Background: an optimization exercise with open tools, aiming at small area and a short achievable clock period. Do not read the settings as production practice. At most, simulation tests tie the RTL to the original design; equivalence was not proved. Some runs may be left out. An edit can pass the tests and still lose a function that they never use. Only the layout flow was run in runs 3 and 4; the RTL was not checked for function there.

<file path="flow/run.sh">
#!/bin/bash
# synth_recipe.tcl (not shown) runs the flow's synth.tcl, then flattens the netlist and writes it again
# the make line also repeats each setting of config.mk as NAME=value (left out here)
make -C /OpenROAD-flow-scripts/flow DESIGN_CONFIG=/design/flow/config.mk WORK_HOME=/design/flow/orfs CLKGATE_MAP_FILE= SYNTH_SCRIPT=/design/flow/synth_recipe.tcl finish
</file>
<file path="flow/config.mk">
export PLATFORM = sky130hd
export DESIGN_NAME = HarmonicMean
export DESIGN_NICKNAME = HarmonicMean
export VERILOG_FILES = /design/flow/design.v
export SDC_FILE = /design/flow/constraint.sdc
export NUM_CORES = 4
export LEC_CHECK = 0
export CAP_MARGIN = 20
export CORE_MARGIN = 2
export CORE_UTILIZATION = 40
export SLEW_MARGIN = 20
</file>
<file path="flow/constraint.sdc">
create_clock -name core_clock -period 56.0 [get_ports {clk}]
set_input_delay 11.2000 -clock core_clock [delete_from_list [all_inputs] [get_ports {clk}]]
set_output_delay 11.2000 -clock core_clock [all_outputs]
set_load 0.01 [all_outputs]
</file>
<file path="flow/design.v">
module HarmonicMean (
    input wire clk,
    input wire reset,
    input wire [15:0] data1,
    input wire [15:0] data2,
    input wire [15:0] data3,
    input wire [15:0] data4,
    input wire data_valid1,
    input wire data_valid2,
    input wire data_valid3,
    input wire data_valid4,
    output reg [15:0] harmonic_mean,
    output reg data_ready
);
wire [15:0] hm_num = data1 * data2 * data3 * data4;
wire [15:0] hm_den = data1 + data2 + data3 + data4;
always @(posedge clk or posedge reset) begin
    if (reset) begin
        harmonic_mean <= 0;
        data_ready <= 0;
    end else if (data_valid1 && data_valid2 && data_valid3 && data_valid4) begin
        harmonic_mean <= (hm_den == 16'd0) ? 16'hFFFF : hm_num / hm_den;
        data_ready <= 1;
    end else begin
        data_ready <= 0;
    end
end
endmodule
</file>
Figure 1. Wires at chosen ports, followed through buffers (run 1).
(2 px per um)
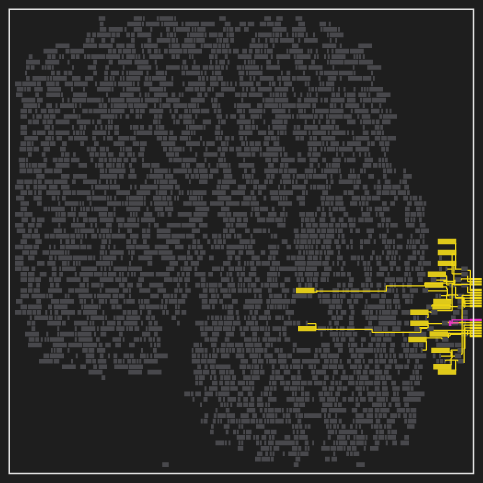
harmonic_mean: drawn in yellow, direction output, end cells 16, buffers 16, wire 550 um. reset: drawn in magenta, direction input, end cells 1, buffers 1, wire 16.5 um.

Figure 2. M3 wires (run 1).
(3 px per um)
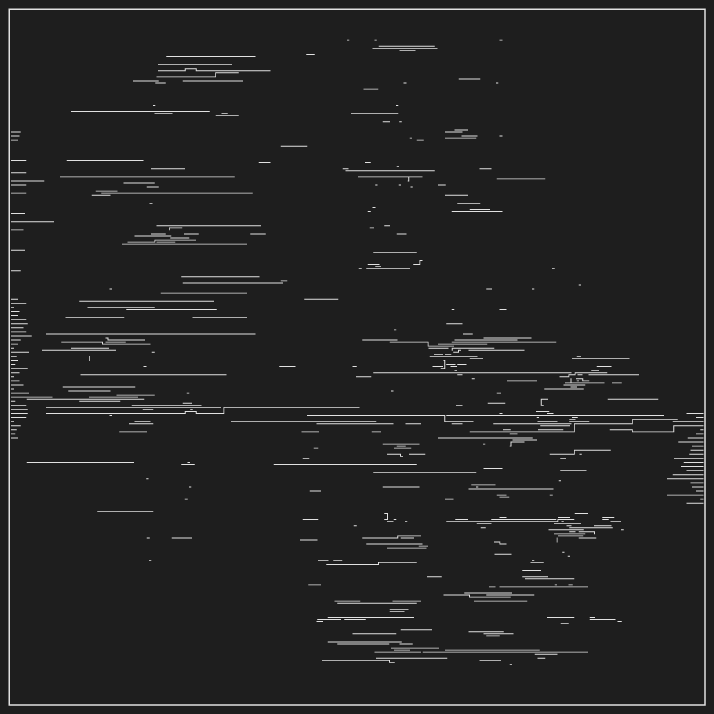
The longest straight run is 72.2 um. The layer carries 3,900 um of wire.

Figure 3. Placement density heat map (run 1).
(1.5 px per um) 23 x 23 tiles, from black (low) to pale yellow (high), 0 to 100% covered.
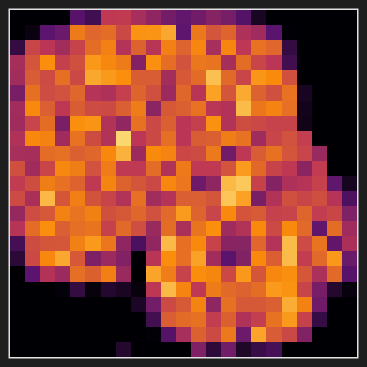
The fullest tile reaches 91%. 8.7% of the tiles are over 75% full. The emptiest ninth of the die: south-west. The mean over all tiles is 44%.

==> run 1: layer usage <==
metal | vias to the layer above | share of wire, %
met5 | - | 0
met4 | 0 | 2.9
met3 | 120 | 6.1
met2 | 664 | 48
met1 | 9216 | 43
li1 | 8896 | -
==> run 1: sequential cells by signal, indices dropped and copies added (netlist names) <==
register       count
harmonic_mean     16
data_ready         1
==> run 1: path summary, 6_finish.rpt <==
path	to	start	slack (ns)
setup / recovery	harmonic_mean[0]	data1[9]	1.93
hold / removal	harmonic_mean[8]	harmonic_mean[8]	0.51
setup reg to reg	harmonic_mean[5]	harmonic_mean[5]	55.20
hold reg to reg	harmonic_mean[8]	harmonic_mean[8]	0.51
max in group asynchronous	harmonic_mean[0]	reset	44.19
min in group asynchronous	harmonic_mean[13]	reset	11.36
==> run 1: kinds of logic after synthesis <==
kind of cell	count (synthesis)	synth area share (%)
buffers and inverters	469	8.60
AOI/OAI and AO/OA	435	14.2
adders and majority gates	577	44.7
DFF	17	2.06
muxes	43	2.26
xor gates and xnor gates	167	7.44
and+or+nand+nor	857	20.7
==> results_dict.tcl, run 1 <==
set metrics [dict create \
    arrival_ns 54.17 \
    grt_use_met1_pct 30.9 \
    synth_ff_type "dfrtp_1" \
    nFlopsAndLatches 17 \
    yosys.area.top_type "fa_1" \
    vias 18900 \
    fin_area_mm2 0.0245 \
    final_common_cell "inv_1" \
    hold_viol_final 0 \
    multi_input_area_mm2 0.0192 \
    initial_utilization_pct 40.4 \
    core_region_area_mm2 0.0512 \
    cp_max_fo 7 \
    post_synth_num_cell_types 88 \
    nMultiInputCombCells 2080 \
    dp_cells 3391 \
    post_cts_buffers 1 \
    signal_buffers 285 \
    timing.final.crit_period_ns 54.07 \
    grt_use_total_pct 23.7 \
    clockNetworkAreaShare_pct 0.321 \
    fin_util_pct 47.9 \
    die_h_um 231 \
    tns_ns 0 \
    postCtsHoldBufs 0 \
    final_cells 3465 \
    synth_area_mm2 0.0207 \
    run_status "finished clean" \
    yosysMostFrequentCell "inv_1" \
    cts-root-buf "clkbuf_16" \
    cts_made_buffers 3 \
    cts-htree-levels 1 \
    pre_cts_ws_ns -1.11 \
    fin_nets 3431 \
    io_pins 87 \
    grt_pass1_vias 19400 \
    vias_per_cell 5.45 \
    sh_seq_area_pct 1.73 \
    clkLatencyLatePin_ns 0.25 \
    dieArea_mm2 0.0535 \
    grt-ovfl-total 0 \
    regArea_um2 425 \
]
==> run 2: a larger rewrite; changed files in full <==
==> flow/design.v <==
module HarmonicMean (
    input wire clk,
    input wire reset,
    input wire [15:0] data1,
    input wire [15:0] data2,
    input wire [15:0] data3,
    input wire [15:0] data4,
    input wire data_valid1,
    input wire data_valid2,
    input wire data_valid3,
    input wire data_valid4,
    output wire [15:0] harmonic_mean,
    output reg data_ready
);
wire [15:0] p12, p34, hm_num;
hm_mul16lo u_m12 (.a(data1), .b(data2), .p(p12));
hm_mul16lo u_m34 (.a(data3), .b(data4), .p(p34));
hm_mul16lo u_mn (.a(p12), .b(p34), .p(hm_num));
wire [15:0] hm_den = data1 + data2 + data3 + data4;
wire all_valid = data_valid1 & data_valid2 & data_valid3 & data_valid4;
wire [15:0] ra [9:16];
wire [15:9] qa;
assign ra[16] = hm_num;
genvar i;
generate
    for (i = 15; i >= 9; i = i - 1) begin : rowa
        hm_divrow #(.I(i)) u (.r(ra[i+1]), .d(hm_den), .q(qa[i]), .rn(ra[i]));
    end
endgenerate
reg [15:0] rem_q;
reg [15:0] den_q;
reg [15:9] qhi_q;
always @(posedge clk or posedge reset) begin
    if (reset) begin
        rem_q <= 16'd0;
        den_q <= 16'd1;
        qhi_q <= 0;
        data_ready <= 1'b0;
    end else begin
        if (all_valid) begin
            rem_q <= ra[9];
            den_q <= hm_den;
            qhi_q <= qa;
        end
        data_ready <= all_valid;
    end
end
wire [15:0] rb [0:9];
wire [8:0] qb;
assign rb[9] = rem_q;
generate
    for (i = 8; i >= 0; i = i - 1) begin : rowb
        hm_divrow #(.I(i)) u (.r(rb[i+1]), .d(den_q), .q(qb[i]), .rn(rb[i]));
    end
endgenerate
assign harmonic_mean = {qhi_q, qb};
endmodule
module hm_divrow #(parameter I = 0) (
    input wire [15:0] r,
    input wire [15:0] d,
    output wire q,
    output wire [15:0] rn
);
    wire hz;
    wire [16-I:0] diff = {1'b0, r[15:I]} - {1'b0, d[15-I:0]};
    generate
        if (I == 0) begin : g0
            assign hz = 1'b1;
            assign rn = q ? diff[15:0] : r;
        end else begin : gn
            assign hz = ~|d[15:16-I];
            assign rn = q ? {diff[15-I:0], r[I-1:0]} : r;
        end
    endgenerate
    assign q = hz & ~diff[16-I];
endmodule
module hm_mul16lo (input wire [15:0] a, input wire [15:0] b, output wire [15:0] p);
    wire pp_0_0 = a[0] & b[0];
    wire pp_0_1 = a[0] & b[1];
    wire pp_0_2 = a[0] & b[2];
    wire pp_0_3 = a[0] & b[3];
    wire pp_0_4 = a[0] & b[4];
    wire pp_0_5 = a[0] & b[5];
    wire pp_0_6 = a[0] & b[6];
    wire pp_0_7 = a[0] & b[7];
    wire pp_0_8 = a[0] & b[8];
    wire pp_0_9 = a[0] & b[9];
    wire pp_0_10 = a[0] & b[10];
    wire pp_0_11 = a[0] & b[11];
    wire pp_0_12 = a[0] & b[12];
    wire pp_0_13 = a[0] & b[13];
    wire pp_0_14 = a[0] & b[14];
    wire pp_0_15 = a[0] & b[15];
    wire pp_1_0 = a[1] & b[0];
    wire pp_1_1 = a[1] & b[1];
    wire pp_1_2 = a[1] & b[2];
    wire pp_1_3 = a[1] & b[3];
    wire pp_1_4 = a[1] & b[4];
    wire pp_1_5 = a[1] & b[5];
    wire pp_1_6 = a[1] & b[6];
    wire pp_1_7 = a[1] & b[7];
    wire pp_1_8 = a[1] & b[8];
    wire pp_1_9 = a[1] & b[9];
    wire pp_1_10 = a[1] & b[10];
    wire pp_1_11 = a[1] & b[11];
    wire pp_1_12 = a[1] & b[12];
    wire pp_1_13 = a[1] & b[13];
    wire pp_1_14 = a[1] & b[14];
    wire pp_2_0 = a[2] & b[0];
    wire pp_2_1 = a[2] & b[1];
    wire pp_2_2 = a[2] & b[2];
    wire pp_2_3 = a[2] & b[3];
    wire pp_2_4 = a[2] & b[4];
    wire pp_2_5 = a[2] & b[5];
    wire pp_2_6 = a[2] & b[6];
    wire pp_2_7 = a[2] & b[7];
    wire pp_2_8 = a[2] & b[8];
    wire pp_2_9 = a[2] & b[9];
    wire pp_2_10 = a[2] & b[10];
    wire pp_2_11 = a[2] & b[11];
    wire pp_2_12 = a[2] & b[12];
    wire pp_2_13 = a[2] & b[13];
    wire pp_3_0 = a[3] & b[0];
    wire pp_3_1 = a[3] & b[1];
    wire pp_3_2 = a[3] & b[2];
    wire pp_3_3 = a[3] & b[3];
    wire pp_3_4 = a[3] & b[4];
    wire pp_3_5 = a[3] & b[5];
    wire pp_3_6 = a[3] & b[6];
    wire pp_3_7 = a[3] & b[7];
    wire pp_3_8 = a[3] & b[8];
    wire pp_3_9 = a[3] & b[9];
    wire pp_3_10 = a[3] & b[10];
    wire pp_3_11 = a[3] & b[11];
    wire pp_3_12 = a[3] & b[12];
    wire pp_4_0 = a[4] & b[0];
    wire pp_4_1 = a[4] & b[1];
    wire pp_4_2 = a[4] & b[2];
    wire pp_4_3 = a[4] & b[3];
    wire pp_4_4 = a[4] & b[4];
    wire pp_4_5 = a[4] & b[5];
    wire pp_4_6 = a[4] & b[6];
    wire pp_4_7 = a[4] & b[7];
    wire pp_4_8 = a[4] & b[8];
    wire pp_4_9 = a[4] & b[9];
    wire pp_4_10 = a[4] & b[10];
    wire pp_4_11 = a[4] & b[11];
    wire pp_5_0 = a[5] & b[0];
    wire pp_5_1 = a[5] & b[1];
    wire pp_5_2 = a[5] & b[2];
    wire pp_5_3 = a[5] & b[3];
    wire pp_5_4 = a[5] & b[4];
    wire pp_5_5 = a[5] & b[5];
    wire pp_5_6 = a[5] & b[6];
    wire pp_5_7 = a[5] & b[7];
    wire pp_5_8 = a[5] & b[8];
    wire pp_5_9 = a[5] & b[9];
    wire pp_5_10 = a[5] & b[10];
    wire pp_6_0 = a[6] & b[0];
    wire pp_6_1 = a[6] & b[1];
    wire pp_6_2 = a[6] & b[2];
    wire pp_6_3 = a[6] & b[3];
    wire pp_6_4 = a[6] & b[4];
    wire pp_6_5 = a[6] & b[5];
    wire pp_6_6 = a[6] & b[6];
    wire pp_6_7 = a[6] & b[7];
    wire pp_6_8 = a[6] & b[8];
    wire pp_6_9 = a[6] & b[9];
    wire pp_7_0 = a[7] & b[0];
    wire pp_7_1 = a[7] & b[1];
    wire pp_7_2 = a[7] & b[2];
    wire pp_7_3 = a[7] & b[3];
    wire pp_7_4 = a[7] & b[4];
    wire pp_7_5 = a[7] & b[5];
    wire pp_7_6 = a[7] & b[6];
    wire pp_7_7 = a[7] & b[7];
    wire pp_7_8 = a[7] & b[8];
    wire pp_8_0 = a[8] & b[0];
    wire pp_8_1 = a[8] & b[1];
    wire pp_8_2 = a[8] & b[2];
    wire pp_8_3 = a[8] & b[3];
    wire pp_8_4 = a[8] & b[4];
    wire pp_8_5 = a[8] & b[5];
    wire pp_8_6 = a[8] & b[6];
    wire pp_8_7 = a[8] & b[7];
    wire pp_9_0 = a[9] & b[0];
    wire pp_9_1 = a[9] & b[1];
    wire pp_9_2 = a[9] & b[2];
    wire pp_9_3 = a[9] & b[3];
    wire pp_9_4 = a[9] & b[4];
    wire pp_9_5 = a[9] & b[5];
    wire pp_9_6 = a[9] & b[6];
    wire pp_10_0 = a[10] & b[0];
    wire pp_10_1 = a[10] & b[1];
    wire pp_10_2 = a[10] & b[2];
    wire pp_10_3 = a[10] & b[3];
    wire pp_10_4 = a[10] & b[4];
    wire pp_10_5 = a[10] & b[5];
    wire pp_11_0 = a[11] & b[0];
    wire pp_11_1 = a[11] & b[1];
    wire pp_11_2 = a[11] & b[2];
    wire pp_11_3 = a[11] & b[3];
    wire pp_11_4 = a[11] & b[4];
    wire pp_12_0 = a[12] & b[0];
    wire pp_12_1 = a[12] & b[1];
    wire pp_12_2 = a[12] & b[2];
    wire pp_12_3 = a[12] & b[3];
    wire pp_13_0 = a[13] & b[0];
    wire pp_13_1 = a[13] & b[1];
    wire pp_13_2 = a[13] & b[2];
    wire pp_14_0 = a[14] & b[0];
    wire pp_14_1 = a[14] & b[1];
    wire pp_15_0 = a[15] & b[0];
    wire s1 = pp_0_2 ^ pp_1_1 ^ pp_2_0;
    wire c2 = (pp_0_2 & pp_1_1) | (pp_2_0 & (pp_0_2 ^ pp_1_1));
    wire s3 = pp_0_3 ^ pp_1_2 ^ pp_2_1;
    wire c4 = (pp_0_3 & pp_1_2) | (pp_2_1 & (pp_0_3 ^ pp_1_2));
    wire s5 = pp_3_0 ^ c2 ^ s3;
    wire c6 = (pp_3_0 & c2) | (s3 & (pp_3_0 ^ c2));
    wire s7 = pp_0_4 ^ pp_1_3 ^ pp_2_2;
    wire c8 = (pp_0_4 & pp_1_3) | (pp_2_2 & (pp_0_4 ^ pp_1_3));
    wire s9 = pp_3_1 ^ pp_4_0 ^ c4;
    wire c10 = (pp_3_1 & pp_4_0) | (c4 & (pp_3_1 ^ pp_4_0));
    wire s11 = s7 ^ c6 ^ s9;
    wire c12 = (s7 & c6) | (s9 & (s7 ^ c6));
    wire s13 = pp_0_5 ^ pp_1_4 ^ pp_2_3;
    wire c14 = (pp_0_5 & pp_1_4) | (pp_2_3 & (pp_0_5 ^ pp_1_4));
    wire s15 = pp_3_2 ^ pp_4_1 ^ pp_5_0;
    wire c16 = (pp_3_2 & pp_4_1) | (pp_5_0 & (pp_3_2 ^ pp_4_1));
    wire s17 = c8 ^ s13 ^ s15;
    wire c18 = (c8 & s13) | (s15 & (c8 ^ s13));
    wire s19 = c10 ^ s17 ^ c12;
    wire c20 = (c10 & s17) | (c12 & (c10 ^ s17));
    wire s21 = pp_0_6 ^ pp_1_5 ^ pp_2_4;
    wire c22 = (pp_0_6 & pp_1_5) | (pp_2_4 & (pp_0_6 ^ pp_1_5));
    wire s23 = pp_3_3 ^ pp_4_2 ^ pp_5_1;
    wire c24 = (pp_3_3 & pp_4_2) | (pp_5_1 & (pp_3_3 ^ pp_4_2));
    wire s25 = pp_6_0 ^ c14 ^ c16;
    wire c26 = (pp_6_0 & c14) | (c16 & (pp_6_0 ^ c14));
    wire s27 = s21 ^ s23 ^ c18;
    wire c28 = (s21 & s23) | (c18 & (s21 ^ s23));
    wire s29 = s25 ^ s27 ^ c20;
    wire c30 = (s25 & s27) | (c20 & (s25 ^ s27));
    wire s31 = pp_0_7 ^ pp_1_6 ^ pp_2_5;
    wire c32 = (pp_0_7 & pp_1_6) | (pp_2_5 & (pp_0_7 ^ pp_1_6));
    wire s33 = pp_3_4 ^ pp_4_3 ^ pp_5_2;
    wire c34 = (pp_3_4 & pp_4_3) | (pp_5_2 & (pp_3_4 ^ pp_4_3));
    wire s35 = pp_6_1 ^ pp_7_0 ^ c22;
    wire c36 = (pp_6_1 & pp_7_0) | (c22 & (pp_6_1 ^ pp_7_0));
    wire s37 = c24 ^ s31 ^ s33;
    wire c38 = (c24 & s31) | (s33 & (c24 ^ s31));
    wire s39 = c26 ^ s35 ^ s37;
    wire c40 = (c26 & s35) | (s37 & (c26 ^ s35));
    wire s41 = c28 ^ s39 ^ c30;
    wire c42 = (c28 & s39) | (c30 & (c28 ^ s39));
    wire s43 = pp_0_8 ^ pp_1_7 ^ pp_2_6;
    wire c44 = (pp_0_8 & pp_1_7) | (pp_2_6 & (pp_0_8 ^ pp_1_7));
    wire s45 = pp_3_5 ^ pp_4_4 ^ pp_5_3;
    wire c46 = (pp_3_5 & pp_4_4) | (pp_5_3 & (pp_3_5 ^ pp_4_4));
    wire s47 = pp_6_2 ^ pp_7_1 ^ pp_8_0;
    wire c48 = (pp_6_2 & pp_7_1) | (pp_8_0 & (pp_6_2 ^ pp_7_1));
    wire s49 = c32 ^ c34 ^ s43;
    wire c50 = (c32 & c34) | (s43 & (c32 ^ c34));
    wire s51 = s45 ^ s47 ^ c36;
    wire c52 = (s45 & s47) | (c36 & (s45 ^ s47));
    wire s53 = c38 ^ s49 ^ s51;
    wire c54 = (c38 & s49) | (s51 & (c38 ^ s49));
    wire s55 = c40 ^ s53 ^ c42;
    wire c56 = (c40 & s53) | (c42 & (c40 ^ s53));
    wire s57 = pp_0_9 ^ pp_1_8 ^ pp_2_7;
    wire c58 = (pp_0_9 & pp_1_8) | (pp_2_7 & (pp_0_9 ^ pp_1_8));
    wire s59 = pp_3_6 ^ pp_4_5 ^ pp_5_4;
    wire c60 = (pp_3_6 & pp_4_5) | (pp_5_4 & (pp_3_6 ^ pp_4_5));
    wire s61 = pp_6_3 ^ pp_7_2 ^ pp_8_1;
    wire c62 = (pp_6_3 & pp_7_2) | (pp_8_1 & (pp_6_3 ^ pp_7_2));
    wire s63 = pp_9_0 ^ c44 ^ c46;
    wire c64 = (pp_9_0 & c44) | (c46 & (pp_9_0 ^ c44));
    wire s65 = c48 ^ s57 ^ s59;
    wire c66 = (c48 & s57) | (s59 & (c48 ^ s57));
    wire s67 = s61 ^ c50 ^ s63;
    wire c68 = (s61 & c50) | (s63 & (s61 ^ c50));
    wire s69 = s65 ^ c52 ^ s67;
    wire c70 = (s65 & c52) | (s67 & (s65 ^ c52));
    wire s71 = c54 ^ s69 ^ c56;
    wire c72 = (c54 & s69) | (c56 & (c54 ^ s69));
    wire s73 = pp_0_10 ^ pp_10_0 ^ pp_1_9;
    wire c74 = (pp_0_10 & pp_10_0) | (pp_1_9 & (pp_0_10 ^ pp_10_0));
    wire s75 = pp_2_8 ^ pp_3_7 ^ pp_4_6;
    wire c76 = (pp_2_8 & pp_3_7) | (pp_4_6 & (pp_2_8 ^ pp_3_7));
    wire s77 = pp_5_5 ^ pp_6_4 ^ pp_7_3;
    wire c78 = (pp_5_5 & pp_6_4) | (pp_7_3 & (pp_5_5 ^ pp_6_4));
    wire s79 = pp_8_2 ^ pp_9_1 ^ c58;
    wire c80 = (pp_8_2 & pp_9_1) | (c58 & (pp_8_2 ^ pp_9_1));
    wire s81 = c60 ^ c62 ^ s73;
    wire c82 = (c60 & c62) | (s73 & (c60 ^ c62));
    wire s83 = s75 ^ s77 ^ c64;
    wire c84 = (s75 & s77) | (c64 & (s75 ^ s77));
    wire s85 = c66 ^ s79 ^ s81;
    wire c86 = (c66 & s79) | (s81 & (c66 ^ s79));
    wire s87 = s83 ^ c68 ^ s85;
    wire c88 = (s83 & c68) | (s85 & (s83 ^ c68));
    wire s89 = c70 ^ s87 ^ c72;
    wire c90 = (c70 & s87) | (c72 & (c70 ^ s87));
    wire s91 = pp_0_11 ^ pp_10_1 ^ pp_11_0;
    wire c92 = (pp_0_11 & pp_10_1) | (pp_11_0 & (pp_0_11 ^ pp_10_1));
    wire s93 = pp_1_10 ^ pp_2_9 ^ pp_3_8;
    wire c94 = (pp_1_10 & pp_2_9) | (pp_3_8 & (pp_1_10 ^ pp_2_9));
    wire s95 = pp_4_7 ^ pp_5_6 ^ pp_6_5;
    wire c96 = (pp_4_7 & pp_5_6) | (pp_6_5 & (pp_4_7 ^ pp_5_6));
    wire s97 = pp_7_4 ^ pp_8_3 ^ pp_9_2;
    wire c98 = (pp_7_4 & pp_8_3) | (pp_9_2 & (pp_7_4 ^ pp_8_3));
    wire s99 = c74 ^ c76 ^ c78;
    wire c100 = (c74 & c76) | (c78 & (c74 ^ c76));
    wire s101 = s91 ^ s93 ^ s95;
    wire c102 = (s91 & s93) | (s95 & (s91 ^ s93));
    wire s103 = s97 ^ c80 ^ c82;
    wire c104 = (s97 & c80) | (c82 & (s97 ^ c80));
    wire s105 = s99 ^ s101 ^ c84;
    wire c106 = (s99 & s101) | (c84 & (s99 ^ s101));
    wire s107 = c86 ^ s103 ^ s105;
    wire c108 = (c86 & s103) | (s105 & (c86 ^ s103));
    wire s109 = c88 ^ s107 ^ c90;
    wire c110 = (c88 & s107) | (c90 & (c88 ^ s107));
    wire s111 = pp_0_12 ^ pp_10_2 ^ pp_11_1;
    wire c112 = (pp_0_12 & pp_10_2) | (pp_11_1 & (pp_0_12 ^ pp_10_2));
    wire s113 = pp_12_0 ^ pp_1_11 ^ pp_2_10;
    wire c114 = (pp_12_0 & pp_1_11) | (pp_2_10 & (pp_12_0 ^ pp_1_11));
    wire s115 = pp_3_9 ^ pp_4_8 ^ pp_5_7;
    wire c116 = (pp_3_9 & pp_4_8) | (pp_5_7 & (pp_3_9 ^ pp_4_8));
    wire s117 = pp_6_6 ^ pp_7_5 ^ pp_8_4;
    wire c118 = (pp_6_6 & pp_7_5) | (pp_8_4 & (pp_6_6 ^ pp_7_5));
    wire s119 = pp_9_3 ^ c92 ^ c94;
    wire c120 = (pp_9_3 & c92) | (c94 & (pp_9_3 ^ c92));
    wire s121 = c96 ^ c98 ^ s111;
    wire c122 = (c96 & c98) | (s111 & (c96 ^ c98));
    wire s123 = s113 ^ s115 ^ s117;
    wire c124 = (s113 & s115) | (s117 & (s113 ^ s115));
    wire s125 = c100 ^ c102 ^ s119;
    wire c126 = (c100 & c102) | (s119 & (c100 ^ c102));
    wire s127 = s121 ^ s123 ^ c104;
    wire c128 = (s121 & s123) | (c104 & (s121 ^ s123));
    wire s129 = s125 ^ c106 ^ s127;
    wire c130 = (s125 & c106) | (s127 & (s125 ^ c106));
    wire s131 = c108 ^ s129 ^ c110;
    wire c132 = (c108 & s129) | (c110 & (c108 ^ s129));
    wire s133 = pp_0_13 ^ pp_10_3 ^ pp_11_2;
    wire c134 = (pp_0_13 & pp_10_3) | (pp_11_2 & (pp_0_13 ^ pp_10_3));
    wire s135 = pp_12_1 ^ pp_13_0 ^ pp_1_12;
    wire c136 = (pp_12_1 & pp_13_0) | (pp_1_12 & (pp_12_1 ^ pp_13_0));
    wire s137 = pp_2_11 ^ pp_3_10 ^ pp_4_9;
    wire c138 = (pp_2_11 & pp_3_10) | (pp_4_9 & (pp_2_11 ^ pp_3_10));
    wire s139 = pp_5_8 ^ pp_6_7 ^ pp_7_6;
    wire c140 = (pp_5_8 & pp_6_7) | (pp_7_6 & (pp_5_8 ^ pp_6_7));
    wire s141 = pp_8_5 ^ pp_9_4 ^ c112;
    wire c142 = (pp_8_5 & pp_9_4) | (c112 & (pp_8_5 ^ pp_9_4));
    wire s143 = c114 ^ c116 ^ c118;
    wire c144 = (c114 & c116) | (c118 & (c114 ^ c116));
    wire s145 = s133 ^ s135 ^ s137;
    wire c146 = (s133 & s135) | (s137 & (s133 ^ s135));
    wire s147 = s139 ^ c120 ^ c122;
    wire c148 = (s139 & c120) | (c122 & (s139 ^ c120));
    wire s149 = c124 ^ s141 ^ s143;
    wire c150 = (c124 & s141) | (s143 & (c124 ^ s141));
    wire s151 = s145 ^ c126 ^ s147;
    wire c152 = (s145 & c126) | (s147 & (s145 ^ c126));
    wire s153 = s149 ^ c128 ^ s151;
    wire c154 = (s149 & c128) | (s151 & (s149 ^ c128));
    wire s155 = c130 ^ s153 ^ c132;
    wire c156 = (c130 & s153) | (c132 & (c130 ^ s153));
    wire s157 = pp_0_14 ^ pp_10_4 ^ pp_11_3;
    wire c158 = (pp_0_14 & pp_10_4) | (pp_11_3 & (pp_0_14 ^ pp_10_4));
    wire s159 = pp_12_2 ^ pp_13_1 ^ pp_14_0;
    wire c160 = (pp_12_2 & pp_13_1) | (pp_14_0 & (pp_12_2 ^ pp_13_1));
    wire s161 = pp_1_13 ^ pp_2_12 ^ pp_3_11;
    wire c162 = (pp_1_13 & pp_2_12) | (pp_3_11 & (pp_1_13 ^ pp_2_12));
    wire s163 = pp_4_10 ^ pp_5_9 ^ pp_6_8;
    wire c164 = (pp_4_10 & pp_5_9) | (pp_6_8 & (pp_4_10 ^ pp_5_9));
    wire s165 = pp_7_7 ^ pp_8_6 ^ pp_9_5;
    wire c166 = (pp_7_7 & pp_8_6) | (pp_9_5 & (pp_7_7 ^ pp_8_6));
    wire s167 = c134 ^ c136 ^ c138;
    wire c168 = (c134 & c136) | (c138 & (c134 ^ c136));
    wire s169 = c140 ^ s157 ^ s159;
    wire c170 = (c140 & s157) | (s159 & (c140 ^ s157));
    wire s171 = s161 ^ s163 ^ s165;
    wire c172 = (s161 & s163) | (s165 & (s161 ^ s163));
    wire s173 = c142 ^ c144 ^ c146;
    wire c174 = (c142 & c144) | (c146 & (c142 ^ c144));
    wire s175 = s167 ^ s169 ^ s171;
    wire c176 = (s167 & s169) | (s171 & (s167 ^ s169));
    wire s177 = c148 ^ c150 ^ s173;
    wire c178 = (c148 & c150) | (s173 & (c148 ^ c150));
    wire s179 = s175 ^ c152 ^ s177;
    wire c180 = (s175 & c152) | (s177 & (s175 ^ c152));
    wire s181 = c154 ^ s179 ^ c156;
    wire c182 = (c154 & s179) | (c156 & (c154 ^ s179));
    wire s183 = pp_0_15 ^ pp_10_5 ^ pp_11_4;
    wire s184 = pp_12_3 ^ pp_13_2 ^ pp_14_1;
    wire s185 = pp_15_0 ^ pp_1_14 ^ pp_2_13;
    wire s186 = pp_3_12 ^ pp_4_11 ^ pp_5_10;
    wire s187 = pp_6_9 ^ pp_7_8 ^ pp_8_7;
    wire s188 = pp_9_6 ^ c158 ^ c160;
    wire s189 = c162 ^ c164 ^ c166;
    wire s190 = s183 ^ s184 ^ s185;
    wire s191 = s186 ^ s187 ^ c168;
    wire s192 = c170 ^ c172 ^ s188;
    wire s193 = s189 ^ s190 ^ s191;
    wire s194 = c174 ^ c176 ^ s192;
    wire s195 = c178 ^ s193 ^ s194;
    wire s196 = c180 ^ s195 ^ c182;
    wire [15:0] ra = {s196, s181, s155, s131, s109, s89, s71, s55, s41, s29, s19, s11, s5, s1, pp_0_1, pp_0_0};
    wire [15:0] rb = {1'b0, 1'b0, 1'b0, 1'b0, 1'b0, 1'b0, 1'b0, 1'b0, 1'b0, 1'b0, 1'b0, 1'b0, 1'b0, 1'b0, pp_1_0, 1'b0};
    assign p = ra + rb;
endmodule
==> flow/config.mk <==
export PLATFORM = sky130hd
export DESIGN_NAME = HarmonicMean
export DESIGN_NICKNAME = HarmonicMean
export VERILOG_FILES = /design/flow/design.v
export SDC_FILE = /design/flow/constraint.sdc
export NUM_CORES = 4
export LEC_CHECK = 0
export ABC_AREA = 1
export CAP_MARGIN = 20
export CORE_MARGIN = 2
export CORE_UTILIZATION = 40
export SLEW_MARGIN = 20
==> results_dict.tcl, run 2 <==
set metrics [dict create \
    run_status "finished clean" \
    cts_made_buffers 5 \
    hpwl_um 47300 \
    hold_end "qhi_q[10]" \
    yosys.area.top_type "fa_1" \
    critPathBufInv 9 \
    synth.avg_cell_area_um2 6.95 \
    final_cells 3644 \
    arrival_ns 22.00 \
    crit_family "compound AO/OA/AOI/OAI gates" \
    synth.area.mux_share_pct 0 \
    post_cts_buffers 0 \
    dp_cells 3636 \
    cts_resized 0 \
    grt_pass1_wl_um 94500 \
    clkLatencyLatePin_ns 0.29 \
    cts.sinks 40 \
    synth_top_family_by_area "adder cells" \
    yosysMostFrequentCell "nand2_1" \
    pre_cts_ws_ns 23.25 \
    hp-start "qhi_q[10]" \
    timing.final.crit_period_ns 33.20 \
    die_w_um 230 \
    synth_simple_gate_area_share_pct 26.2 \
    grt_pass1_vias 19200 \
    hold_path.class "flip-flop to flip-flop" \
    dieArea_mm2 0.0528 \
    final_common_cell "nand2_1" \
    cts_tree "yes" \
    cts-htree-levels 2 \
    worst_ep_required_time_ns 44.80 \
    drv_slew 0 \
    synth_seq_area_share_pct 4.92 \
    drv_cap 0 \
    period_share_pct 59.3 \
    grt-ovfl-total 0 \
    synth_fa_ha_area_share_pct 41.1 \
    async_flop_share_pct 100 \
    clock_skew_ns 0 \
    synthXorXnorAreaFrac_pct 4.71 \
    die_h_um 230 \
    routed_wl_um 57400 \
    io_pins 87 \
    fin_nets 3521 \
    reg_top3 "den_q (16), rem_q (16), qhi_q (7)" \
    rrSetupSlack_ns 54.85 \
    postCtsHoldBufs 0 \
    hold_viol_final 0 \
    fin_area_mm2 0.0220 \
    worstSetupPathType "flip-flop to primary output" \
    vias 18200 \
    whs_path_depth 2 \
    area_growth_pct 7.83 \
    drt-initial-drc-count 1009 \
    r2r-start "den_q[8]" \
    clkSlewWorstSetupHoldPaths_ns 0.06 \
    synth_compound_area_share_pct 9.02 \
    clock_path_buffers 2 \
    slowest_stage "fa_1" \
    critPathCapture "harmonic_mean[0]" \
    place_area_mm2 0.0218 \
    worst_r2r_endpoint "den_q[8]" \
    cp-start-kind "flip-flop" \
    worst_slack_ns 22.80 \
    cp_max_fo 27 \
    grt_use_total_pct 22.1 \
    post_synth_num_cell_types 53 \
    vias_per_cell 5.00 \
    synth_nets 3486 \
    path_depth 121 \
    cts-root-buf "clkbuf_16" \
    cp-startpoint "den_q[1]" \
    synth_seq_cells 40 \
    synth_area_mm2 0.0204 \
    tns_ns 0 \
    synth_ff_type "dfrtp_1" \
]
[run 2: changes by cell type in the layout (fill, tap and decap cells not counted), moves of 49 or more]
cell,delta
and2_1,-205
buf_4,-173
fa_1,+49
ha_1,-127
inv_1,+257
nand2_1,+611
nand3_1,+117
nor3_1,-58
o21a_1,-56
xnor2_1,-84
[run 2: area by class of cell]
class	instances	area [um^2]
clock buffers	7	133
clock inverters	1	5.00
fillers	5284	28300
inverters	671	2520
multi-input cells	2153	16500
flip-flops and latches	40	1000
well taps	672	841
repair buffers	100	966
[run 2: layer usage]
layer | wire length [um] | up-vias | GRT usage (%)
li1 | - | 8909 | -
met1 | 24100 | 8788 | 27.0
met2 | 29600 | 406 | 41.9
met3 | 2100 | 99 | 0.955
met4 | 1650 | 0 | 6.65
met5 | 0 | - | 0
[run 2: kinds of logic (layout without fill, tap and decap cells)]
group,count (synthesis),in the layout
fa+ha+maj,480,480
flops,40,40
buf+inv,743,779
xor+xnor,108,108
compound gates,306,306
simple gates,1259,1259
Figure 4. Wire density map (run 2).
(1.5 px per um) 23 x 23 tiles, from black (low) to pale yellow (high), scaled to the fullest tile. Values are wire area over tile area, all layers added.
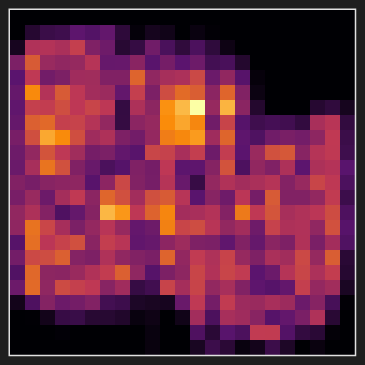
The fullest tile reaches 0.55. The emptiest ninth of the die: north-east. 20% of the tiles are over half the peak. The mean over all tiles is 0.17. 19% of the tiles are nearly empty.

Figure 5. Placement density heat map (run 2).
(1.5 px per um) 23 x 23 tiles, from black (low) to pale yellow (high), 0 to 100% covered.
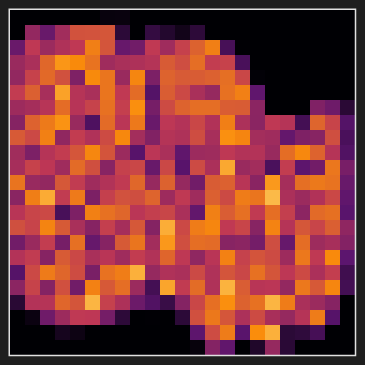
initial core utilization: 40.6%
core box area: 0.0503 mm^2
final core utilization: 43.7%

--- run 3: outline of the changes from run 2 ---
flow/design.v: 413 -> 1169 lines; modules unchanged: 1
  hm_divrow: edited, 19 -> 694 lines
  hm_mul16lo: edited, 337 -> 418 lines
--- a/flow/config.mk
+++ b/flow/config.mk
@@ -7,6 +7,6 @@
 export LEC_CHECK = 0
 export ABC_AREA = 1
-export CAP_MARGIN = 20
+export CAP_MARGIN = 70
 export CORE_MARGIN = 2
 export CORE_UTILIZATION = 40
-export SLEW_MARGIN = 20
+export SLEW_MARGIN = 70
==> results_dict.tcl, run 3 <==
set metrics [dict create \
    synth.area.mux_share_pct 0.395 \
    synth_fa_ha_area_share_pct 45.9 \
    critPathBufInv 20 \
    arrival_ns 21.04 \
    r2r-start "den_q[8]" \
    cts_resized 0 \
    cts.sinks 40 \
    synth_seq_cells 40 \
    grt_pass1_vias 17600 \
    grt_use_total_pct 22.3 \
    initial_utilization_pct 40.5 \
    dr_wl_met2_um 26000 \
    clock_skew_ns 0 \
    tns_ns 0 \
    crit_family "compound AO/OA/AOI/OAI gates" \
    fin_area_mm2 0.0210 \
    cp-start-kind "flip-flop" \
    core_region_area_mm2 0.0477 \
    synthXorXnorAreaFrac_pct 4.08 \
    io_pins 87 \
    place_area_mm2 0.0208 \
    worst_r2r_endpoint "den_q[8]" \
    signal_buffers 115 \
    area_growth_pct 8.54 \
    die_w_um 224 \
    dieArea_mm2 0.0501 \
    n_tap_cell 615 \
    worstSetupPathType "flip-flop to primary output" \
    cp-startpoint "den_q[0]" \
    largest_cell_class "multi-input gates" \
    drt-met1-wl_um 23500 \
    async_flop_share_pct 100 \
    synth_simple_gate_area_share_pct 23.9 \
    cts-root-buf "clkbuf_16" \
    multi_input_area_share_pct 75.5 \
    grt-ovfl-total 0 \
    synth_compound_area_share_pct 6.98 \
    clockNetworkAreaShare_pct 0.799 \
    fin_nets 3280 \
    run_status "finished clean" \
    grt_pass1_wl_um 89300 \
    rrSetupSlack_ns 54.90 \
    clkbuf_count 5 \
    final_common_cell "nand2_1" \
    cts_tree "yes" \
    cts-htree-levels 2 \
    synth_top_family_by_area "adder cells" \
    nNonClkInverters 598 \
]
==> run 3: changes by cell type after synthesis, moves of 11 or more <==
cell	change
inv_1	-65
nor2_1	-37
a21oi_1	-32
fa_1	+31
nand2_1	-28
xor2_1	-27
nand3_1	-22
o21bai_1	-19
clkbuf_1	+17
o21ai_1	-15
xnor2_1	+11
==> run 3: through the flow <==
stage	worst slack [ns]	hold WS, ns
6_report	23.76	0.493
5_1_grt	21.54	0.532
4_1_cts	23.57	0.494
3_5_place_dp	23.96	0.478
3_3_place_gp	23.71	0.477
2_1_floorplan	26.91	0.453
==> run 3: per-layer routing <==
layer  track usage (%)  vias up
met1              29.6     8113
met4              6.13        0
met2              39.2      526
met5                 0        -
li1                  -     8051
met3              1.98       77
==> run 3: worst min-delay path by stage <==
| stage | from | slack [ns] | to | cells past startpoint |
|---|---|---|---|---|
| CTS | rem_q[0] | 0.49 | rem_q[0] | 2 |
| global placement | rem_q[0] | 0.48 | rem_q[0] | 2 |
| detailed placement | rem_q[0] | 0.48 | rem_q[0] | 2 |
| floorplan | rem_q[0] | 0.45 | rem_q[0] | 2 |
| global route | rem_q[0] | 0.53 | rem_q[0] | 2 |
| finish | rem_q[0] | 0.49 | rem_q[0] | 2 |
Figure 6. Placement density heat map (run 3).
(1.5 px per um) 22 x 22 tiles, from black (low) to pale yellow (high), 0 to 100% covered.
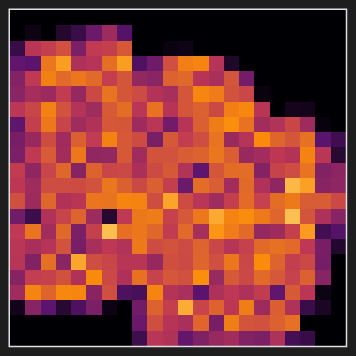
3.1% of the tiles are over 75% full. The emptiest ninth of the die: north-east. The fullest tile reaches 86%.

Figure 7. M3 wires (run 3).
(3 px per um)
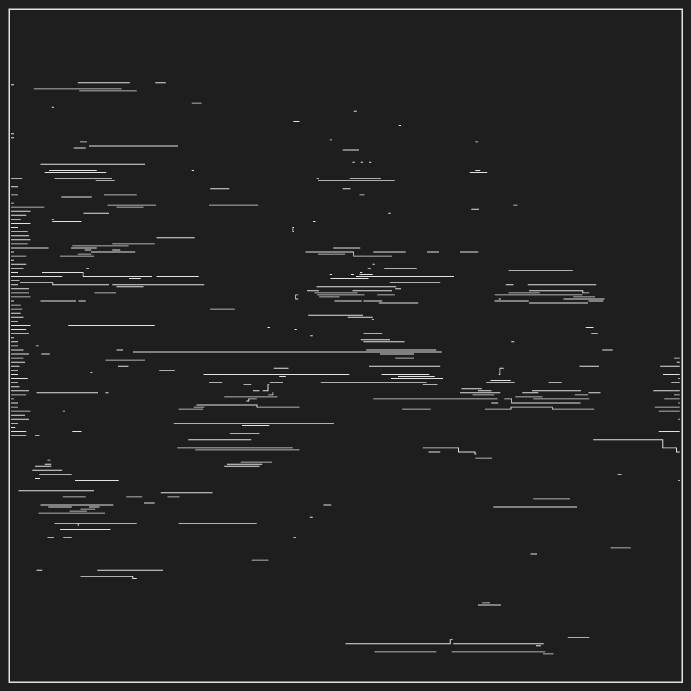
via count: 16,800
routed wire length: 53,800 um

==> run 4, diff against run 3 <==
--- a/flow/config.mk
+++ b/flow/config.mk
@@ -7,6 +7,6 @@
 export LEC_CHECK = 0
 export ABC_AREA = 1
-export CAP_MARGIN = 70
+export CAP_MARGIN = 20
 export CORE_MARGIN = 2
 export CORE_UTILIZATION = 40
-export SLEW_MARGIN = 70
+export SLEW_MARGIN = 20
Figure 8. M3 wires (run 4).
(3 px per um)
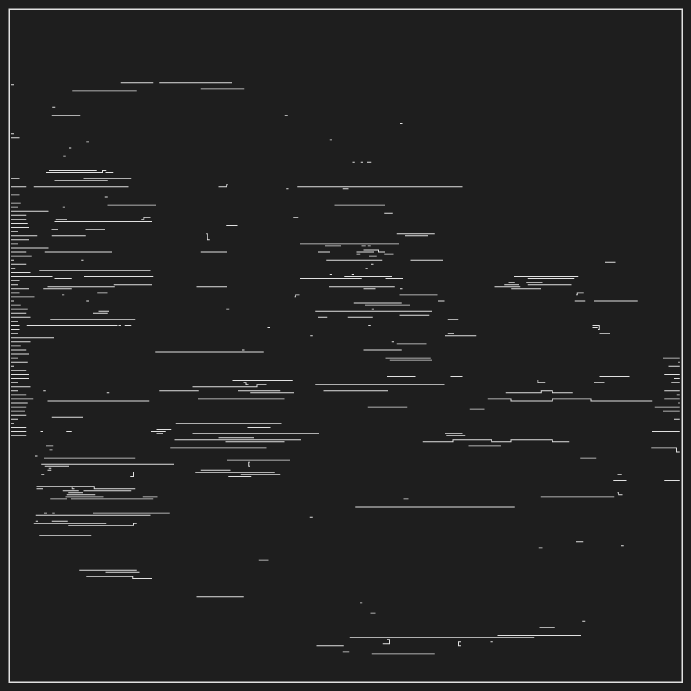
routed wire length: 53,600 um
met3 usage: 1.84%

==> results_dict.tcl, run 4 <==
set metrics [dict create \
    run_status "finished clean" \
    antenna_found_initial 0 \
    worst_r2r_endpoint "den_q[8]" \
    fin_util_pct 43.9 \
    dr_wl_met2_um 26100 \
    timing.final.crit_period_ns 32.93 \
    cts.sinks 40 \
    path_depth 123 \
    io_buffer_count 86 \
    grt_pass1_vias 17500 \
    cts-root-buf "clkbuf_16" \
    drt-met1-wl_um 23400 \
    worst_ep_required_time_ns 44.80 \
    cts-htree-levels 2 \
    clock_skew_ns 0 \
    hp-start "rem_q[0]" \
    crit_path_max_incr_delay_ns 0.93 \
    hold_viol_final 0 \
    rrSetupSlack_ns 54.72 \
    grt-ovfl-total 0 \
    cts_resized 0 \
    dr_wl_met3_um 2770 \
    rsz0062_at_grt "no" \
    whs_ns 0.490 \
    hold_path.class "flip-flop to flip-flop" \
    die_h_um 224 \
    period_share_pct 58.8 \
    path_common_cell "nand2_1" \
    netlist_top_cells_count "nand2_1 (822), inv_1 (590), fa_1 (348)" \
    ff2ff_path_depth 3 \
    area_growth_pct 8.53 \
    worstSetupPathType "flip-flop to primary output" \
    critPathBufInv 16 \
    met2_usage_pct 39.7 \
    synth_area_mm2 0.0193 \
    synth_top_area_share_pct 36.0 \
    cts_tree "yes" \
    dieArea_mm2 0.0501 \
    tns_ns 0 \
    reg_top3 "den_q (16), rem_q (16), qhi_q (7)" \
    cts_made_buffers 5 \
    drive_gt1_share_pct 3.77 \
    initial_utilization_pct 40.5 \
    crit_family "compound AO/OA/AOI/OAI gates" \
    hold_end "rem_q[0]" \
    yosysWarnings 1 \
    post_synth_num_cell_types 55 \
    fin_area_mm2 0.0210 \
    grt_pass1_wl_um 89600 \
    slowest_stage "dfrtp_1" \
    netlist_instances 2665 \
    vias_per_cell 5.03 \
    yosysMostFrequentCell "nand2_1" \
    synth_ff_type "dfrtp_1" \
    place_area_mm2 0.0208 \
    clkSlewWorstSetupHoldPaths_ns 0.07 \
    drv_slew 0 \
    arrival_ns 21.73 \
    drt-initial-drc-count 981 \
    async_flop_share_pct 100 \
    synth_seq_area_share_pct 5.19 \
    grt_start_max_net_pins 42 \
    tightest_slew_ns 1.05 \
    fmaxAchievable_ghz 0.0304 \
    std_cell_rows 80 \
    drc 0 \
    synthTopCellsByArea "fa_1 (36%), nand2_1 (16%), inv_1 (11%), ha_1 (9.9%), dfrtp_1 (5.0%)" \
    final_cell_mix "nand2_1 (822), inv_1 (589), fa_1 (348), ha_1 (153), nand3_1 (122)" \
    cp-startpoint "den_q[2]" \
    critPathCapture "harmonic_mean[0]" \
    clkLatencyLatePin_ns 0.28 \
    whs_path_depth 2 \
    die_w_um 224 \
    relSlewSlack_pct 29.5 \
    io_pins 87 \
    final_common_cell "nand2_1" \
    r2r-start "den_q[8]" \
    drt_pass1_iterations 8 \
    dp_cells 3315 \
    highest_layer "met4" \
    drt.antenna.violating_nets 0 \
    yosys.area.top_type "fa_1" \
    core_region_area_mm2 0.0477 \
    place_congestion 0.884 \
    busiest_layer "met2" \
    fin_nets 3278 \
    synth_edf_count 0 \
    post_cts_buffers 0 \
    cp-start-kind "flip-flop" \
    diodes 0 \
    clock_path_buffers 2 \
    drt-wirelength-per-cell_um 16.1 \
    synth.avg_cell_area_um2 7.25 \
    vias 16700 \
    synth_nets 3236 \
    cp_max_fo 25 \
    synth_seq_cells 40 \
    grt_use_met1_pct 29.3 \
    end_kind "primary output" \
    drv_cap 0 \
    final_cells 3323 \
    grt_use_total_pct 22.3 \
    setup_violations 0 \
    hpwl_um 44200 \
]
Figure 9. Wire density map (run 4).
(1.5 px per um) 22 x 22 tiles, from black (low) to pale yellow (high), scaled to the fullest tile. Values are wire area over tile area, all layers added.
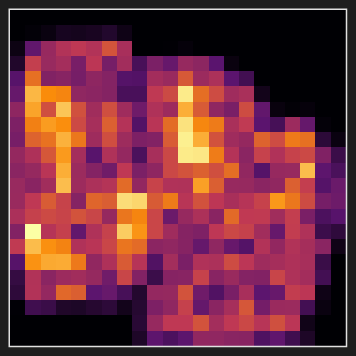
The densest ninth of the die: center. The fullest tile reaches 0.49. The emptiest ninth of the die: north-east. The mean over all tiles is 0.17. 27% of the tiles are over half the peak. 21% of the tiles are nearly empty.

[run 4: cells by family after synthesis]
group	share of synthesized area (%)
simple gates	23.9
buf+inv	13.5
fa+ha+maj	45.9
compound gates	6.98
xor+xnor	4.08
flops	5.19
mux	0.395
[run 4: through the flow]
stage / setup slack (ns)
final: 23.07
after global routing: 20.59
after CTS: 22.96
after detailed placement: 23.30
after global placement: 23.71
after floorplan: 26.91
[run 4: final cells by class]
class                      count  area (um^2)
clock buffer                   5          125
clock inverter                 3         42.5
fill                        4818        26800
inverter                     598         2240
multi-input combinational   1949        15700
sequential                    40         1000
tap                          615          769
timing repair buffer         113         1060
==> run 5, diff against run 4 <==
--- a/flow/design.v
+++ b/flow/design.v
@@ -13,9 +13,9 @@
     output reg data_ready
 );
-wire [15:0] p12, p34, hm_num;
+wire [15:0] p12, p34, hm_num, hm_den;
 hm_mul16lo u_m12 (.a(data1), .b(data2), .p(p12));
 hm_mul16lo u_m34 (.a(data3), .b(data4), .p(p34));
 hm_mul16lo u_mn (.a(p12), .b(p34), .p(hm_num));
-wire [15:0] hm_den = data1 + data2 + data3 + data4;
+hm_sum4 u_sum (.a(data1), .b(data2), .c(data3), .d(data4), .s(hm_den));
 wire all_valid = data_valid1 & data_valid2 & data_valid3 & data_valid4;
 wire [15:0] ra [9:16];
@@ -888,185 +888,185 @@
     wire pp_15_0 = a[15] & b[0];
     wire s1 = pp_0_2 ^ pp_1_1 ^ pp_2_0;
-    wire c2 = (pp_0_2 & pp_1_1) | (pp_2_0 & (pp_0_2 ^ pp_1_1));
+    wire c2 = ~((~pp_0_2 & ~pp_1_1) | (~pp_2_0 & (pp_0_2 ^ pp_1_1)));
     wire s3 = pp_0_3 ^ pp_1_2 ^ pp_2_1;
-    wire c4 = (pp_0_3 & pp_1_2) | (pp_2_1 & (pp_0_3 ^ pp_1_2));
+    wire c4 = ~((~pp_0_3 & ~pp_1_2) | (~pp_2_1 & (pp_0_3 ^ pp_1_2)));
     wire s5 = pp_3_0 ^ c2 ^ s3;
-    wire c6 = (pp_3_0 & c2) | (s3 & (pp_3_0 ^ c2));
+    wire c6 = ~((~pp_3_0 & ~c2) | (~s3 & (pp_3_0 ^ c2)));
     wire s7 = pp_0_4 ^ pp_1_3 ^ pp_2_2;
-    wire c8 = (pp_0_4 & pp_1_3) | (pp_2_2 & (pp_0_4 ^ pp_1_3));
+    wire c8 = ~((~pp_0_4 & ~pp_1_3) | (~pp_2_2 & (pp_0_4 ^ pp_1_3)));
     wire s9 = pp_3_1 ^ pp_4_0 ^ c4;
-    wire c10 = (pp_3_1 & pp_4_0) | (c4 & (pp_3_1 ^ pp_4_0));
+    wire c10 = ~((~pp_3_1 & ~pp_4_0) | (~c4 & (pp_3_1 ^ pp_4_0)));
     wire s11 = s7 ^ c6 ^ s9;
-    wire c12 = (s7 & c6) | (s9 & (s7 ^ c6));
+    wire c12 = ~((~s7 & ~c6) | (~s9 & (s7 ^ c6)));
     wire s13 = pp_0_5 ^ pp_1_4 ^ pp_2_3;
-    wire c14 = (pp_0_5 & pp_1_4) | (pp_2_3 & (pp_0_5 ^ pp_1_4));
+    wire c14 = ~((~pp_0_5 & ~pp_1_4) | (~pp_2_3 & (pp_0_5 ^ pp_1_4)));
     wire s15 = pp_3_2 ^ pp_4_1 ^ pp_5_0;
-    wire c16 = (pp_3_2 & pp_4_1) | (pp_5_0 & (pp_3_2 ^ pp_4_1));
+    wire c16 = ~((~pp_3_2 & ~pp_4_1) | (~pp_5_0 & (pp_3_2 ^ pp_4_1)));
     wire s17 = c8 ^ s13 ^ s15;
-    wire c18 = (c8 & s13) | (s15 & (c8 ^ s13));
+    wire c18 = ~((~c8 & ~s13) | (~s15 & (c8 ^ s13)));
     wire s19 = c10 ^ s17 ^ c12;
-    wire c20 = (c10 & s17) | (c12 & (c10 ^ s17));
+    wire c20 = ~((~c10 & ~s17) | (~c12 & (c10 ^ s17)));
     wire s21 = pp_0_6 ^ pp_1_5 ^ pp_2_4;
-    wire c22 = (pp_0_6 & pp_1_5) | (pp_2_4 & (pp_0_6 ^ pp_1_5));
+    wire c22 = ~((~pp_0_6 & ~pp_1_5) | (~pp_2_4 & (pp_0_6 ^ pp_1_5)));
     wire s23 = pp_3_3 ^ pp_4_2 ^ pp_5_1;
-    wire c24 = (pp_3_3 & pp_4_2) | (pp_5_1 & (pp_3_3 ^ pp_4_2));
+    wire c24 = ~((~pp_3_3 & ~pp_4_2) | (~pp_5_1 & (pp_3_3 ^ pp_4_2)));
     wire s25 = pp_6_0 ^ c14 ^ c16;
-    wire c26 = (pp_6_0 & c14) | (c16 & (pp_6_0 ^ c14));
+    wire c26 = ~((~pp_6_0 & ~c14) | (~c16 & (pp_6_0 ^ c14)));
     wire s27 = s21 ^ s23 ^ c18;
-    wire c28 = (s21 & s23) | (c18 & (s21 ^ s23));
+    wire c28 = ~((~s21 & ~s23) | (~c18 & (s21 ^ s23)));
     wire s29 = s25 ^ s27 ^ c20;
-    wire c30 = (s25 & s27) | (c20 & (s25 ^ s27));
+    wire c30 = ~((~s25 & ~s27) | (~c20 & (s25 ^ s27)));
     wire s31 = pp_0_7 ^ pp_1_6 ^ pp_2_5;
-    wire c32 = (pp_0_7 & pp_1_6) | (pp_2_5 & (pp_0_7 ^ pp_1_6));
+    wire c32 = ~((~pp_0_7 & ~pp_1_6) | (~pp_2_5 & (pp_0_7 ^ pp_1_6)));
     wire s33 = pp_3_4 ^ pp_4_3 ^ pp_5_2;
-    wire c34 = (pp_3_4 & pp_4_3) | (pp_5_2 & (pp_3_4 ^ pp_4_3));
+    wire c34 = ~((~pp_3_4 & ~pp_4_3) | (~pp_5_2 & (pp_3_4 ^ pp_4_3)));
     wire s35 = pp_6_1 ^ pp_7_0 ^ c22;
-    wire c36 = (pp_6_1 & pp_7_0) | (c22 & (pp_6_1 ^ pp_7_0));
+    wire c36 = ~((~pp_6_1 & ~pp_7_0) | (~c22 & (pp_6_1 ^ pp_7_0)));
     wire s37 = c24 ^ s31 ^ s33;
-    wire c38 = (c24 & s31) | (s33 & (c24 ^ s31));
+    wire c38 = ~((~c24 & ~s31) | (~s33 & (c24 ^ s31)));
     wire s39 = c26 ^ s35 ^ s37;
-    wire c40 = (c26 & s35) | (s37 & (c26 ^ s35));
+    wire c40 = ~((~c26 & ~s35) | (~s37 & (c26 ^ s35)));
     wire s41 = c28 ^ s39 ^ c30;
-    wire c42 = (c28 & s39) | (c30 & (c28 ^ s39));
+    wire c42 = ~((~c28 & ~s39) | (~c30 & (c28 ^ s39)));
     wire s43 = pp_0_8 ^ pp_1_7 ^ pp_2_6;
-    wire c44 = (pp_0_8 & pp_1_7) | (pp_2_6 & (pp_0_8 ^ pp_1_7));
+    wire c44 = ~((~pp_0_8 & ~pp_1_7) | (~pp_2_6 & (pp_0_8 ^ pp_1_7)));
     wire s45 = pp_3_5 ^ pp_4_4 ^ pp_5_3;
-    wire c46 = (pp_3_5 & pp_4_4) | (pp_5_3 & (pp_3_5 ^ pp_4_4));
+    wire c46 = ~((~pp_3_5 & ~pp_4_4) | (~pp_5_3 & (pp_3_5 ^ pp_4_4)));
     wire s47 = pp_6_2 ^ pp_7_1 ^ pp_8_0;
-    wire c48 = (pp_6_2 & pp_7_1) | (pp_8_0 & (pp_6_2 ^ pp_7_1));
+    wire c48 = ~((~pp_6_2 & ~pp_7_1) | (~pp_8_0 & (pp_6_2 ^ pp_7_1)));
     wire s49 = c32 ^ c34 ^ s43;
-    wire c50 = (c32 & c34) | (s43 & (c32 ^ c34));
+    wire c50 = ~((~c32 & ~c34) | (~s43 & (c32 ^ c34)));
     wire s51 = s45 ^ s47 ^ c36;
-    wire c52 = (s45 & s47) | (c36 & (s45 ^ s47));
+    wire c52 = ~((~s45 & ~s47) | (~c36 & (s45 ^ s47)));
     wire s53 = c38 ^ s49 ^ s51;
-    wire c54 = (c38 & s49) | (s51 & (c38 ^ s49));
+    wire c54 = ~((~c38 & ~s49) | (~s51 & (c38 ^ s49)));
     wire s55 = c40 ^ s53 ^ c42;
-    wire c56 = (c40 & s53) | (c42 & (c40 ^ s53));
+    wire c56 = ~((~c40 & ~s53) | (~c42 & (c40 ^ s53)));
     wire s57 = pp_0_9 ^ pp_1_8 ^ pp_2_7;
-    wire c58 = (pp_0_9 & pp_1_8) | (pp_2_7 & (pp_0_9 ^ pp_1_8));
+    wire c58 = ~((~pp_0_9 & ~pp_1_8) | (~pp_2_7 & (pp_0_9 ^ pp_1_8)));
     wire s59 = pp_3_6 ^ pp_4_5 ^ pp_5_4;
-    wire c60 = (pp_3_6 & pp_4_5) | (pp_5_4 & (pp_3_6 ^ pp_4_5));
+    wire c60 = ~((~pp_3_6 & ~pp_4_5) | (~pp_5_4 & (pp_3_6 ^ pp_4_5)));
     wire s61 = pp_6_3 ^ pp_7_2 ^ pp_8_1;
-    wire c62 = (pp_6_3 & pp_7_2) | (pp_8_1 & (pp_6_3 ^ pp_7_2));
+    wire c62 = ~((~pp_6_3 & ~pp_7_2) | (~pp_8_1 & (pp_6_3 ^ pp_7_2)));
     wire s63 = pp_9_0 ^ c44 ^ c46;
-    wire c64 = (pp_9_0 & c44) | (c46 & (pp_9_0 ^ c44));
+    wire c64 = ~((~pp_9_0 & ~c44) | (~c46 & (pp_9_0 ^ c44)));
     wire s65 = c48 ^ s57 ^ s59;
-    wire c66 = (c48 & s57) | (s59 & (c48 ^ s57));
+    wire c66 = ~((~c48 & ~s57) | (~s59 & (c48 ^ s57)));
     wire s67 = s61 ^ c50 ^ s63;
-    wire c68 = (s61 & c50) | (s63 & (s61 ^ c50));
+    wire c68 = ~((~s61 & ~c50) | (~s63 & (s61 ^ c50)));
     wire s69 = s65 ^ c52 ^ s67;
-    wire c70 = (s65 & c52) | (s67 & (s65 ^ c52));
+    wire c70 = ~((~s65 & ~c52) | (~s67 & (s65 ^ c52)));
     wire s71 = c54 ^ s69 ^ c56;
-    wire c72 = (c54 & s69) | (c56 & (c54 ^ s69));
+    wire c72 = ~((~c54 & ~s69) | (~c56 & (c54 ^ s69)));
     wire s73 = pp_0_10 ^ pp_10_0 ^ pp_1_9;
-    wire c74 = (pp_0_10 & pp_10_0) | (pp_1_9 & (pp_0_10 ^ pp_10_0));
+    wire c74 = ~((~pp_0_10 & ~pp_10_0) | (~pp_1_9 & (pp_0_10 ^ pp_10_0)));
     wire s75 = pp_2_8 ^ pp_3_7 ^ pp_4_6;
-    wire c76 = (pp_2_8 & pp_3_7) | (pp_4_6 & (pp_2_8 ^ pp_3_7));
+    wire c76 = ~((~pp_2_8 & ~pp_3_7) | (~pp_4_6 & (pp_2_8 ^ pp_3_7)));
     wire s77 = pp_5_5 ^ pp_6_4 ^ pp_7_3;
-    wire c78 = (pp_5_5 & pp_6_4) | (pp_7_3 & (pp_5_5 ^ pp_6_4));
+    wire c78 = ~((~pp_5_5 & ~pp_6_4) | (~pp_7_3 & (pp_5_5 ^ pp_6_4)));
     wire s79 = pp_8_2 ^ pp_9_1 ^ c58;
-    wire c80 = (pp_8_2 & pp_9_1) | (c58 & (pp_8_2 ^ pp_9_1));
+    wire c80 = ~((~pp_8_2 & ~pp_9_1) | (~c58 & (pp_8_2 ^ pp_9_1)));
     wire s81 = c60 ^ c62 ^ s73;
-    wire c82 = (c60 & c62) | (s73 & (c60 ^ c62));
+    wire c82 = ~((~c60 & ~c62) | (~s73 & (c60 ^ c62)));
     wire s83 = s75 ^ s77 ^ c64;
-    wire c84 = (s75 & s77) | (c64 & (s75 ^ s77));
+    wire c84 = ~((~s75 & ~s77) | (~c64 & (s75 ^ s77)));
     wire s85 = c66 ^ s79 ^ s81;
-    wire c86 = (c66 & s79) | (s81 & (c66 ^ s79));
+    wire c86 = ~((~c66 & ~s79) | (~s81 & (c66 ^ s79)));
     wire s87 = s83 ^ c68 ^ s85;
-    wire c88 = (s83 & c68) | (s85 & (s83 ^ c68));
+    wire c88 = ~((~s83 & ~c68) | (~s85 & (s83 ^ c68)));
     wire s89 = c70 ^ s87 ^ c72;
-    wire c90 = (c70 & s87) | (c72 & (c70 ^ s87));
+    wire c90 = ~((~c70 & ~s87) | (~c72 & (c70 ^ s87)));
     wire s91 = pp_0_11 ^ pp_10_1 ^ pp_11_0;
-    wire c92 = (pp_0_11 & pp_10_1) | (pp_11_0 & (pp_0_11 ^ pp_10_1));
+    wire c92 = ~((~pp_0_11 & ~pp_10_1) | (~pp_11_0 & (pp_0_11 ^ pp_10_1)));
     wire s93 = pp_1_10 ^ pp_2_9 ^ pp_3_8;
-    wire c94 = (pp_1_10 & pp_2_9) | (pp_3_8 & (pp_1_10 ^ pp_2_9));
+    wire c94 = ~((~pp_1_10 & ~pp_2_9) | (~pp_3_8 & (pp_1_10 ^ pp_2_9)));
     wire s95 = pp_4_7 ^ pp_5_6 ^ pp_6_5;
-    wire c96 = (pp_4_7 & pp_5_6) | (pp_6_5 & (pp_4_7 ^ pp_5_6));
+    wire c96 = ~((~pp_4_7 & ~pp_5_6) | (~pp_6_5 & (pp_4_7 ^ pp_5_6)));
     wire s97 = pp_7_4 ^ pp_8_3 ^ pp_9_2;
-    wire c98 = (pp_7_4 & pp_8_3) | (pp_9_2 & (pp_7_4 ^ pp_8_3));
+    wire c98 = ~((~pp_7_4 & ~pp_8_3) | (~pp_9_2 & (pp_7_4 ^ pp_8_3)));
     wire s99 = c74 ^ c76 ^ c78;
-    wire c100 = (c74 & c76) | (c78 & (c74 ^ c76));
+    wire c100 = ~((~c74 & ~c76) | (~c78 & (c74 ^ c76)));
     wire s101 = s91 ^ s93 ^ s95;
-    wire c102 = (s91 & s93) | (s95 & (s91 ^ s93));
+    wire c102 = ~((~s91 & ~s93) | (~s95 & (s91 ^ s93)));
     wire s103 = s97 ^ c80 ^ c82;
-    wire c104 = (s97 & c80) | (c82 & (s97 ^ c80));
+    wire c104 = ~((~s97 & ~c80) | (~c82 & (s97 ^ c80)));
     wire s105 = s99 ^ s101 ^ c84;
-    wire c106 = (s99 & s101) | (c84 & (s99 ^ s101));
+    wire c106 = ~((~s99 & ~s101) | (~c84 & (s99 ^ s101)));
     wire s107 = c86 ^ s103 ^ s105;
-    wire c108 = (c86 & s103) | (s105 & (c86 ^ s103));
+    wire c108 = ~((~c86 & ~s103) | (~s105 & (c86 ^ s103)));
     wire s109 = c88 ^ s107 ^ c90;
-    wire c110 = (c88 & s107) | (c90 & (c88 ^ s107));
+    wire c110 = ~((~c88 & ~s107) | (~c90 & (c88 ^ s107)));
     wire s111 = pp_0_12 ^ pp_10_2 ^ pp_11_1;
-    wire c112 = (pp_0_12 & pp_10_2) | (pp_11_1 & (pp_0_12 ^ pp_10_2));
+    wire c112 = ~((~pp_0_12 & ~pp_10_2) | (~pp_11_1 & (pp_0_12 ^ pp_10_2)));
     wire s113 = pp_12_0 ^ pp_1_11 ^ pp_2_10;
-    wire c114 = (pp_12_0 & pp_1_11) | (pp_2_10 & (pp_12_0 ^ pp_1_11));
+    wire c114 = ~((~pp_12_0 & ~pp_1_11) | (~pp_2_10 & (pp_12_0 ^ pp_1_11)));
     wire s115 = pp_3_9 ^ pp_4_8 ^ pp_5_7;
-    wire c116 = (pp_3_9 & pp_4_8) | (pp_5_7 & (pp_3_9 ^ pp_4_8));
+    wire c116 = ~((~pp_3_9 & ~pp_4_8) | (~pp_5_7 & (pp_3_9 ^ pp_4_8)));
     wire s117 = pp_6_6 ^ pp_7_5 ^ pp_8_4;
-    wire c118 = (pp_6_6 & pp_7_5) | (pp_8_4 & (pp_6_6 ^ pp_7_5));
+    wire c118 = ~((~pp_6_6 & ~pp_7_5) | (~pp_8_4 & (pp_6_6 ^ pp_7_5)));
     wire s119 = pp_9_3 ^ c92 ^ c94;
-    wire c120 = (pp_9_3 & c92) | (c94 & (pp_9_3 ^ c92));
+    wire c120 = ~((~pp_9_3 & ~c92) | (~c94 & (pp_9_3 ^ c92)));
     wire s121 = c96 ^ c98 ^ s111;
-    wire c122 = (c96 & c98) | (s111 & (c96 ^ c98));
+    wire c122 = ~((~c96 & ~c98) | (~s111 & (c96 ^ c98)));
     wire s123 = s113 ^ s115 ^ s117;
-    wire c124 = (s113 & s115) | (s117 & (s113 ^ s115));
+    wire c124 = ~((~s113 & ~s115) | (~s117 & (s113 ^ s115)));
     wire s125 = c100 ^ c102 ^ s119;
-    wire c126 = (c100 & c102) | (s119 & (c100 ^ c102));
+    wire c126 = ~((~c100 & ~c102) | (~s119 & (c100 ^ c102)));
     wire s127 = s121 ^ s123 ^ c104;
-    wire c128 = (s121 & s123) | (c104 & (s121 ^ s123));
+    wire c128 = ~((~s121 & ~s123) | (~c104 & (s121 ^ s123)));
     wire s129 = s125 ^ c106 ^ s127;
-    wire c130 = (s125 & c106) | (s127 & (s125 ^ c106));
+    wire c130 = ~((~s125 & ~c106) | (~s127 & (s125 ^ c106)));
     wire s131 = c108 ^ s129 ^ c110;
-    wire c132 = (c108 & s129) | (c110 & (c108 ^ s129));
+    wire c132 = ~((~c108 & ~s129) | (~c110 & (c108 ^ s129)));
     wire s133 = pp_0_13 ^ pp_10_3 ^ pp_11_2;
-    wire c134 = (pp_0_13 & pp_10_3) | (pp_11_2 & (pp_0_13 ^ pp_10_3));
+    wire c134 = ~((~pp_0_13 & ~pp_10_3) | (~pp_11_2 & (pp_0_13 ^ pp_10_3)));
     wire s135 = pp_12_1 ^ pp_13_0 ^ pp_1_12;
-    wire c136 = (pp_12_1 & pp_13_0) | (pp_1_12 & (pp_12_1 ^ pp_13_0));
+    wire c136 = ~((~pp_12_1 & ~pp_13_0) | (~pp_1_12 & (pp_12_1 ^ pp_13_0)));
     wire s137 = pp_2_11 ^ pp_3_10 ^ pp_4_9;
-    wire c138 = (pp_2_11 & pp_3_10) | (pp_4_9 & (pp_2_11 ^ pp_3_10));
+    wire c138 = ~((~pp_2_11 & ~pp_3_10) | (~pp_4_9 & (pp_2_11 ^ pp_3_10)));
     wire s139 = pp_5_8 ^ pp_6_7 ^ pp_7_6;
-    wire c140 = (pp_5_8 & pp_6_7) | (pp_7_6 & (pp_5_8 ^ pp_6_7));
+    wire c140 = ~((~pp_5_8 & ~pp_6_7) | (~pp_7_6 & (pp_5_8 ^ pp_6_7)));
     wire s141 = pp_8_5 ^ pp_9_4 ^ c112;
-    wire c142 = (pp_8_5 & pp_9_4) | (c112 & (pp_8_5 ^ pp_9_4));
+    wire c142 = ~((~pp_8_5 & ~pp_9_4) | (~c112 & (pp_8_5 ^ pp_9_4)));
     wire s143 = c114 ^ c116 ^ c118;
-    wire c144 = (c114 & c116) | (c118 & (c114 ^ c116));
+    wire c144 = ~((~c114 & ~c116) | (~c118 & (c114 ^ c116)));
     wire s145 = s133 ^ s135 ^ s137;
-    wire c146 = (s133 & s135) | (s137 & (s133 ^ s135));
+    wire c146 = ~((~s133 & ~s135) | (~s137 & (s133 ^ s135)));
     wire s147 = s139 ^ c120 ^ c122;
-    wire c148 = (s139 & c120) | (c122 & (s139 ^ c120));
+    wire c148 = ~((~s139 & ~c120) | (~c122 & (s139 ^ c120)));
     wire s149 = c124 ^ s141 ^ s143;
-    wire c150 = (c124 & s141) | (s143 & (c124 ^ s141));
+    wire c150 = ~((~c124 & ~s141) | (~s143 & (c124 ^ s141)));
     wire s151 = s145 ^ c126 ^ s147;
-    wire c152 = (s145 & c126) | (s147 & (s145 ^ c126));
+    wire c152 = ~((~s145 & ~c126) | (~s147 & (s145 ^ c126)));
     wire s153 = s149 ^ c128 ^ s151;
-    wire c154 = (s149 & c128) | (s151 & (s149 ^ c128));
+    wire c154 = ~((~s149 & ~c128) | (~s151 & (s149 ^ c128)));
     wire s155 = c130 ^ s153 ^ c132;
-    wire c156 = (c130 & s153) | (c132 & (c130 ^ s153));
+    wire c156 = ~((~c130 & ~s153) | (~c132 & (c130 ^ s153)));
     wire s157 = pp_0_14 ^ pp_10_4 ^ pp_11_3;
-    wire c158 = (pp_0_14 & pp_10_4) | (pp_11_3 & (pp_0_14 ^ pp_10_4));
+    wire c158 = ~((~pp_0_14 & ~pp_10_4) | (~pp_11_3 & (pp_0_14 ^ pp_10_4)));
     wire s159 = pp_12_2 ^ pp_13_1 ^ pp_14_0;
-    wire c160 = (pp_12_2 & pp_13_1) | (pp_14_0 & (pp_12_2 ^ pp_13_1));
+    wire c160 = ~((~pp_12_2 & ~pp_13_1) | (~pp_14_0 & (pp_12_2 ^ pp_13_1)));
     wire s161 = pp_1_13 ^ pp_2_12 ^ pp_3_11;
-    wire c162 = (pp_1_13 & pp_2_12) | (pp_3_11 & (pp_1_13 ^ pp_2_12));
+    wire c162 = ~((~pp_1_13 & ~pp_2_12) | (~pp_3_11 & (pp_1_13 ^ pp_2_12)));
     wire s163 = pp_4_10 ^ pp_5_9 ^ pp_6_8;
-    wire c164 = (pp_4_10 & pp_5_9) | (pp_6_8 & (pp_4_10 ^ pp_5_9));
+    wire c164 = ~((~pp_4_10 & ~pp_5_9) | (~pp_6_8 & (pp_4_10 ^ pp_5_9)));
     wire s165 = pp_7_7 ^ pp_8_6 ^ pp_9_5;
-    wire c166 = (pp_7_7 & pp_8_6) | (pp_9_5 & (pp_7_7 ^ pp_8_6));
+    wire c166 = ~((~pp_7_7 & ~pp_8_6) | (~pp_9_5 & (pp_7_7 ^ pp_8_6)));
     wire s167 = c134 ^ c136 ^ c138;
-    wire c168 = (c134 & c136) | (c138 & (c134 ^ c136));
+    wire c168 = ~((~c134 & ~c136) | (~c138 & (c134 ^ c136)));
     wire s169 = c140 ^ s157 ^ s159;
-    wire c170 = (c140 & s157) | (s159 & (c140 ^ s157));
+    wire c170 = ~((~c140 & ~s157) | (~s159 & (c140 ^ s157)));
     wire s171 = s161 ^ s163 ^ s165;
-    wire c172 = (s161 & s163) | (s165 & (s161 ^ s163));
+    wire c172 = ~((~s161 & ~s163) | (~s165 & (s161 ^ s163)));
     wire s173 = c142 ^ c144 ^ c146;
-    wire c174 = (c142 & c144) | (c146 & (c142 ^ c144));
+    wire c174 = ~((~c142 & ~c144) | (~c146 & (c142 ^ c144)));
     wire s175 = s167 ^ s169 ^ s171;
-    wire c176 = (s167 & s169) | (s171 & (s167 ^ s169));
+    wire c176 = ~((~s167 & ~s169) | (~s171 & (s167 ^ s169)));
     wire s177 = c148 ^ c150 ^ s173;
-    wire c178 = (c148 & c150) | (s173 & (c148 ^ c150));
+    wire c178 = ~((~c148 & ~c150) | (~s173 & (c148 ^ c150)));
     wire s179 = s175 ^ c152 ^ s177;
-    wire c180 = (s175 & c152) | (s177 & (s175 ^ c152));
+    wire c180 = ~((~s175 & ~c152) | (~s177 & (s175 ^ c152)));
     wire s181 = c154 ^ s179 ^ c156;
-    wire c182 = (c154 & s179) | (c156 & (c154 ^ s179));
+    wire c182 = ~((~c154 & ~s179) | (~c156 & (c154 ^ s179)));
     wire s183 = pp_0_15 ^ pp_10_5 ^ pp_11_4;
     wire s184 = pp_12_3 ^ pp_13_2 ^ pp_14_1;
@@ -1168,2 +1168,17 @@
     assign p[15] = fp0[15] ^ fg4_14;
 endmodule
+module hm_sum4 (input wire [15:0] a, input wire [15:0] b, input wire [15:0] c, input wire [15:0] d, output wire [15:0] s);
+    wire [15:0] s1 = a ^ b ^ c;
+    wire [15:0] c1 = {(a[14:0] & b[14:0]) | (c[14:0] & (a[14:0] ^ b[14:0])), 1'b0};
+    wire [15:0] s2 = s1 ^ c1 ^ d;
+    wire [15:0] c2 = {(s1[14:0] & c1[14:0]) | (d[14:0] & (s1[14:0] ^ c1[14:0])), 1'b0};
+    wire [16:0] cy;
+    assign cy[0] = 1'b0;
+    genvar i;
+    generate
+        for (i = 0; i < 16; i = i + 1) begin : rc
+            assign s[i] = s2[i] ^ c2[i] ^ cy[i];
+            assign cy[i+1] = (s2[i] & c2[i]) | (cy[i] & (s2[i] ^ c2[i]));
+        end
+    endgenerate
+endmodule
--- a/flow/config.mk
+++ b/flow/config.mk
@@ -7,6 +7,6 @@
 export LEC_CHECK = 0
 export ABC_AREA = 1
-export CAP_MARGIN = 20
+export CAP_MARGIN = 70
 export CORE_MARGIN = 2
 export CORE_UTILIZATION = 40
-export SLEW_MARGIN = 20
+export SLEW_MARGIN = 70
Figure 10. The worst timing path (run 5).
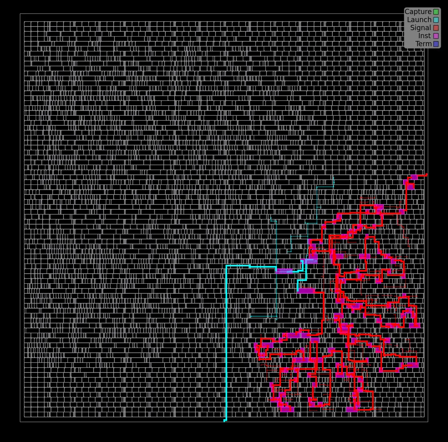
Post-Layout Cell Count: 3,342
final worst path period need: 31.45 ns

==> results_dict.tcl, run 5 <==
set metrics [dict create \
    run_status "finished clean" \
    synth.avg_cell_area_um2 7.26 \
    synthXorXnorAreaFrac_pct 3.96 \
    r2r-start "den_q[8]" \
    drt_pass1_iterations 5 \
    cts-root-buf "clkbuf_16" \
    hold_end "qhi_q[9]" \
    grt_use_total_pct 22.0 \
    rrSetupSlack_ns 54.87 \
    place_congestion 0.874 \
    yosys.area.top_type "fa_1" \
    relSlewSlack_pct 70.9 \
    tns_ns 0 \
    setup_violations 0 \
    clock_skew_ns 0 \
    clkSlewWorstSetupHoldPaths_ns 0.06 \
    ff2ff_path_depth 3 \
    worst_slack_ns 24.55 \
    cts-htree-levels 2 \
    fin_nets 3296 \
    netlist_instances 2684 \
    arrival_ns 20.25 \
    drive_gt1_share_pct 5.72 \
    cp-start-kind "flip-flop" \
    slowest_stage "dfstp_2" \
    synth_edf_count 0 \
    post_cts_buffers 0 \
    period_share_pct 56.2 \
    hp-start "qhi_q[9]" \
    tightest_slew_ns 0.437 \
    die_w_um 225 \
    synth.area.mux_share_pct 0.340 \
    cts_made_buffers 5 \
    path_common_cell "nand2_1" \
    die_h_um 225 \
    synth_top_family_by_area "adder cells" \
    cp_max_fo 23 \
    pre_cts_ws_ns 24.92 \
    end_kind "primary output" \
    vias 16500 \
    regArea_mm2 0.00101 \
    fmaxAchievable_ghz 0.0318 \
    synth_ff_type "dfrtp_1" \
    grt_start_max_net_pins 44 \
    core_region_area_mm2 0.0479 \
    nFillCells 4806 \
    cts.sinks 40 \
    place_area_mm2 0.0208 \
    synth_nets 3254 \
    fin_util_pct 43.8 \
    async_flop_share_pct 100 \
    synth_compound_area_share_pct 6.58 \
    nMultiInputCombCells 1893 \
    antenna_found_initial 0 \
    nNonClkInverters 673 \
    dp_cells 3331 \
    io_buffer_count 86 \
    largest_cell_class "multi-input gates" \
    clkLatencyLatePin_ns 0.28 \
    hold_viol_final 0 \
    std_cell_rows 80 \
    reg_top3 "den_q (16), rem_q (16), qhi_q (7)" \
    rsz0062_at_grt "no" \
    worst_ep_required_time_ns 44.80 \
    whs_ns 0.492 \
    grt_pass1_wl_um 88500 \
    diodes 0 \
    n_tap_cell 615 \
    synth_top_area_share_pct 37.0 \
    synth_seq_cells 40 \
    post_synth_num_cell_types 58 \
    dieArea_mm2 0.0505 \
    hold_path.class "flip-flop to flip-flop" \
]
Figure 11. M3 wires (run 5).
(3 px per um)
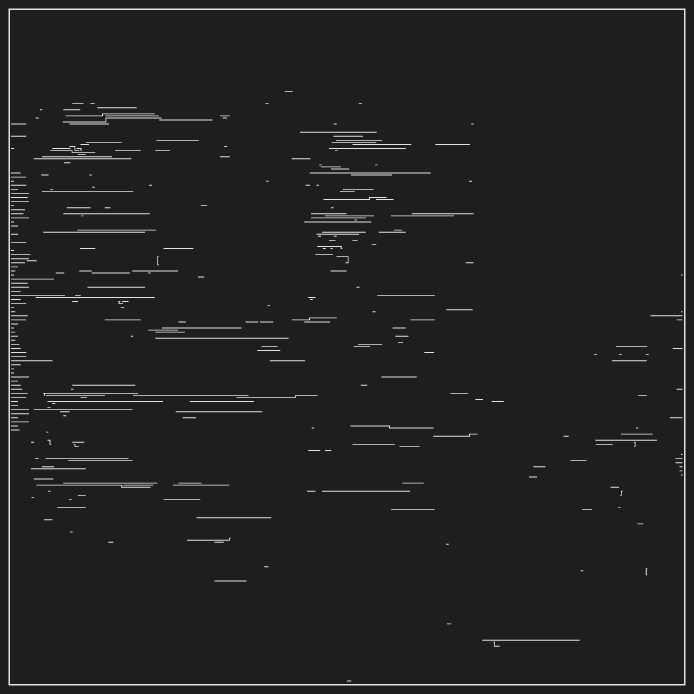
The layer holds 4.3% of the routed length. 203 nets have wire on it. The longest straight run is 44.2 um. The wires run mostly horizontal. The layer carries 2,260 um of wire.

==> run 5: cell types whose count changed in the layout (fill, tap and decap cells not counted), moves of 17 or more <==
| cell | previous run | this run |
|---|---|---|
| inv_1 | 589 | 660 |
| buf_2 | 0 | 37 |
| nand2_1 | 822 | 786 |
| clkdlybuf4s50_1 | 86 | 51 |
| nor2_1 | 102 | 137 |
| a21oi_1 | 58 | 41 |
==> run 5: per-layer routing <==
| layer | GRT usage, % | wire [um] |
|---|---|---|
| met3 | 1.21 | 2260 |
| met4 | 7.28 | 1910 |
| met1 | 27.8 | 22400 |
| met5 | 0 | 0 |
| met2 | 40.2 | 26700 |
==> run 5: worst max-delay path by stage <==
stage,endpoint,startpoint,cells after the start
6_report,harmonic_mean[0],den_q[0],125
3_5_place_dp,rem_q[14],data4[2],92
2_1_floorplan,rem_q[11],data3[0],91
3_3_place_gp,harmonic_mean[0],den_q[2],118
4_1_cts,harmonic_mean[0],den_q[0],123
5_1_grt,harmonic_mean[0],den_q[0],126
==> run 6, diff against run 5 <==
--- a/flow/config.mk
+++ b/flow/config.mk
@@ -9,4 +9,5 @@
 export CAP_MARGIN = 70
 export CORE_MARGIN = 2
-export CORE_UTILIZATION = 40
+export CORE_UTILIZATION = 65
+export PLACE_DENSITY = 0.75
 export SLEW_MARGIN = 70
Figure 12. M3 wires (run 6).
(4 px per um)
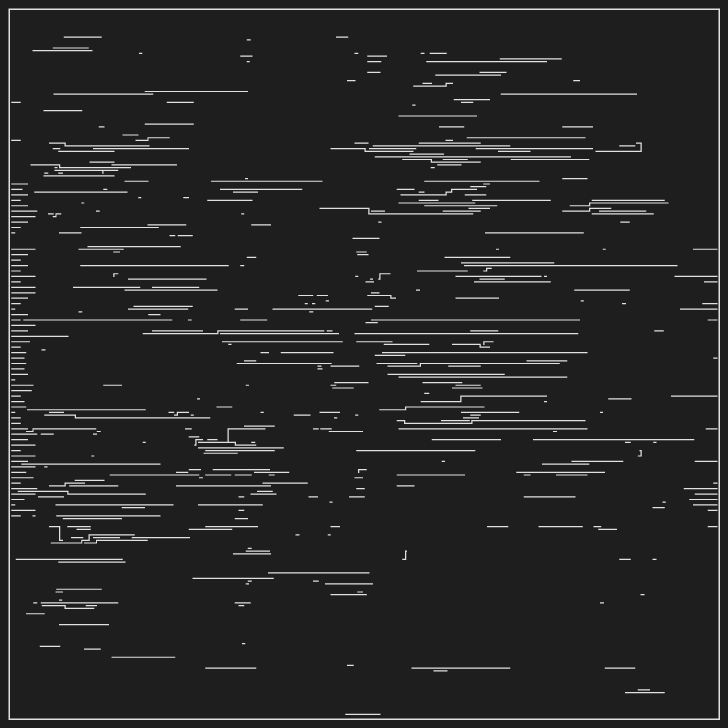
routed wire length: 52,500 um
met3 usage: 3.35%
via count: 17,000

Figure 13. Wire density map (run 6).
(2 px per um) 35 x 35 tiles, from black (low) to pale yellow (high), scaled to the fullest tile. Values are wire area over tile area, all layers added.
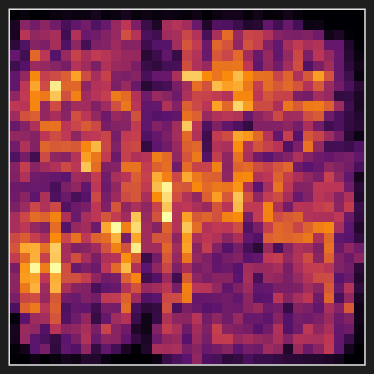
Global Route Usage Sum: 35.6%
DR WL/cell: 16.9 um

==> results_dict.tcl, run 6 <==
set metrics [dict create \
    cts_made_buffers 5 \
    synth_nets 3254 \
    reg_top3 "den_q (16), rem_q (16), qhi_q (7)" \
    hold_path.class "flip-flop to flip-flop" \
    drive_gt1_share_pct 5.86 \
    async_flop_share_pct 100 \
    worst_slack_ns 24.04 \
    dieArea_mm2 0.0314 \
    antenna_found_initial 0 \
    io_buffer_count 86 \
    end_kind "primary output" \
    synth_top_area_share_pct 37.0 \
    arrival_ns 20.76 \
    drt_pass1_iterations 5 \
    tightest_slew_ns 0.452 \
    core_region_area_mm2 0.0296 \
    cp_max_fo 23 \
    drt-met1-wl_um 20700 \
    hold_end "qhi_q[13]" \
    post_cts_buffers 0 \
    fin_nets 3284 \
    run_status "finished clean" \
    cts-root-buf "clkbuf_16" \
    setup_violations 0 \
    clkSlewWorstSetupHoldPaths_ns 0.06 \
    dp_cells 3097 \
    yosys.area.top_type "fa_1" \
    worst_ep_required_time_ns 44.80 \
    slowest_stage "dfstp_2" \
    dr_wl_met2_um 25300 \
    critPathCapture "harmonic_mean[0]" \
    nFillCells 2517 \
    tns_ns 0 \
    cp-start-kind "flip-flop" \
    path_common_cell "nand2_1" \
    cts-htree-levels 2 \
    grt_pass1_wl_um 87700 \
    timing.final.crit_period_ns 31.96 \
    highest_layer "met4" \
    place_congestion 0.969 \
    ff2ff_path_depth 2 \
]
[run 6: cell counts after synthesis]
Identical to the previous run, type by type.
[run 6: cell families after synthesis]
logic type | after synthesis | share of synthesized area [%]
muxes | 5 | 0.340
buffers and inverters | 751 | 15.1
xor gates and xnor gates | 88 | 3.96
AOI/OAI and AO/OA | 203 | 6.58
DFF | 40 | 5.14
and+or+nand+nor | 1097 | 22.9
adders and majority gates | 500 | 46.0
[run 6: final cells by class]
| type | count | area, um^2 | share of cell area, % |
|---|---|---|---|
| Tap cell | 390 | 488 | 2.36 |
| Clock buffer | 6 | 139 | 0.672 |
| Timing Repair Buffer | 101 | 791 | 3.83 |
| Multi-Input combinational cell | 1893 | 15700 | 75.8 |
| Sequential cell | 40 | 1010 | 4.90 |
| Clock inverter | 2 | 38.8 | 0.188 |
| Inverter | 673 | 2530 | 12.3 |
[run 6: layer usage]
metal / track usage, % / vias to the layer above
li1: - / 7970
met1: 45.4 / 8180
met2: 61.7 / 692
met3: 3.35 / 178
met4: 15.8 / 0
met5: 0 / -
==> run 7, diff against run 6 <==
==> flow/flow/run.sh (new file) <==
#!/bin/bash
# Standard synthesis, then full-adder polarity clean-up on its netlist, then the
# standard layout from that netlist. Each tool's output goes to its own log here.
set -euo pipefail
R=orfs/results/$FLOW_PLATFORM/HarmonicMean/base
bash standard.sh synth > synth.log 2>&1
cp $R/1_2_yosys.v 1_2_yosys.standard.v
python3 flow/fapol.py 1_2_yosys.standard.v $R/1_2_yosys.v > fapol.log 2>&1
bash standard.sh finish SETUP_SLACK_MARGIN=31 > layout.log 2>&1
==> flow/flow/fapol.py (new file) <==
#!/usr/bin/env python3
"""Flips the polarity of full-adder cells in a Yosys netlist to remove inverters.

A full adder is self-dual: fa(~a, ~b, ~c) = (~cout, ~sum). Flipping one takes the
complements of its inputs (reusing inverters already there) and complements its
outputs (absorbing the inverters on them). A flip is kept when it lowers the
inverter count. usage: fapol.py in.v out.v
"""
import re, sys
from collections import defaultdict

src = open(sys.argv[1]).read()
mod_m = re.search(r'^module\s+(\w+)\s*\((.*?)\);', src, re.S | re.M)
body_start = mod_m.end()
end_idx = src.rindex('endmodule')
body = src[body_start:end_idx]

inst_re = re.compile(r'^\s*(sky130_fd_sc_hd__\w+)\s+(\S+)\s*\((.*?)\);', re.S | re.M)
pin_re = re.compile(r'\.(\w+)\(([^()]*)\)')
insts = {}
order = []
for m in inst_re.finditer(body):
    typ, name, pins = m.group(1), m.group(2), m.group(3)
    insts[name] = {'type': typ, 'pins': {p: n.strip() for p, n in pin_re.findall(pins)}}
    order.append(name)
other = inst_re.sub('', body)  # declarations and assigns
assert 'assign' not in other or True
ports_out = set()
for m in re.finditer(r'^\s*output\s+(\[\d+:\d+\]\s+)?(\S+)\s*;', body, re.M):
    rng, nm = m.group(1), m.group(2)
    if rng:
        a, b = map(int, re.findall(r'\d+', rng))
        for i in range(min(a, b), max(a, b) + 1):
            ports_out.add(f'{nm}[{i}]')
    else:
        ports_out.add(nm)
assigns = re.findall(r'^\s*assign\s+(.*?)\s*=\s*(.*?);', other, re.M)
assign_nets = set()
for l, r in assigns:
    assign_nets.add(l.strip()); assign_nets.add(r.strip())

def is_inv(t): return re.fullmatch(r'sky130_fd_sc_hd__(clk)?inv_\d+', t) is not None
def is_fa(t): return re.fullmatch(r'sky130_fd_sc_hd__fa_\d+', t) is not None
OUTPINS = {'X', 'Y', 'Q', 'Q_N', 'COUT', 'SUM', 'HI', 'LO'}

def norm(n):
    return n.replace(' ', '')

def maps():
    drv, loads = {}, defaultdict(list)
    for nm, ins in insts.items():
        for p, n in ins['pins'].items():
            if not n: continue
            k = norm(n)
            if p in OUTPINS: drv[k] = (nm, p)
            else: loads[k].append((nm, p))
    return drv, loads

cnt = [0]
newwires = []
def fresh():
    cnt[0] += 1
    w = f'fapol_n{cnt[0]}'
    newwires.append(w)
    return w
def new_inv(a, y):
    cnt[0] += 1
    nm = f'fapol_i{cnt[0]}'
    insts[nm] = {'type': 'sky130_fd_sc_hd__inv_1', 'pins': {'A': a, 'Y': y}}
    return nm

def protected(n):
    return norm(n) in ports_out or norm(n) in assign_nets

def delta(f, drv, loads):
    ins = insts[f]['pins']
    d = 0
    seen = set()
    for p in ('A', 'B', 'CIN'):
        n = norm(ins[p])
        if n in seen: continue
        seen.add(n)
        dv = drv.get(n)
        if dv and is_inv(insts[dv[0]]['type']):
            ld = loads[n]
            if all(x[0] == f for x in ld) and not protected(n): d -= 1
        elif any(is_inv(insts[x[0]]['type']) for x in loads[n]):
            pass
        else:
            d += 1
    for p in ('SUM', 'COUT'):
        n = norm(ins.get(p, ''))
        if not n: continue
        ld = loads[n]
        k = [x for x in ld if is_inv(insts[x[0]]['type'])]
        rest = [x for x in ld if not is_inv(insts[x[0]]['type'])]
        d -= len([x for x in k if not protected(insts[x[0]]['pins']['Y'])])
        if rest or protected(n): d += 1
    return d

def flip(f, drv, loads):
    ins = insts[f]['pins']
    comp = {}
    for p in ('A', 'B', 'CIN'):
        n = norm(ins[p])
        if n in comp:
            ins[p] = comp[n]; continue
        dv = drv.get(n)
        if dv and is_inv(insts[dv[0]]['type']):
            c = insts[dv[0]]['pins']['A']
        else:
            invs = [x for x in loads[n] if is_inv(insts[x[0]]['type'])]
            if invs:
                c = insts[invs[0][0]]['pins']['Y']
            else:
                c = fresh(); new_inv(ins[p], c)
        comp[n] = c
        ins[p] = c
    for p in ('SUM', 'COUT'):
        n = ins.get(p, '')
        if not n or not n.strip(): continue
        nn = fresh()
        ins[p] = nn
        new_inv(nn, n)

def cleanup():
    changed = True
    while changed:
        changed = False
        drv, loads = maps()
        for nm in list(insts):
            ins = insts.get(nm)
            if ins is None or not is_inv(ins['type']): continue
            y = norm(ins['pins']['Y'])
            if not loads[y] and not protected(y):
                del insts[nm]; changed = True; continue
            a = norm(ins['pins']['A'])
            dv = drv.get(a)
            if dv and is_inv(insts[dv[0]]['type']) and not protected(y):
                m = insts[dv[0]]['pins']['A']
                for (ln, lp) in loads[y]:
                    insts[ln]['pins'][lp] = m
                del insts[nm]; changed = True
        if changed: continue
        # merge inverters on the same input
        byin = defaultdict(list)
        for nm, ins in insts.items():
            if is_inv(ins['type']): byin[norm(ins['pins']['A'])].append(nm)
        for a, lst in byin.items():
            if len(lst) < 2: continue
            keep = lst[0]
            ky = insts[keep]['pins']['Y']
            for nm in lst[1:]:
                y = norm(insts[nm]['pins']['Y'])
                if protected(y): continue
                for (ln, lp) in loads[y]:
                    insts[ln]['pins'][lp] = ky
                del insts[nm]; changed = True
            if changed: break

def ninv():
    return sum(1 for i in insts.values() if is_inv(i['type']))

cleanup()
before = ninv()
it = 0
while True:
    drv, loads = maps()
    best, bd = None, 0
    for nm, ins in insts.items():
        if is_fa(ins['type']):
            d = delta(nm, drv, loads)
            if d < bd: best, bd = nm, d
    if best is None: break
    flip(best, drv, loads)
    cleanup()
    it += 1
after = ninv()
print(f'fapol: {it} flips, inverters {before} -> {after}', file=sys.stderr)

# write out
def fmt(n):
    n = n.strip()
    return n + ' ' if n.startswith('\\') else n
used = set()
for ins in insts.values():
    for n in ins['pins'].values(): used.add(norm(n))
lines = []
decl = other
wires = ''.join(f'  wire {w};\n' for w in newwires if w in used)
out = src[:body_start] + decl.rstrip('\n') + '\n' + wires
for nm, ins in insts.items():
    pins = ',\n'.join(f'    .{p}({fmt(n)})' for p, n in ins['pins'].items())
    out += f'  {ins["type"]} {nm} (\n{pins}\n  );\n'
out += 'endmodule\n' + src[end_idx + len('endmodule'):].lstrip('\n')
open(sys.argv[2], 'w').write(out)
==> flow/standard.sh (new file) <==
#!/bin/bash
# synth_recipe.tcl (not shown) runs the flow's synth.tcl, then flattens the netlist and writes it again
# the make line also repeats each setting of config.mk as NAME=value (left out here)
make -C /OpenROAD-flow-scripts/flow DESIGN_CONFIG=/design/flow/config.mk WORK_HOME=/design/flow/orfs CLKGATE_MAP_FILE= SYNTH_SCRIPT=/design/flow/synth_recipe.tcl "${@:-finish}"
--- a/flow/config.mk
+++ b/flow/config.mk
@@ -9,5 +9,4 @@
 export CAP_MARGIN = 70
 export CORE_MARGIN = 2
-export CORE_UTILIZATION = 65
-export PLACE_DENSITY = 0.75
+export CORE_UTILIZATION = 40
 export SLEW_MARGIN = 70
removed: flow/run.sh
Figure 14. Wire density map (run 7).
(1.5 px per um) 22 x 22 tiles, from black (low) to pale yellow (high), scaled to the fullest tile. Values are wire area over tile area, all layers added.
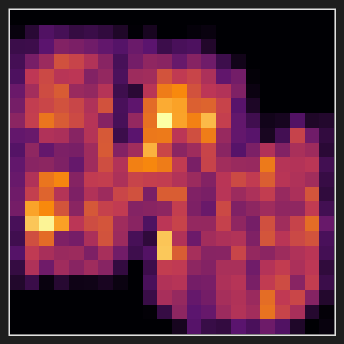
20% of the tiles are nearly empty. The fullest tile reaches 0.61. The mean over all tiles is 0.19. The emptiest ninth of the die: north-east. 22% of the tiles are over half the peak.

Figure 15. The worst timing path (run 7).
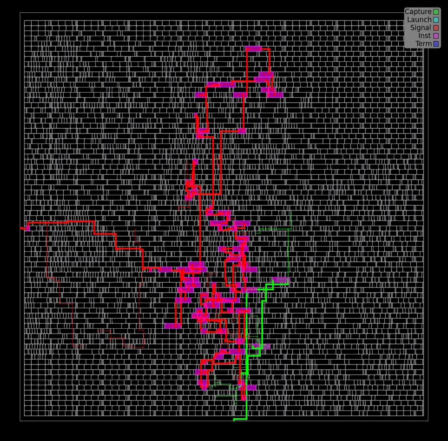
final worst path period need: 27.82 ns
final core utilization: 51.2%

==> results_dict.tcl, run 7 <==
set metrics [dict create \
    r2r-start "den_q[8]" \
    io_buffer_count 86 \
    tightest_slew_ns 0.498 \
    drv_cap 0 \
    fin_nets 3118 \
    synth_nets 2868 \
    place_congestion 0.889 \
    vias 16600 \
    grt_pass1_wl_um 89300 \
    dp_cells 2916 \
    slowest_stage "fa_2" \
    antenna_found_initial 0 \
    core_region_area_mm2 0.0443 \
    vias_per_cell 5.27 \
    rrSetupSlack_ns 54.83 \
    critPathBufInv 14 \
    path_common_cell "fa_2" \
    die_w_um 216 \
    cts-root-buf "clkbuf_16" \
    worst_ep_required_time_ns 56.17 \
    rsz0062_at_grt "yes" \
    drt-wirelength-per-cell_um 18.0 \
    cts-htree-levels 2 \
    clkLatencyLatePin_ns 0.28 \
    setup_violations 0 \
    cts_made_buffers 5 \
    yosysWarnings 1 \
    cp-start-kind "input pin" \
    synth_area_mm2 0.0180 \
    io_pins 87 \
    cp_max_fo 12 \
    hold_end "rem_q[15]" \
    drive_gt1_share_pct 26.1 \
    routed_wl_um 56500 \
    clock_skew_ns 0 \
    reg_top3 "den_q (16), rem_q (16), qhi_q (7)" \
    area_growth_pct 25.9 \
    final_cells 3141 \
    clkSlewWorstSetupHoldPaths_ns 0.06 \
    ff2ff_path_depth 3 \
    drt_pass1_iterations 5 \
    arrival_ns 27.99 \
    tns_ns 0 \
    end_kind "flip-flop" \
    run_status "finished clean" \
    hold_path.class "flip-flop to flip-flop" \
    dieArea_mm2 0.0468 \
    worst_slack_ns 28.18 \
    synth.avg_cell_area_um2 7.85 \
    relSlewSlack_pct 66.5 \
    grt_use_total_pct 24.0 \
]
-- run 7: worst max-delay path by stage --
stage	start	endpoint	cells after the start
finish	data4[5]	rem_q[14]	83
detailed placement	den_q[13]	harmonic_mean[0]	121
global placement	den_q[4]	harmonic_mean[0]	118
floorplan	data3[0]	rem_q[11]	87
global route	data2[2]	rem_q[14]	86
CTS	data2[2]	rem_q[13]	85
-- run 7: cell type report --
cell class	instances	area [um^2]
Clock buffer	5	125
Clock inverter	3	23.8
Fill cell	4133	21600
Inverter	287	1130
Multi-Input combinational cell	1895	17000
Sequential cell	40	1020
Tap cell	592	741
Timing Repair Buffer	316	2600
Timing Repair inverter	3	18.8
-- run 7: timing repair --
item	in CTS	in global routing
gates cloned	5	0
gates resized for setup	189	124
setup buffers	151	60
hold endpoints to repair	0	0
setup endpoints to repair	13	13
pin swaps	135	119
-- run 7: layer usage --
metal | vias to the layer above | wire (um) | GRT usage, % | share of wire [%]
met1 | 8210 | 22000 | 29.3 | 39
met2 | 559 | 29400 | 44.3 | 52
li1 | 7633 | - | - | -
met4 | 0 | 2190 | 8.63 | 3.9
met5 | - | 0 | 0 | 0
met3 | 157 | 2910 | 1.75 | 5.1
Figure 16. M3 wires (run 7).
(3 px per um)
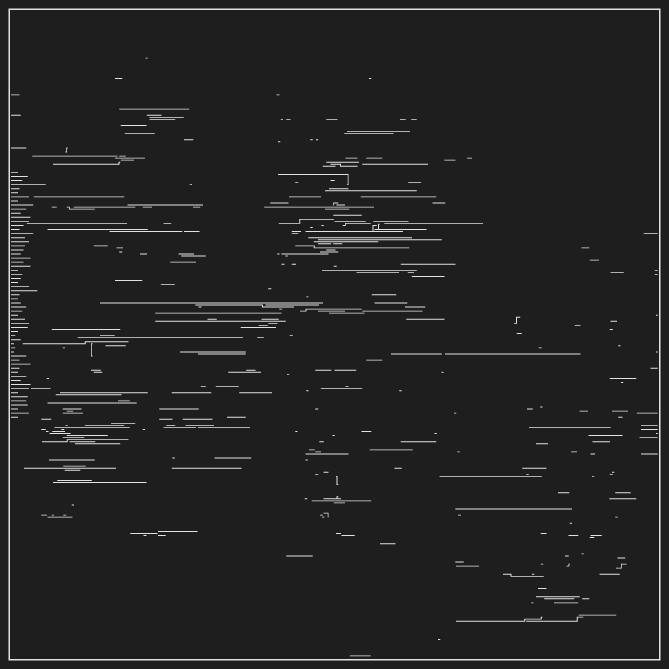

==> run 8, diff against run 7 <==
--- a/flow/flow/run.sh
+++ b/flow/flow/run.sh
@@ -7,3 +7,3 @@
 cp $R/1_2_yosys.v 1_2_yosys.standard.v
 python3 flow/fapol.py 1_2_yosys.standard.v $R/1_2_yosys.v > fapol.log 2>&1
-bash standard.sh finish SETUP_SLACK_MARGIN=31 > layout.log 2>&1
+bash standard.sh finish SETUP_SLACK_MARGIN=28 > layout.log 2>&1
Figure 17. M3 wires (run 8).
(3 px per um)
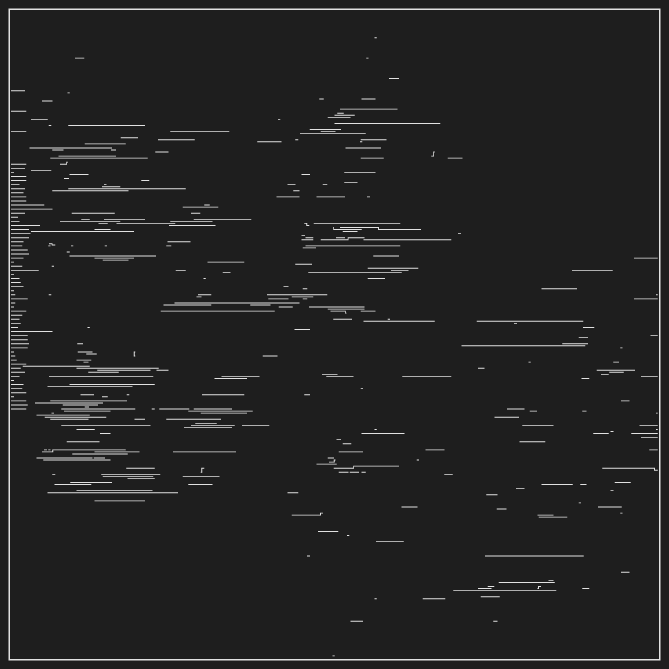
The wires run mostly horizontal. 242 nets have wire on it. The layer carries 2,870 um of wire. The layer holds 5.2% of the routed length.

Figure 18. Wire density map (run 8).
(1.5 px per um) 22 x 22 tiles, from black (low) to pale yellow (high), scaled to the fullest tile. Values are wire area over tile area, all layers added.
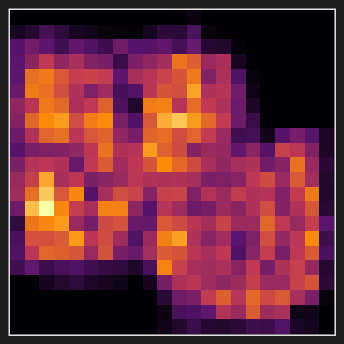
The mean over all tiles is 0.19. 26% of the tiles are over half the peak. The fullest tile reaches 0.58. 21% of the tiles are nearly empty.

==> results_dict.tcl, run 8 <==
set metrics [dict create \
    run_status "finished clean" \
    path_common_cell "fa_2" \
    final_common_cell "nand2_1" \
    sh_seq_area_pct 4.65 \
    ff2ff_path_depth 3 \
    initial_utilization_pct 40.7 \
    reg_top3 "den_q (16), rem_q (16), qhi_q (7)" \
    post_cts_buffers 120 \
    timing.final.crit_period_ns 28.17 \
    nMultiInputCombCells 1896 \
    cp_max_fo 8 \
    bufAreaShareNonClock_pct 9.98 \
    grt_pass1_wl_um 90000 \
    pre_cts_ws_ns 25.18 \
    multi_input_area_mm2 0.0167 \
    place_area_mm2 0.0193 \
    vias 16300 \
    worst_slack_ns 27.83 \
    clockNetworkAreaShare_pct 0.783 \
    hold_path.class "flip-flop to flip-flop" \
    drv_cap 0 \
    rrSetupSlack_ns 54.84 \
    fin_util_pct 49.4 \
    busiest_layer "met2" \
    fmaxAchievable_ghz 0.0355 \
    drt-wirelength-per-cell_um 18.0 \
    drv_slew 0 \
    regArea_mm2 0.00102 \
    nFillCells 4219 \
    grt-ovfl-total 0 \
    slowest_stage "fa_2" \
    core_region_area_mm2 0.0443 \
    worstSetupPathType "input pin to flip-flop" \
    cts_tree "yes" \
    met2_usage_pct 44.5 \
    clock_path_buffers 2 \
    io_buffer_count 86 \
    postCtsHoldBufs 0 \
    nNonClkInverters 288 \
    cts_made_buffers 5 \
    n_tap_cell 592 \
    largest_cell_class "multi-input gates" \
    drt.antenna.violating_nets 0 \
    dp_cells 2917 \
    clock_skew_ns 0 \
    hold_viol_final 0 \
    routed_wl_um 55500 \
    nFlopsAndLatches 40 \
    drt-met1-wl_um 22600 \
    cp-start-kind "input pin" \
    dr_wl_met3_um 2870 \
    antenna_found_initial 0 \
    drive_gt1_share_pct 21.4 \
    clkbuf_count 5 \
    cts-htree-levels 2 \
    grt_use_met1_pct 30.5 \
    cts-root-buf "clkbuf_16" \
    final_cells 3083 \
    relSlewSlack_pct 69.5 \
    drc 0 \
    drt_pass1_iterations 5 \
    fin_nets 3060 \
    rsz0062_at_grt "yes" \
    clkSlewWorstSetupHoldPaths_ns 0.06 \
    std_cell_rows 77 \
    grt_pass1_vias 17300 \
    vias_per_cell 5.28 \
    clkLatencyLatePin_ns 0.29 \
    dr_wl_met2_um 28300 \
    synth_nets 2868 \
    crit_path_max_incr_delay_ns 0.62 \
    yosysWarnings 1 \
    multi_input_area_share_pct 76.1 \
    highest_layer "met4" \
    worst_ep_required_time_ns 56.16 \
    end_kind "flip-flop" \
    die_w_um 216 \
    die_h_um 216 \
    cts.sinks 40 \
    io_pins 87 \
    tightest_slew_ns 0.456 \
    area_growth_pct 21.4 \
    grt_start_max_net_pins 44 \
    final_cell_mix "nand2_1 (739), fa_1 (308), inv_1 (259), buf_4 (152), ha_1 (123)" \
    signal_buffers 259 \
    setup_violations 0 \
    whs_path_depth 2 \
    synth.avg_cell_area_um2 7.85 \
    whs_ns 0.493 \
    hpwl_um 41500 \
    place_congestion 0.887 \
    arrival_ns 28.33 \
    drt-initial-drc-count 922 \
    gr-usage-met3_pct 1.64 \
    cts_resized 244 \
    period_share_pct 50.3 \
    netlist_instances 2298 \
    diodes 0 \
    dieArea_mm2 0.0468 \
    fin_area_mm2 0.0219 \
    synth_area_mm2 0.0180 \
    tns_ns 0 \
    grt_use_total_pct 24.2 \
]
[run 8: changes by cell type in the layout (fill, tap and decap cells not counted), sizes merged]
cell,previous run,this run
buf,270,211
bufinv,0,1
clkdlybuf4s15,1,0
clkbuf,8,10
clkinv,7,4
inv,282,285
clkdlybuf4s50,41,42
clkinvlp,4,1
nand3,111,113
nand2,792,791
[run 8: worst max-delay path: cells and delay by family]
family	cells	cell delay, ns
and+or+nand+nor	28	3.19
xor gates and xnor gates	2	0.37
buffers and inverters	14	1.15
AOI/OAI and AO/OA	10	1.51
adders and majority gates	28	10.90
[run 8: final timing paths]
check,startpoint,to
hold reg to reg,qhi_q[11],qhi_q[11]
setup / recovery,data4[3],rem_q[13]
setup reg to reg,den_q[8],den_q[8]
min in group asynchronous,reset,qhi_q[10]
hold / removal,qhi_q[11],qhi_q[11]
max in group asynchronous,reset,den_q[0]
==> run 9, diff against run 8 <==
--- a/flow/flow/run.sh
+++ b/flow/flow/run.sh
@@ -7,3 +7,3 @@
 cp $R/1_2_yosys.v 1_2_yosys.standard.v
 python3 flow/fapol.py 1_2_yosys.standard.v $R/1_2_yosys.v > fapol.log 2>&1
-bash standard.sh finish SETUP_SLACK_MARGIN=28 > layout.log 2>&1
+bash standard.sh finish SETUP_SLACK_MARGIN=24 > layout.log 2>&1
Figure 19. M3 wires (run 9).
(3 px per um)
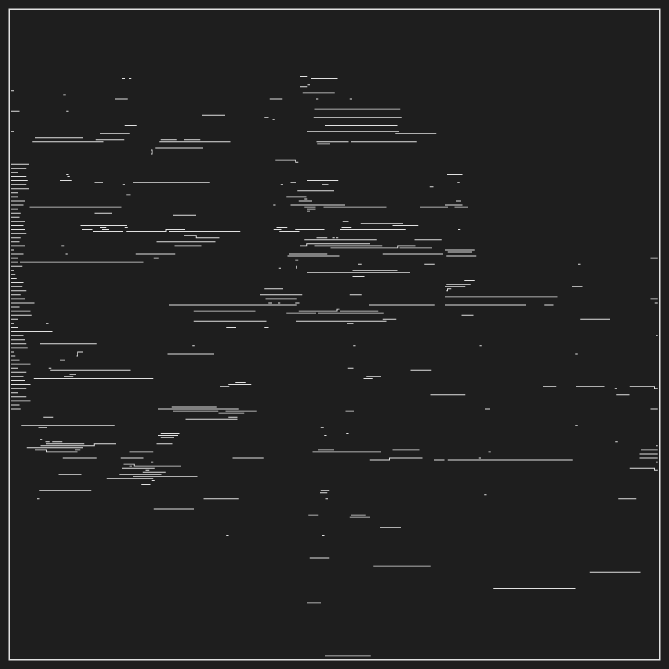
The wires run mostly horizontal. The longest straight run is 42.3 um. The layer carries 2,430 um of wire.

Figure 20. Wire density map (run 9).
(1.5 px per um) 22 x 22 tiles, from black (low) to pale yellow (high), scaled to the fullest tile. Values are wire area over tile area, all layers added.
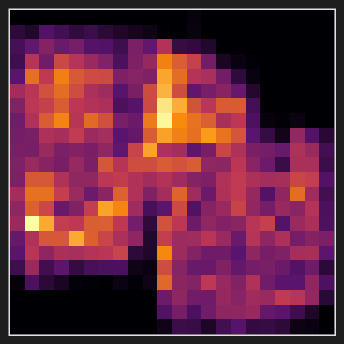
The mean over all tiles is 0.18. The fullest tile reaches 0.57. The emptiest ninth of the die: north-east.

==> results_dict.tcl, run 9 <==
set metrics [dict create \
    hpwl_um 42400 \
    run_status "finished clean" \
    cp-startpoint "data2[1]" \
    grt_pass1_wl_um 85200 \
    cp_max_fo 17 \
    routed_wl_um 51800 \
    met2_usage_pct 41.4 \
    fin_area_mm2 0.0198 \
    cts-htree-levels 2 \
    cts_made_buffers 5 \
    drt-met1-wl_um 21600 \
    io_pins 87 \
    drv_slew 0 \
    place_congestion 0.919 \
    diodes 0 \
    drive_gt1_share_pct 8.09 \
    highest_layer "met4" \
    crit_path_max_incr_delay_ns 0.55 \
    worstSetupPathType "input pin to flip-flop" \
    synth_area_mm2 0.0180 \
    cts_tree "yes" \
    ff2ff_path_depth 3 \
    end_kind "flip-flop" \
    cts.sinks 40 \
    drt_pass1_iterations 6 \
    drv_cap 0 \
    critPathCapture "rem_q[14]" \
    clock_skew_ns 0 \
    final_cell_mix "nand2_1 (784), fa_1 (358), inv_1 (274), ha_1 (136), nor2_1 (135)" \
    worst_r2r_endpoint "den_q[8]" \
    tightest_slew_ns 0.554 \
    fin_util_pct 44.7 \
    dr_wl_met3_um 2430 \
    grt_pass1_vias 16500 \
    dieArea_mm2 0.0468 \
    timing.final.crit_period_ns 30.45 \
    worst_slack_ns 25.56 \
    netlist_instances 2298 \
    synth.avg_cell_area_um2 7.85 \
    hold_path.class "flip-flop to flip-flop" \
    yosysWarnings 1 \
    relSlewSlack_pct 63.0 \
    antenna_found_initial 0 \
    rrSetupSlack_ns 54.90 \
    postCtsHoldBufs 0 \
    hold_viol_final 0 \
    grt_start_max_net_pins 44 \
    io_buffer_count 86 \
    whs_ns 0.487 \
    vias_per_cell 5.25 \
    reg_top3 "den_q (16), rem_q (16), qhi_q (7)" \
    pre_cts_ws_ns 24.56 \
    rsz0062_at_grt "yes" \
    clock_path_buffers 2 \
    final_cells 2953 \
    dp_cells 2923 \
    place_area_mm2 0.0194 \
    tns_ns 0 \
    final_common_cell "nand2_1" \
    clkLatencyLatePin_ns 0.28 \
    dr_wl_met2_um 26300 \
    cp-start-kind "input pin" \
    path_common_cell "fa_1" \
    cts-root-buf "clkbuf_16" \
    clkSlewWorstSetupHoldPaths_ns 0.06 \
    std_cell_rows 77 \
    worst_ep_required_time_ns 56.16 \
    synth_nets 2868 \
    drt-initial-drc-count 896 \
    drt.antenna.violating_nets 0 \
    fin_nets 2930 \
    fmaxAchievable_ghz 0.0328 \
    area_growth_pct 9.80 \
    period_share_pct 54.4 \
    busiest_layer "met2" \
]
[run 9: what timing repair did]
item                                    4_1_cts  5_1_grt
endpoints found under the setup margin        0        9
hold endpoints to repair                      0        0
setup buffers                                 0       20
resized for setup                             0       27
[run 9: cell type report]
| cell class | count | area, um^2 |
|---|---|---|
| clock inverters | 2 | 15.0 |
| fillers | 4469 | 24500 |
| well taps | 592 | 741 |
| repair buffers | 131 | 1060 |
| clock buffers | 6 | 139 |
| inverters | 287 | 1090 |
| flip-flops and latches | 40 | 1010 |
| multi-input cells | 1895 | 15700 |
[run 9: how the worst min path moves through the flow]
stage	startpoint	endpoint	slack, ns	cells past startpoint
after floorplan	rem_q[3]	rem_q[3]	0.47	2
final	den_q[0]	den_q[0]	0.49	2
after global routing	qhi_q[9]	qhi_q[9]	0.52	1
after CTS	qhi_q[9]	qhi_q[9]	0.52	1
after global placement	qhi_q[9]	qhi_q[9]	0.49	1
after detailed placement	qhi_q[9]	qhi_q[9]	0.50	1
[run 9: worst max-delay path, delay by kind of cell]
kind	cells	cell delay (ns)
xor+xnor	3	0.53
fa+ha+maj	28	11.30
buf+inv	13	1.76
compound gates	11	1.86
simple gates	30	3.95
==> run 10, diff against run 9 <==
--- a/flow/flow/run.sh
+++ b/flow/flow/run.sh
@@ -7,3 +7,3 @@
 cp $R/1_2_yosys.v 1_2_yosys.standard.v
 python3 flow/fapol.py 1_2_yosys.standard.v $R/1_2_yosys.v > fapol.log 2>&1
-bash standard.sh finish SETUP_SLACK_MARGIN=24 > layout.log 2>&1
+bash standard.sh finish SETUP_SLACK_MARGIN=26 "BUFFER_PORTS_ARGS=-buffer_cell sky130_fd_sc_hd__buf_2" > layout.log 2>&1
==> results_dict.tcl, run 10 <==
set metrics [dict create \
    run_status "finished clean" \
    clock_skew_ns 0 \
    drv_slew 0 \
    cp-start-kind "input pin" \
    cts_resized 17 \
    post_cts_buffers 2 \
    fmaxAchievable_ghz 0.0343 \
    fin_nets 2975 \
    multi_input_area_mm2 0.0161 \
    hp-start "den_q[0]" \
    rrSetupSlack_ns 54.87 \
    clkbuf_count 6 \
    worst_ep_required_time_ns 56.16 \
    ff2ff_path_depth 3 \
    reg_top3 "den_q (16), rem_q (16), qhi_q (7)" \
    cts-htree-levels 2 \
    io_buffer_count 86 \
    postCtsHoldBufs 0 \
    drive_gt1_share_pct 14.7 \
    crit_path_max_incr_delay_ns 0.56 \
    n_tap_cell 592 \
    tightest_slew_ns 0.520 \
    timing.final.crit_period_ns 29.11 \
    multi_input_area_share_pct 79.1 \
    whs_ns 0.483 \
    antenna_found_initial 0 \
    largest_cell_class "multi-input gates" \
    std_cell_rows 77 \
    cts_tree "yes" \
    path_common_cell "fa_1" \
    whs_path_depth 2 \
    hold_end "den_q[0]" \
    crit_family "adder cells" \
    nFillCells 4398 \
    nMultiInputCombCells 1898 \
    hold_path.class "flip-flop to flip-flop" \
    place_congestion 0.924 \
    routed_wl_um 51700 \
    clkLatencyLatePin_ns 0.28 \
]
[run 10: per-stage QoR]
stage / setup WS (ns) / std cells / instance area (um^2) / utilization (%)
after floorplan: 26.61 / 2298 / 18000 / -
after global placement: 24.08 / 2908 / 18900 / 42.6
after detailed placement: 25.27 / 2910 / 19000 / 42.8
after CTS: 26.02 / 2921 / 19200 / 43.3
after global routing: 25.79 / 2998 / 20300 / 45.8
final: 26.89 / 2998 / 20300 / 45.8
[run 10: worst max path at each step]
| stage | endpoint | cells past startpoint | slack [ns] |
|---|---|---|---|
| floorplan | rem_q[11] | 88 | 26.61 |
| global placement | harmonic_mean[0] | 116 | 24.08 |
| detailed placement | harmonic_mean[0] | 120 | 25.27 |
| CTS | rem_q[13] | 86 | 26.02 |
| global route | harmonic_mean[0] | 124 | 25.79 |
| finish | rem_q[14] | 86 | 26.89 |
[run 10: tightest hold or removal path, stage by stage, from the launching register on]
cell,delay (ns)
dfstp_2,0.38
nand2_1,0.06
nand2_1,0.05
[run 10: layer usage]
metal  track usage [%]  vias up  share of wire, %
met5                 0        -                 0
met4              6.96        0               3.2
met3             0.968      100               4.7
met2              39.0      511                50
met1              28.9     7731                42
li1                  -     7348                 -
Figure 21. Placement density heat map (run 10).
(1.5 px per um) 22 x 22 tiles, from black (low) to pale yellow (high), 0 to 100% covered.
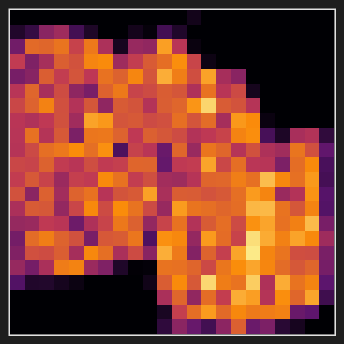
final core utilization: 45.8%
initial core utilization: 40.7%
core box area: 0.0443 mm^2

Figure 22. M3 wires (run 10).
(3 px per um)
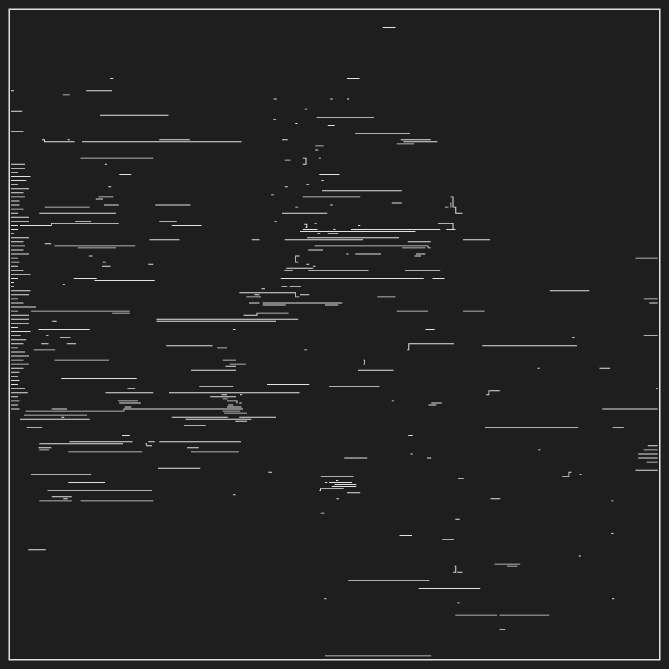
219 nets have wire on it. The layer carries 2,430 um of wire. The layer holds 4.7% of the routed length. The wires run mostly horizontal. The longest straight run is 52.9 um.

==> run 11, diff against run 10 <==
--- a/flow/config.mk
+++ b/flow/config.mk
@@ -7,6 +7,6 @@
 export LEC_CHECK = 0
 export ABC_AREA = 1
-export CAP_MARGIN = 70
+export CAP_MARGIN = 20
 export CORE_MARGIN = 2
 export CORE_UTILIZATION = 40
-export SLEW_MARGIN = 70
+export SLEW_MARGIN = 20
Figure 23. Wires at chosen ports, followed through buffers (run 11).
(2 px per um)
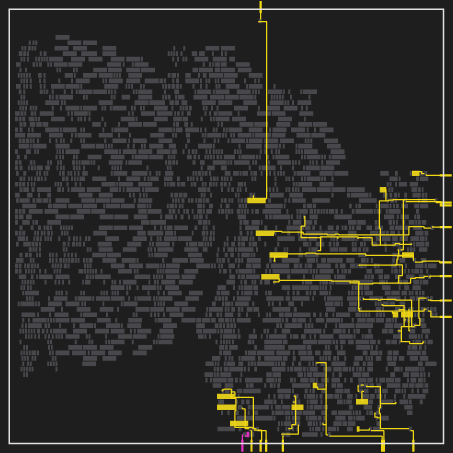
reset: drawn in magenta, direction input, end cells 1, buffers 1, wire 5.00 um. harmonic_mean: drawn in yellow, direction output, end cells 16, buffers 22, wire 1,150 um.

==> results_dict.tcl, run 11 <==
set metrics [dict create \
    largest_cell_class "multi-input gates" \
    fin_util_pct 44.8 \
    place_area_mm2 0.0189 \
    dr_wl_met2_um 25600 \
    initial_utilization_pct 40.7 \
    worst_ep_required_time_ns 56.15 \
    rrSetupSlack_ns 54.71 \
    cts.sinks 40 \
    cts_tree "yes" \
    run_status "finished clean" \
    timing.final.crit_period_ns 29.10 \
    hp-start "den_q[0]" \
    crit_path_max_incr_delay_ns 0.54 \
    postCtsHoldBufs 0 \
    cts-htree-levels 2 \
    core_region_area_mm2 0.0443 \
    fmaxAchievable_ghz 0.0344 \
    multi_input_area_mm2 0.0159 \
    drt-met1-wl_um 21300 \
    dr_wl_met3_um 2470 \
    fin_area_mm2 0.0199 \
    worst_slack_ns 26.90 \
    clkbuf_count 6 \
    tightest_slew_ns 0.926 \
    hold_path.class "flip-flop to flip-flop" \
    drv_slew 0 \
    std_cell_rows 77 \
    highest_layer "met4" \
    whs_path_depth 2 \
    routed_wl_um 51100 \
    hold_end "den_q[0]" \
    antenna_found_initial 0 \
    fin_nets 2947 \
    multi_input_area_share_pct 79.9 \
    io_buffer_count 86 \
    reg_top3 "den_q (16), rem_q (16), qhi_q (7)" \
    drive_gt1_share_pct 12.7 \
    signal_buffers 145 \
    nMultiInputCombCells 1897 \
    place_congestion 0.924 \
]
Figure 24. Placement density heat map (run 11).
(1.5 px per um) 22 x 22 tiles, from black (low) to pale yellow (high), 0 to 100% covered.
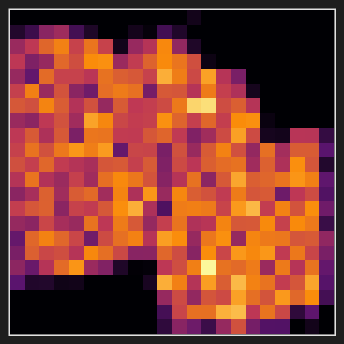
23% of the tiles are nearly empty. The fullest tile reaches 98%. The mean over all tiles is 41%. 7.9% of the tiles are over 75% full. The emptiest ninth of the die: north-east.

run 11: metrics by stage:
| stage | hold slack (ns) | cells |
|---|---|---|
| after floorplan | 0.475 | 2298 |
| after global placement | 0.493 | 2908 |
| after detailed placement | 0.496 | 2908 |
| after CTS | 0.511 | 2925 |
| after global routing | 0.508 | 2970 |
| final | 0.483 | 2970 |
run 11: timing repair:
action                     4_1_cts  5_1_grt
setup endpoints to repair       10       10
resized for setup               33      104
setup buffers                    8       40
gates cloned                     1        5
pin swaps                        3       33
run 11: critical path, delay by kind of cell:
kind | cells | cell delay, ns
AO/OA/AOI/OAI | 10 | 1.64
XOR/XNOR | 3 | 0.52
adder cells (fa/ha/maj) | 27 | 11.04
buffers and inverters | 13 | 1.14
AND/OR/NAND/NOR | 33 | 3.73
run 11: layer usage:
layer,global-route usage [%],vias up
met5,0,-
met4,7.51,0
met3,1.47,98
met2,39.2,507
met1,28.6,7670
li1,-,7291
==> run 12, diff against run 11 <==
--- a/flow/config.mk
+++ b/flow/config.mk
@@ -9,4 +9,5 @@
 export CAP_MARGIN = 20
 export CORE_MARGIN = 2
-export CORE_UTILIZATION = 40
+export CORE_UTILIZATION = 70
+export PLACE_DENSITY = 0.8
 export SLEW_MARGIN = 20
Figure 25. Wire density map (run 12).
(2 px per um) 33 x 33 tiles, from black (low) to pale yellow (high), scaled to the fullest tile. Values are wire area over tile area, all layers added.
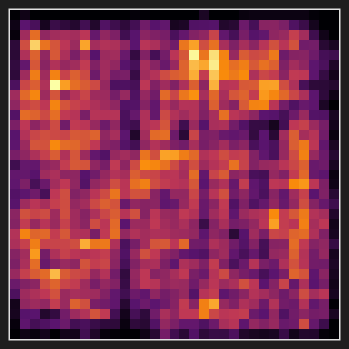
3.7% of the tiles are nearly empty. The mean over all tiles is 0.33. 26% of the tiles are over half the peak. The fullest tile reaches 0.85.

==> results_dict.tcl, run 12 <==
set metrics [dict create \
    worst_ep_required_time_ns 44.80 \
    drive_gt1_share_pct 12.5 \
    tightest_slew_ns 0.906 \
    busiest_layer "met2" \
    run_status "finished clean" \
    gr-usage-met3_pct 5.68 \
    cts_resized 32 \
    hold_path.class "flip-flop to flip-flop" \
    crit_family "compound AO/OA/AOI/OAI gates" \
    grt-ovfl-total 0 \
    clock_skew_ns 0 \
    place_congestion 0.999 \
    cts-htree-levels 2 \
    fin_nets 2949 \
    vias 16300 \
    post_cts_buffers 10 \
    met2_usage_pct 67.1 \
    grt_pass1_wl_um 81200 \
    hp-start "qhi_q[9]" \
    antenna_found_initial 0 \
    tns_ns 0 \
    final_cells 2710 \
    dr_wl_met3_um 4630 \
    highest_layer "met4" \
    std_cell_rows 58 \
    whs_ns 0.516 \
    dr_wl_met2_um 25400 \
    initial_utilization_pct 71.4 \
    drt-met1-wl_um 18400 \
    rsz0062_at_grt "yes" \
    dp_cells 2643 \
    timing.final.crit_period_ns 29.28 \
    cts-root-buf "clkbuf_16" \
    period_share_pct 52.3 \
    hpwl_um 40600 \
    whs_path_depth 1 \
    reg_top3 "den_q (16), rem_q (16), qhi_q (7)" \
    core_region_area_mm2 0.0253 \
    crit_path_max_incr_delay_ns 0.48 \
    io_buffer_count 86 \
    fmaxAchievable_ghz 0.0342 \
    cts_tree "yes" \
    worst_slack_ns 26.72 \
    routed_wl_um 51300 \
    critPathBufInv 17 \
    cts_made_buffers 5 \
    grt_use_met1_pct 46.7 \
    cts.sinks 40 \
    postCtsHoldBufs 0 \
    rrSetupSlack_ns 54.71 \
    drv_slew 0 \
]
Figure 26. Wires at chosen ports, followed through buffers (run 12).
(3 px per um)
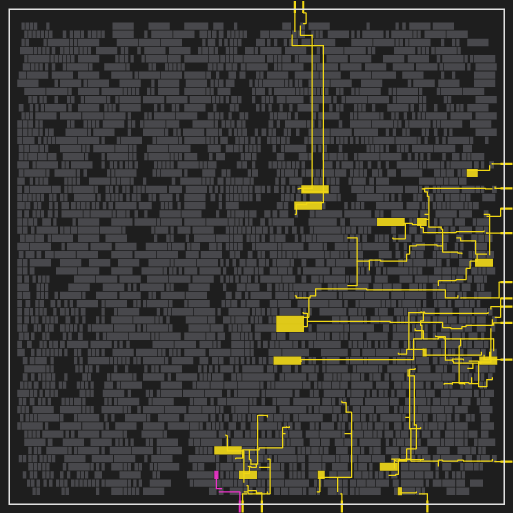
harmonic_mean: drawn in yellow, direction output, end cells 16, buffers 22, wire 1,200 um. reset: drawn in magenta, direction input, end cells 1, buffers 1, wire 16.9 um.

==> run 12: final cells by class <==
| type | instances | area (um^2) | share of cell area (%) |
|---|---|---|---|
| multi-input combinational | 1898 | 15900 | 81.3 |
| clock inverter | 2 | 38.8 | 0.198 |
| clock buffer | 6 | 139 | 0.710 |
| sequential | 40 | 1010 | 5.17 |
| timing repair buffer | 145 | 946 | 4.84 |
| tap | 330 | 413 | 2.11 |
| inverter | 287 | 1100 | 5.63 |
| timing repair inverter | 2 | 12.5 | 0.0640 |
==> run 12: stage by stage <==
step	utilization [%]	cell area (um^2)
after floorplan	-	18000
after global placement	73.3	18500
after detailed placement	73.3	18500
after CTS	74.8	18900
after global routing	77.4	19500
final	77.4	19500
==> run 12: worst max path at each step <==
stage,end,cells after the start,startpoint,slack [ns]
final,harmonic_mean[0],120,den_q[15],26.72
after global routing,harmonic_mean[0],121,den_q[15],25.39
after CTS,harmonic_mean[0],122,den_q[0],25.93
after detailed placement,harmonic_mean[0],118,den_q[2],23.38
after global placement,harmonic_mean[0],117,den_q[2],23.84
after floorplan,rem_q[11],88,data3[0],26.61

[separate check: timing with driven ports]
The results above use ideal ports. As a check the final layouts listed here were re-extracted and re-timed, cells and wires unchanged. Step 1, drivers: a clkbuf_16 drives clk and a buf_2 each remaining input, both assumed. Step 2, shift: input delay + t, output delay - t, t = (earliest + latest rising clock arrival at the registers) / 2. This alone moves slack from input paths to output paths. Slacks: ideal / step 1 / step 2; pairs: ideal / step 1.
run	shift t [ns]	slack for setup (ns)	hold WS [ns]	worst setup path after step 2	slew at the worst register clock pin (ns)
run 1	0.283	1.931 / 1.939 / 1.656	0.512 / 0.512 / 0.512	input to register	0.06 / 0.06
run 2	0.327	22.804 / 22.765 / 23.092	0.485 / 0.485 / 0.485	register to output	0.06 / 0.06
run 3	0.322	23.764 / 23.728 / 24.049	0.493 / 0.493 / 0.493	register to output	0.06 / 0.06
run 4	0.325	23.069 / 23.032 / 23.357	0.490 / 0.490 / 0.490	register to output	0.07 / 0.07
run 5	0.324	24.550 / 24.508 / 24.832	0.492 / 0.492 / 0.492	register to output	0.06 / 0.06
run 6	0.326	24.044 / 24.002 / 24.328	0.494 / 0.494 / 0.494	register to output	0.07 / 0.07
run 7	0.326	28.177 / 28.195 / 27.869	0.520 / 0.520 / 0.520	input to register	0.06 / 0.06
run 8	0.323	27.828 / 27.786 / 27.463	0.493 / 0.493 / 0.493	input to register	0.07 / 0.07
run 9	0.321	25.555 / 25.567 / 25.246	0.487 / 0.487 / 0.487	input to register	0.06 / 0.06
run 10	0.323	26.886 / 26.883 / 26.560	0.483 / 0.483 / 0.483	input to register	0.06 / 0.06
run 11	0.326	26.902 / 26.896 / 26.570	0.483 / 0.483 / 0.483	input to register	0.06 / 0.06
run 12	0.320	26.721 / 26.685 / 26.511	0.516 / 0.516 / 0.516	input to register	0.06 / 0.06
After both steps setup and hold are still met in every run listed. The setup slack of run 8, which loses most, moves by -0.042 ns with the drivers and by -0.365 ns with both steps.
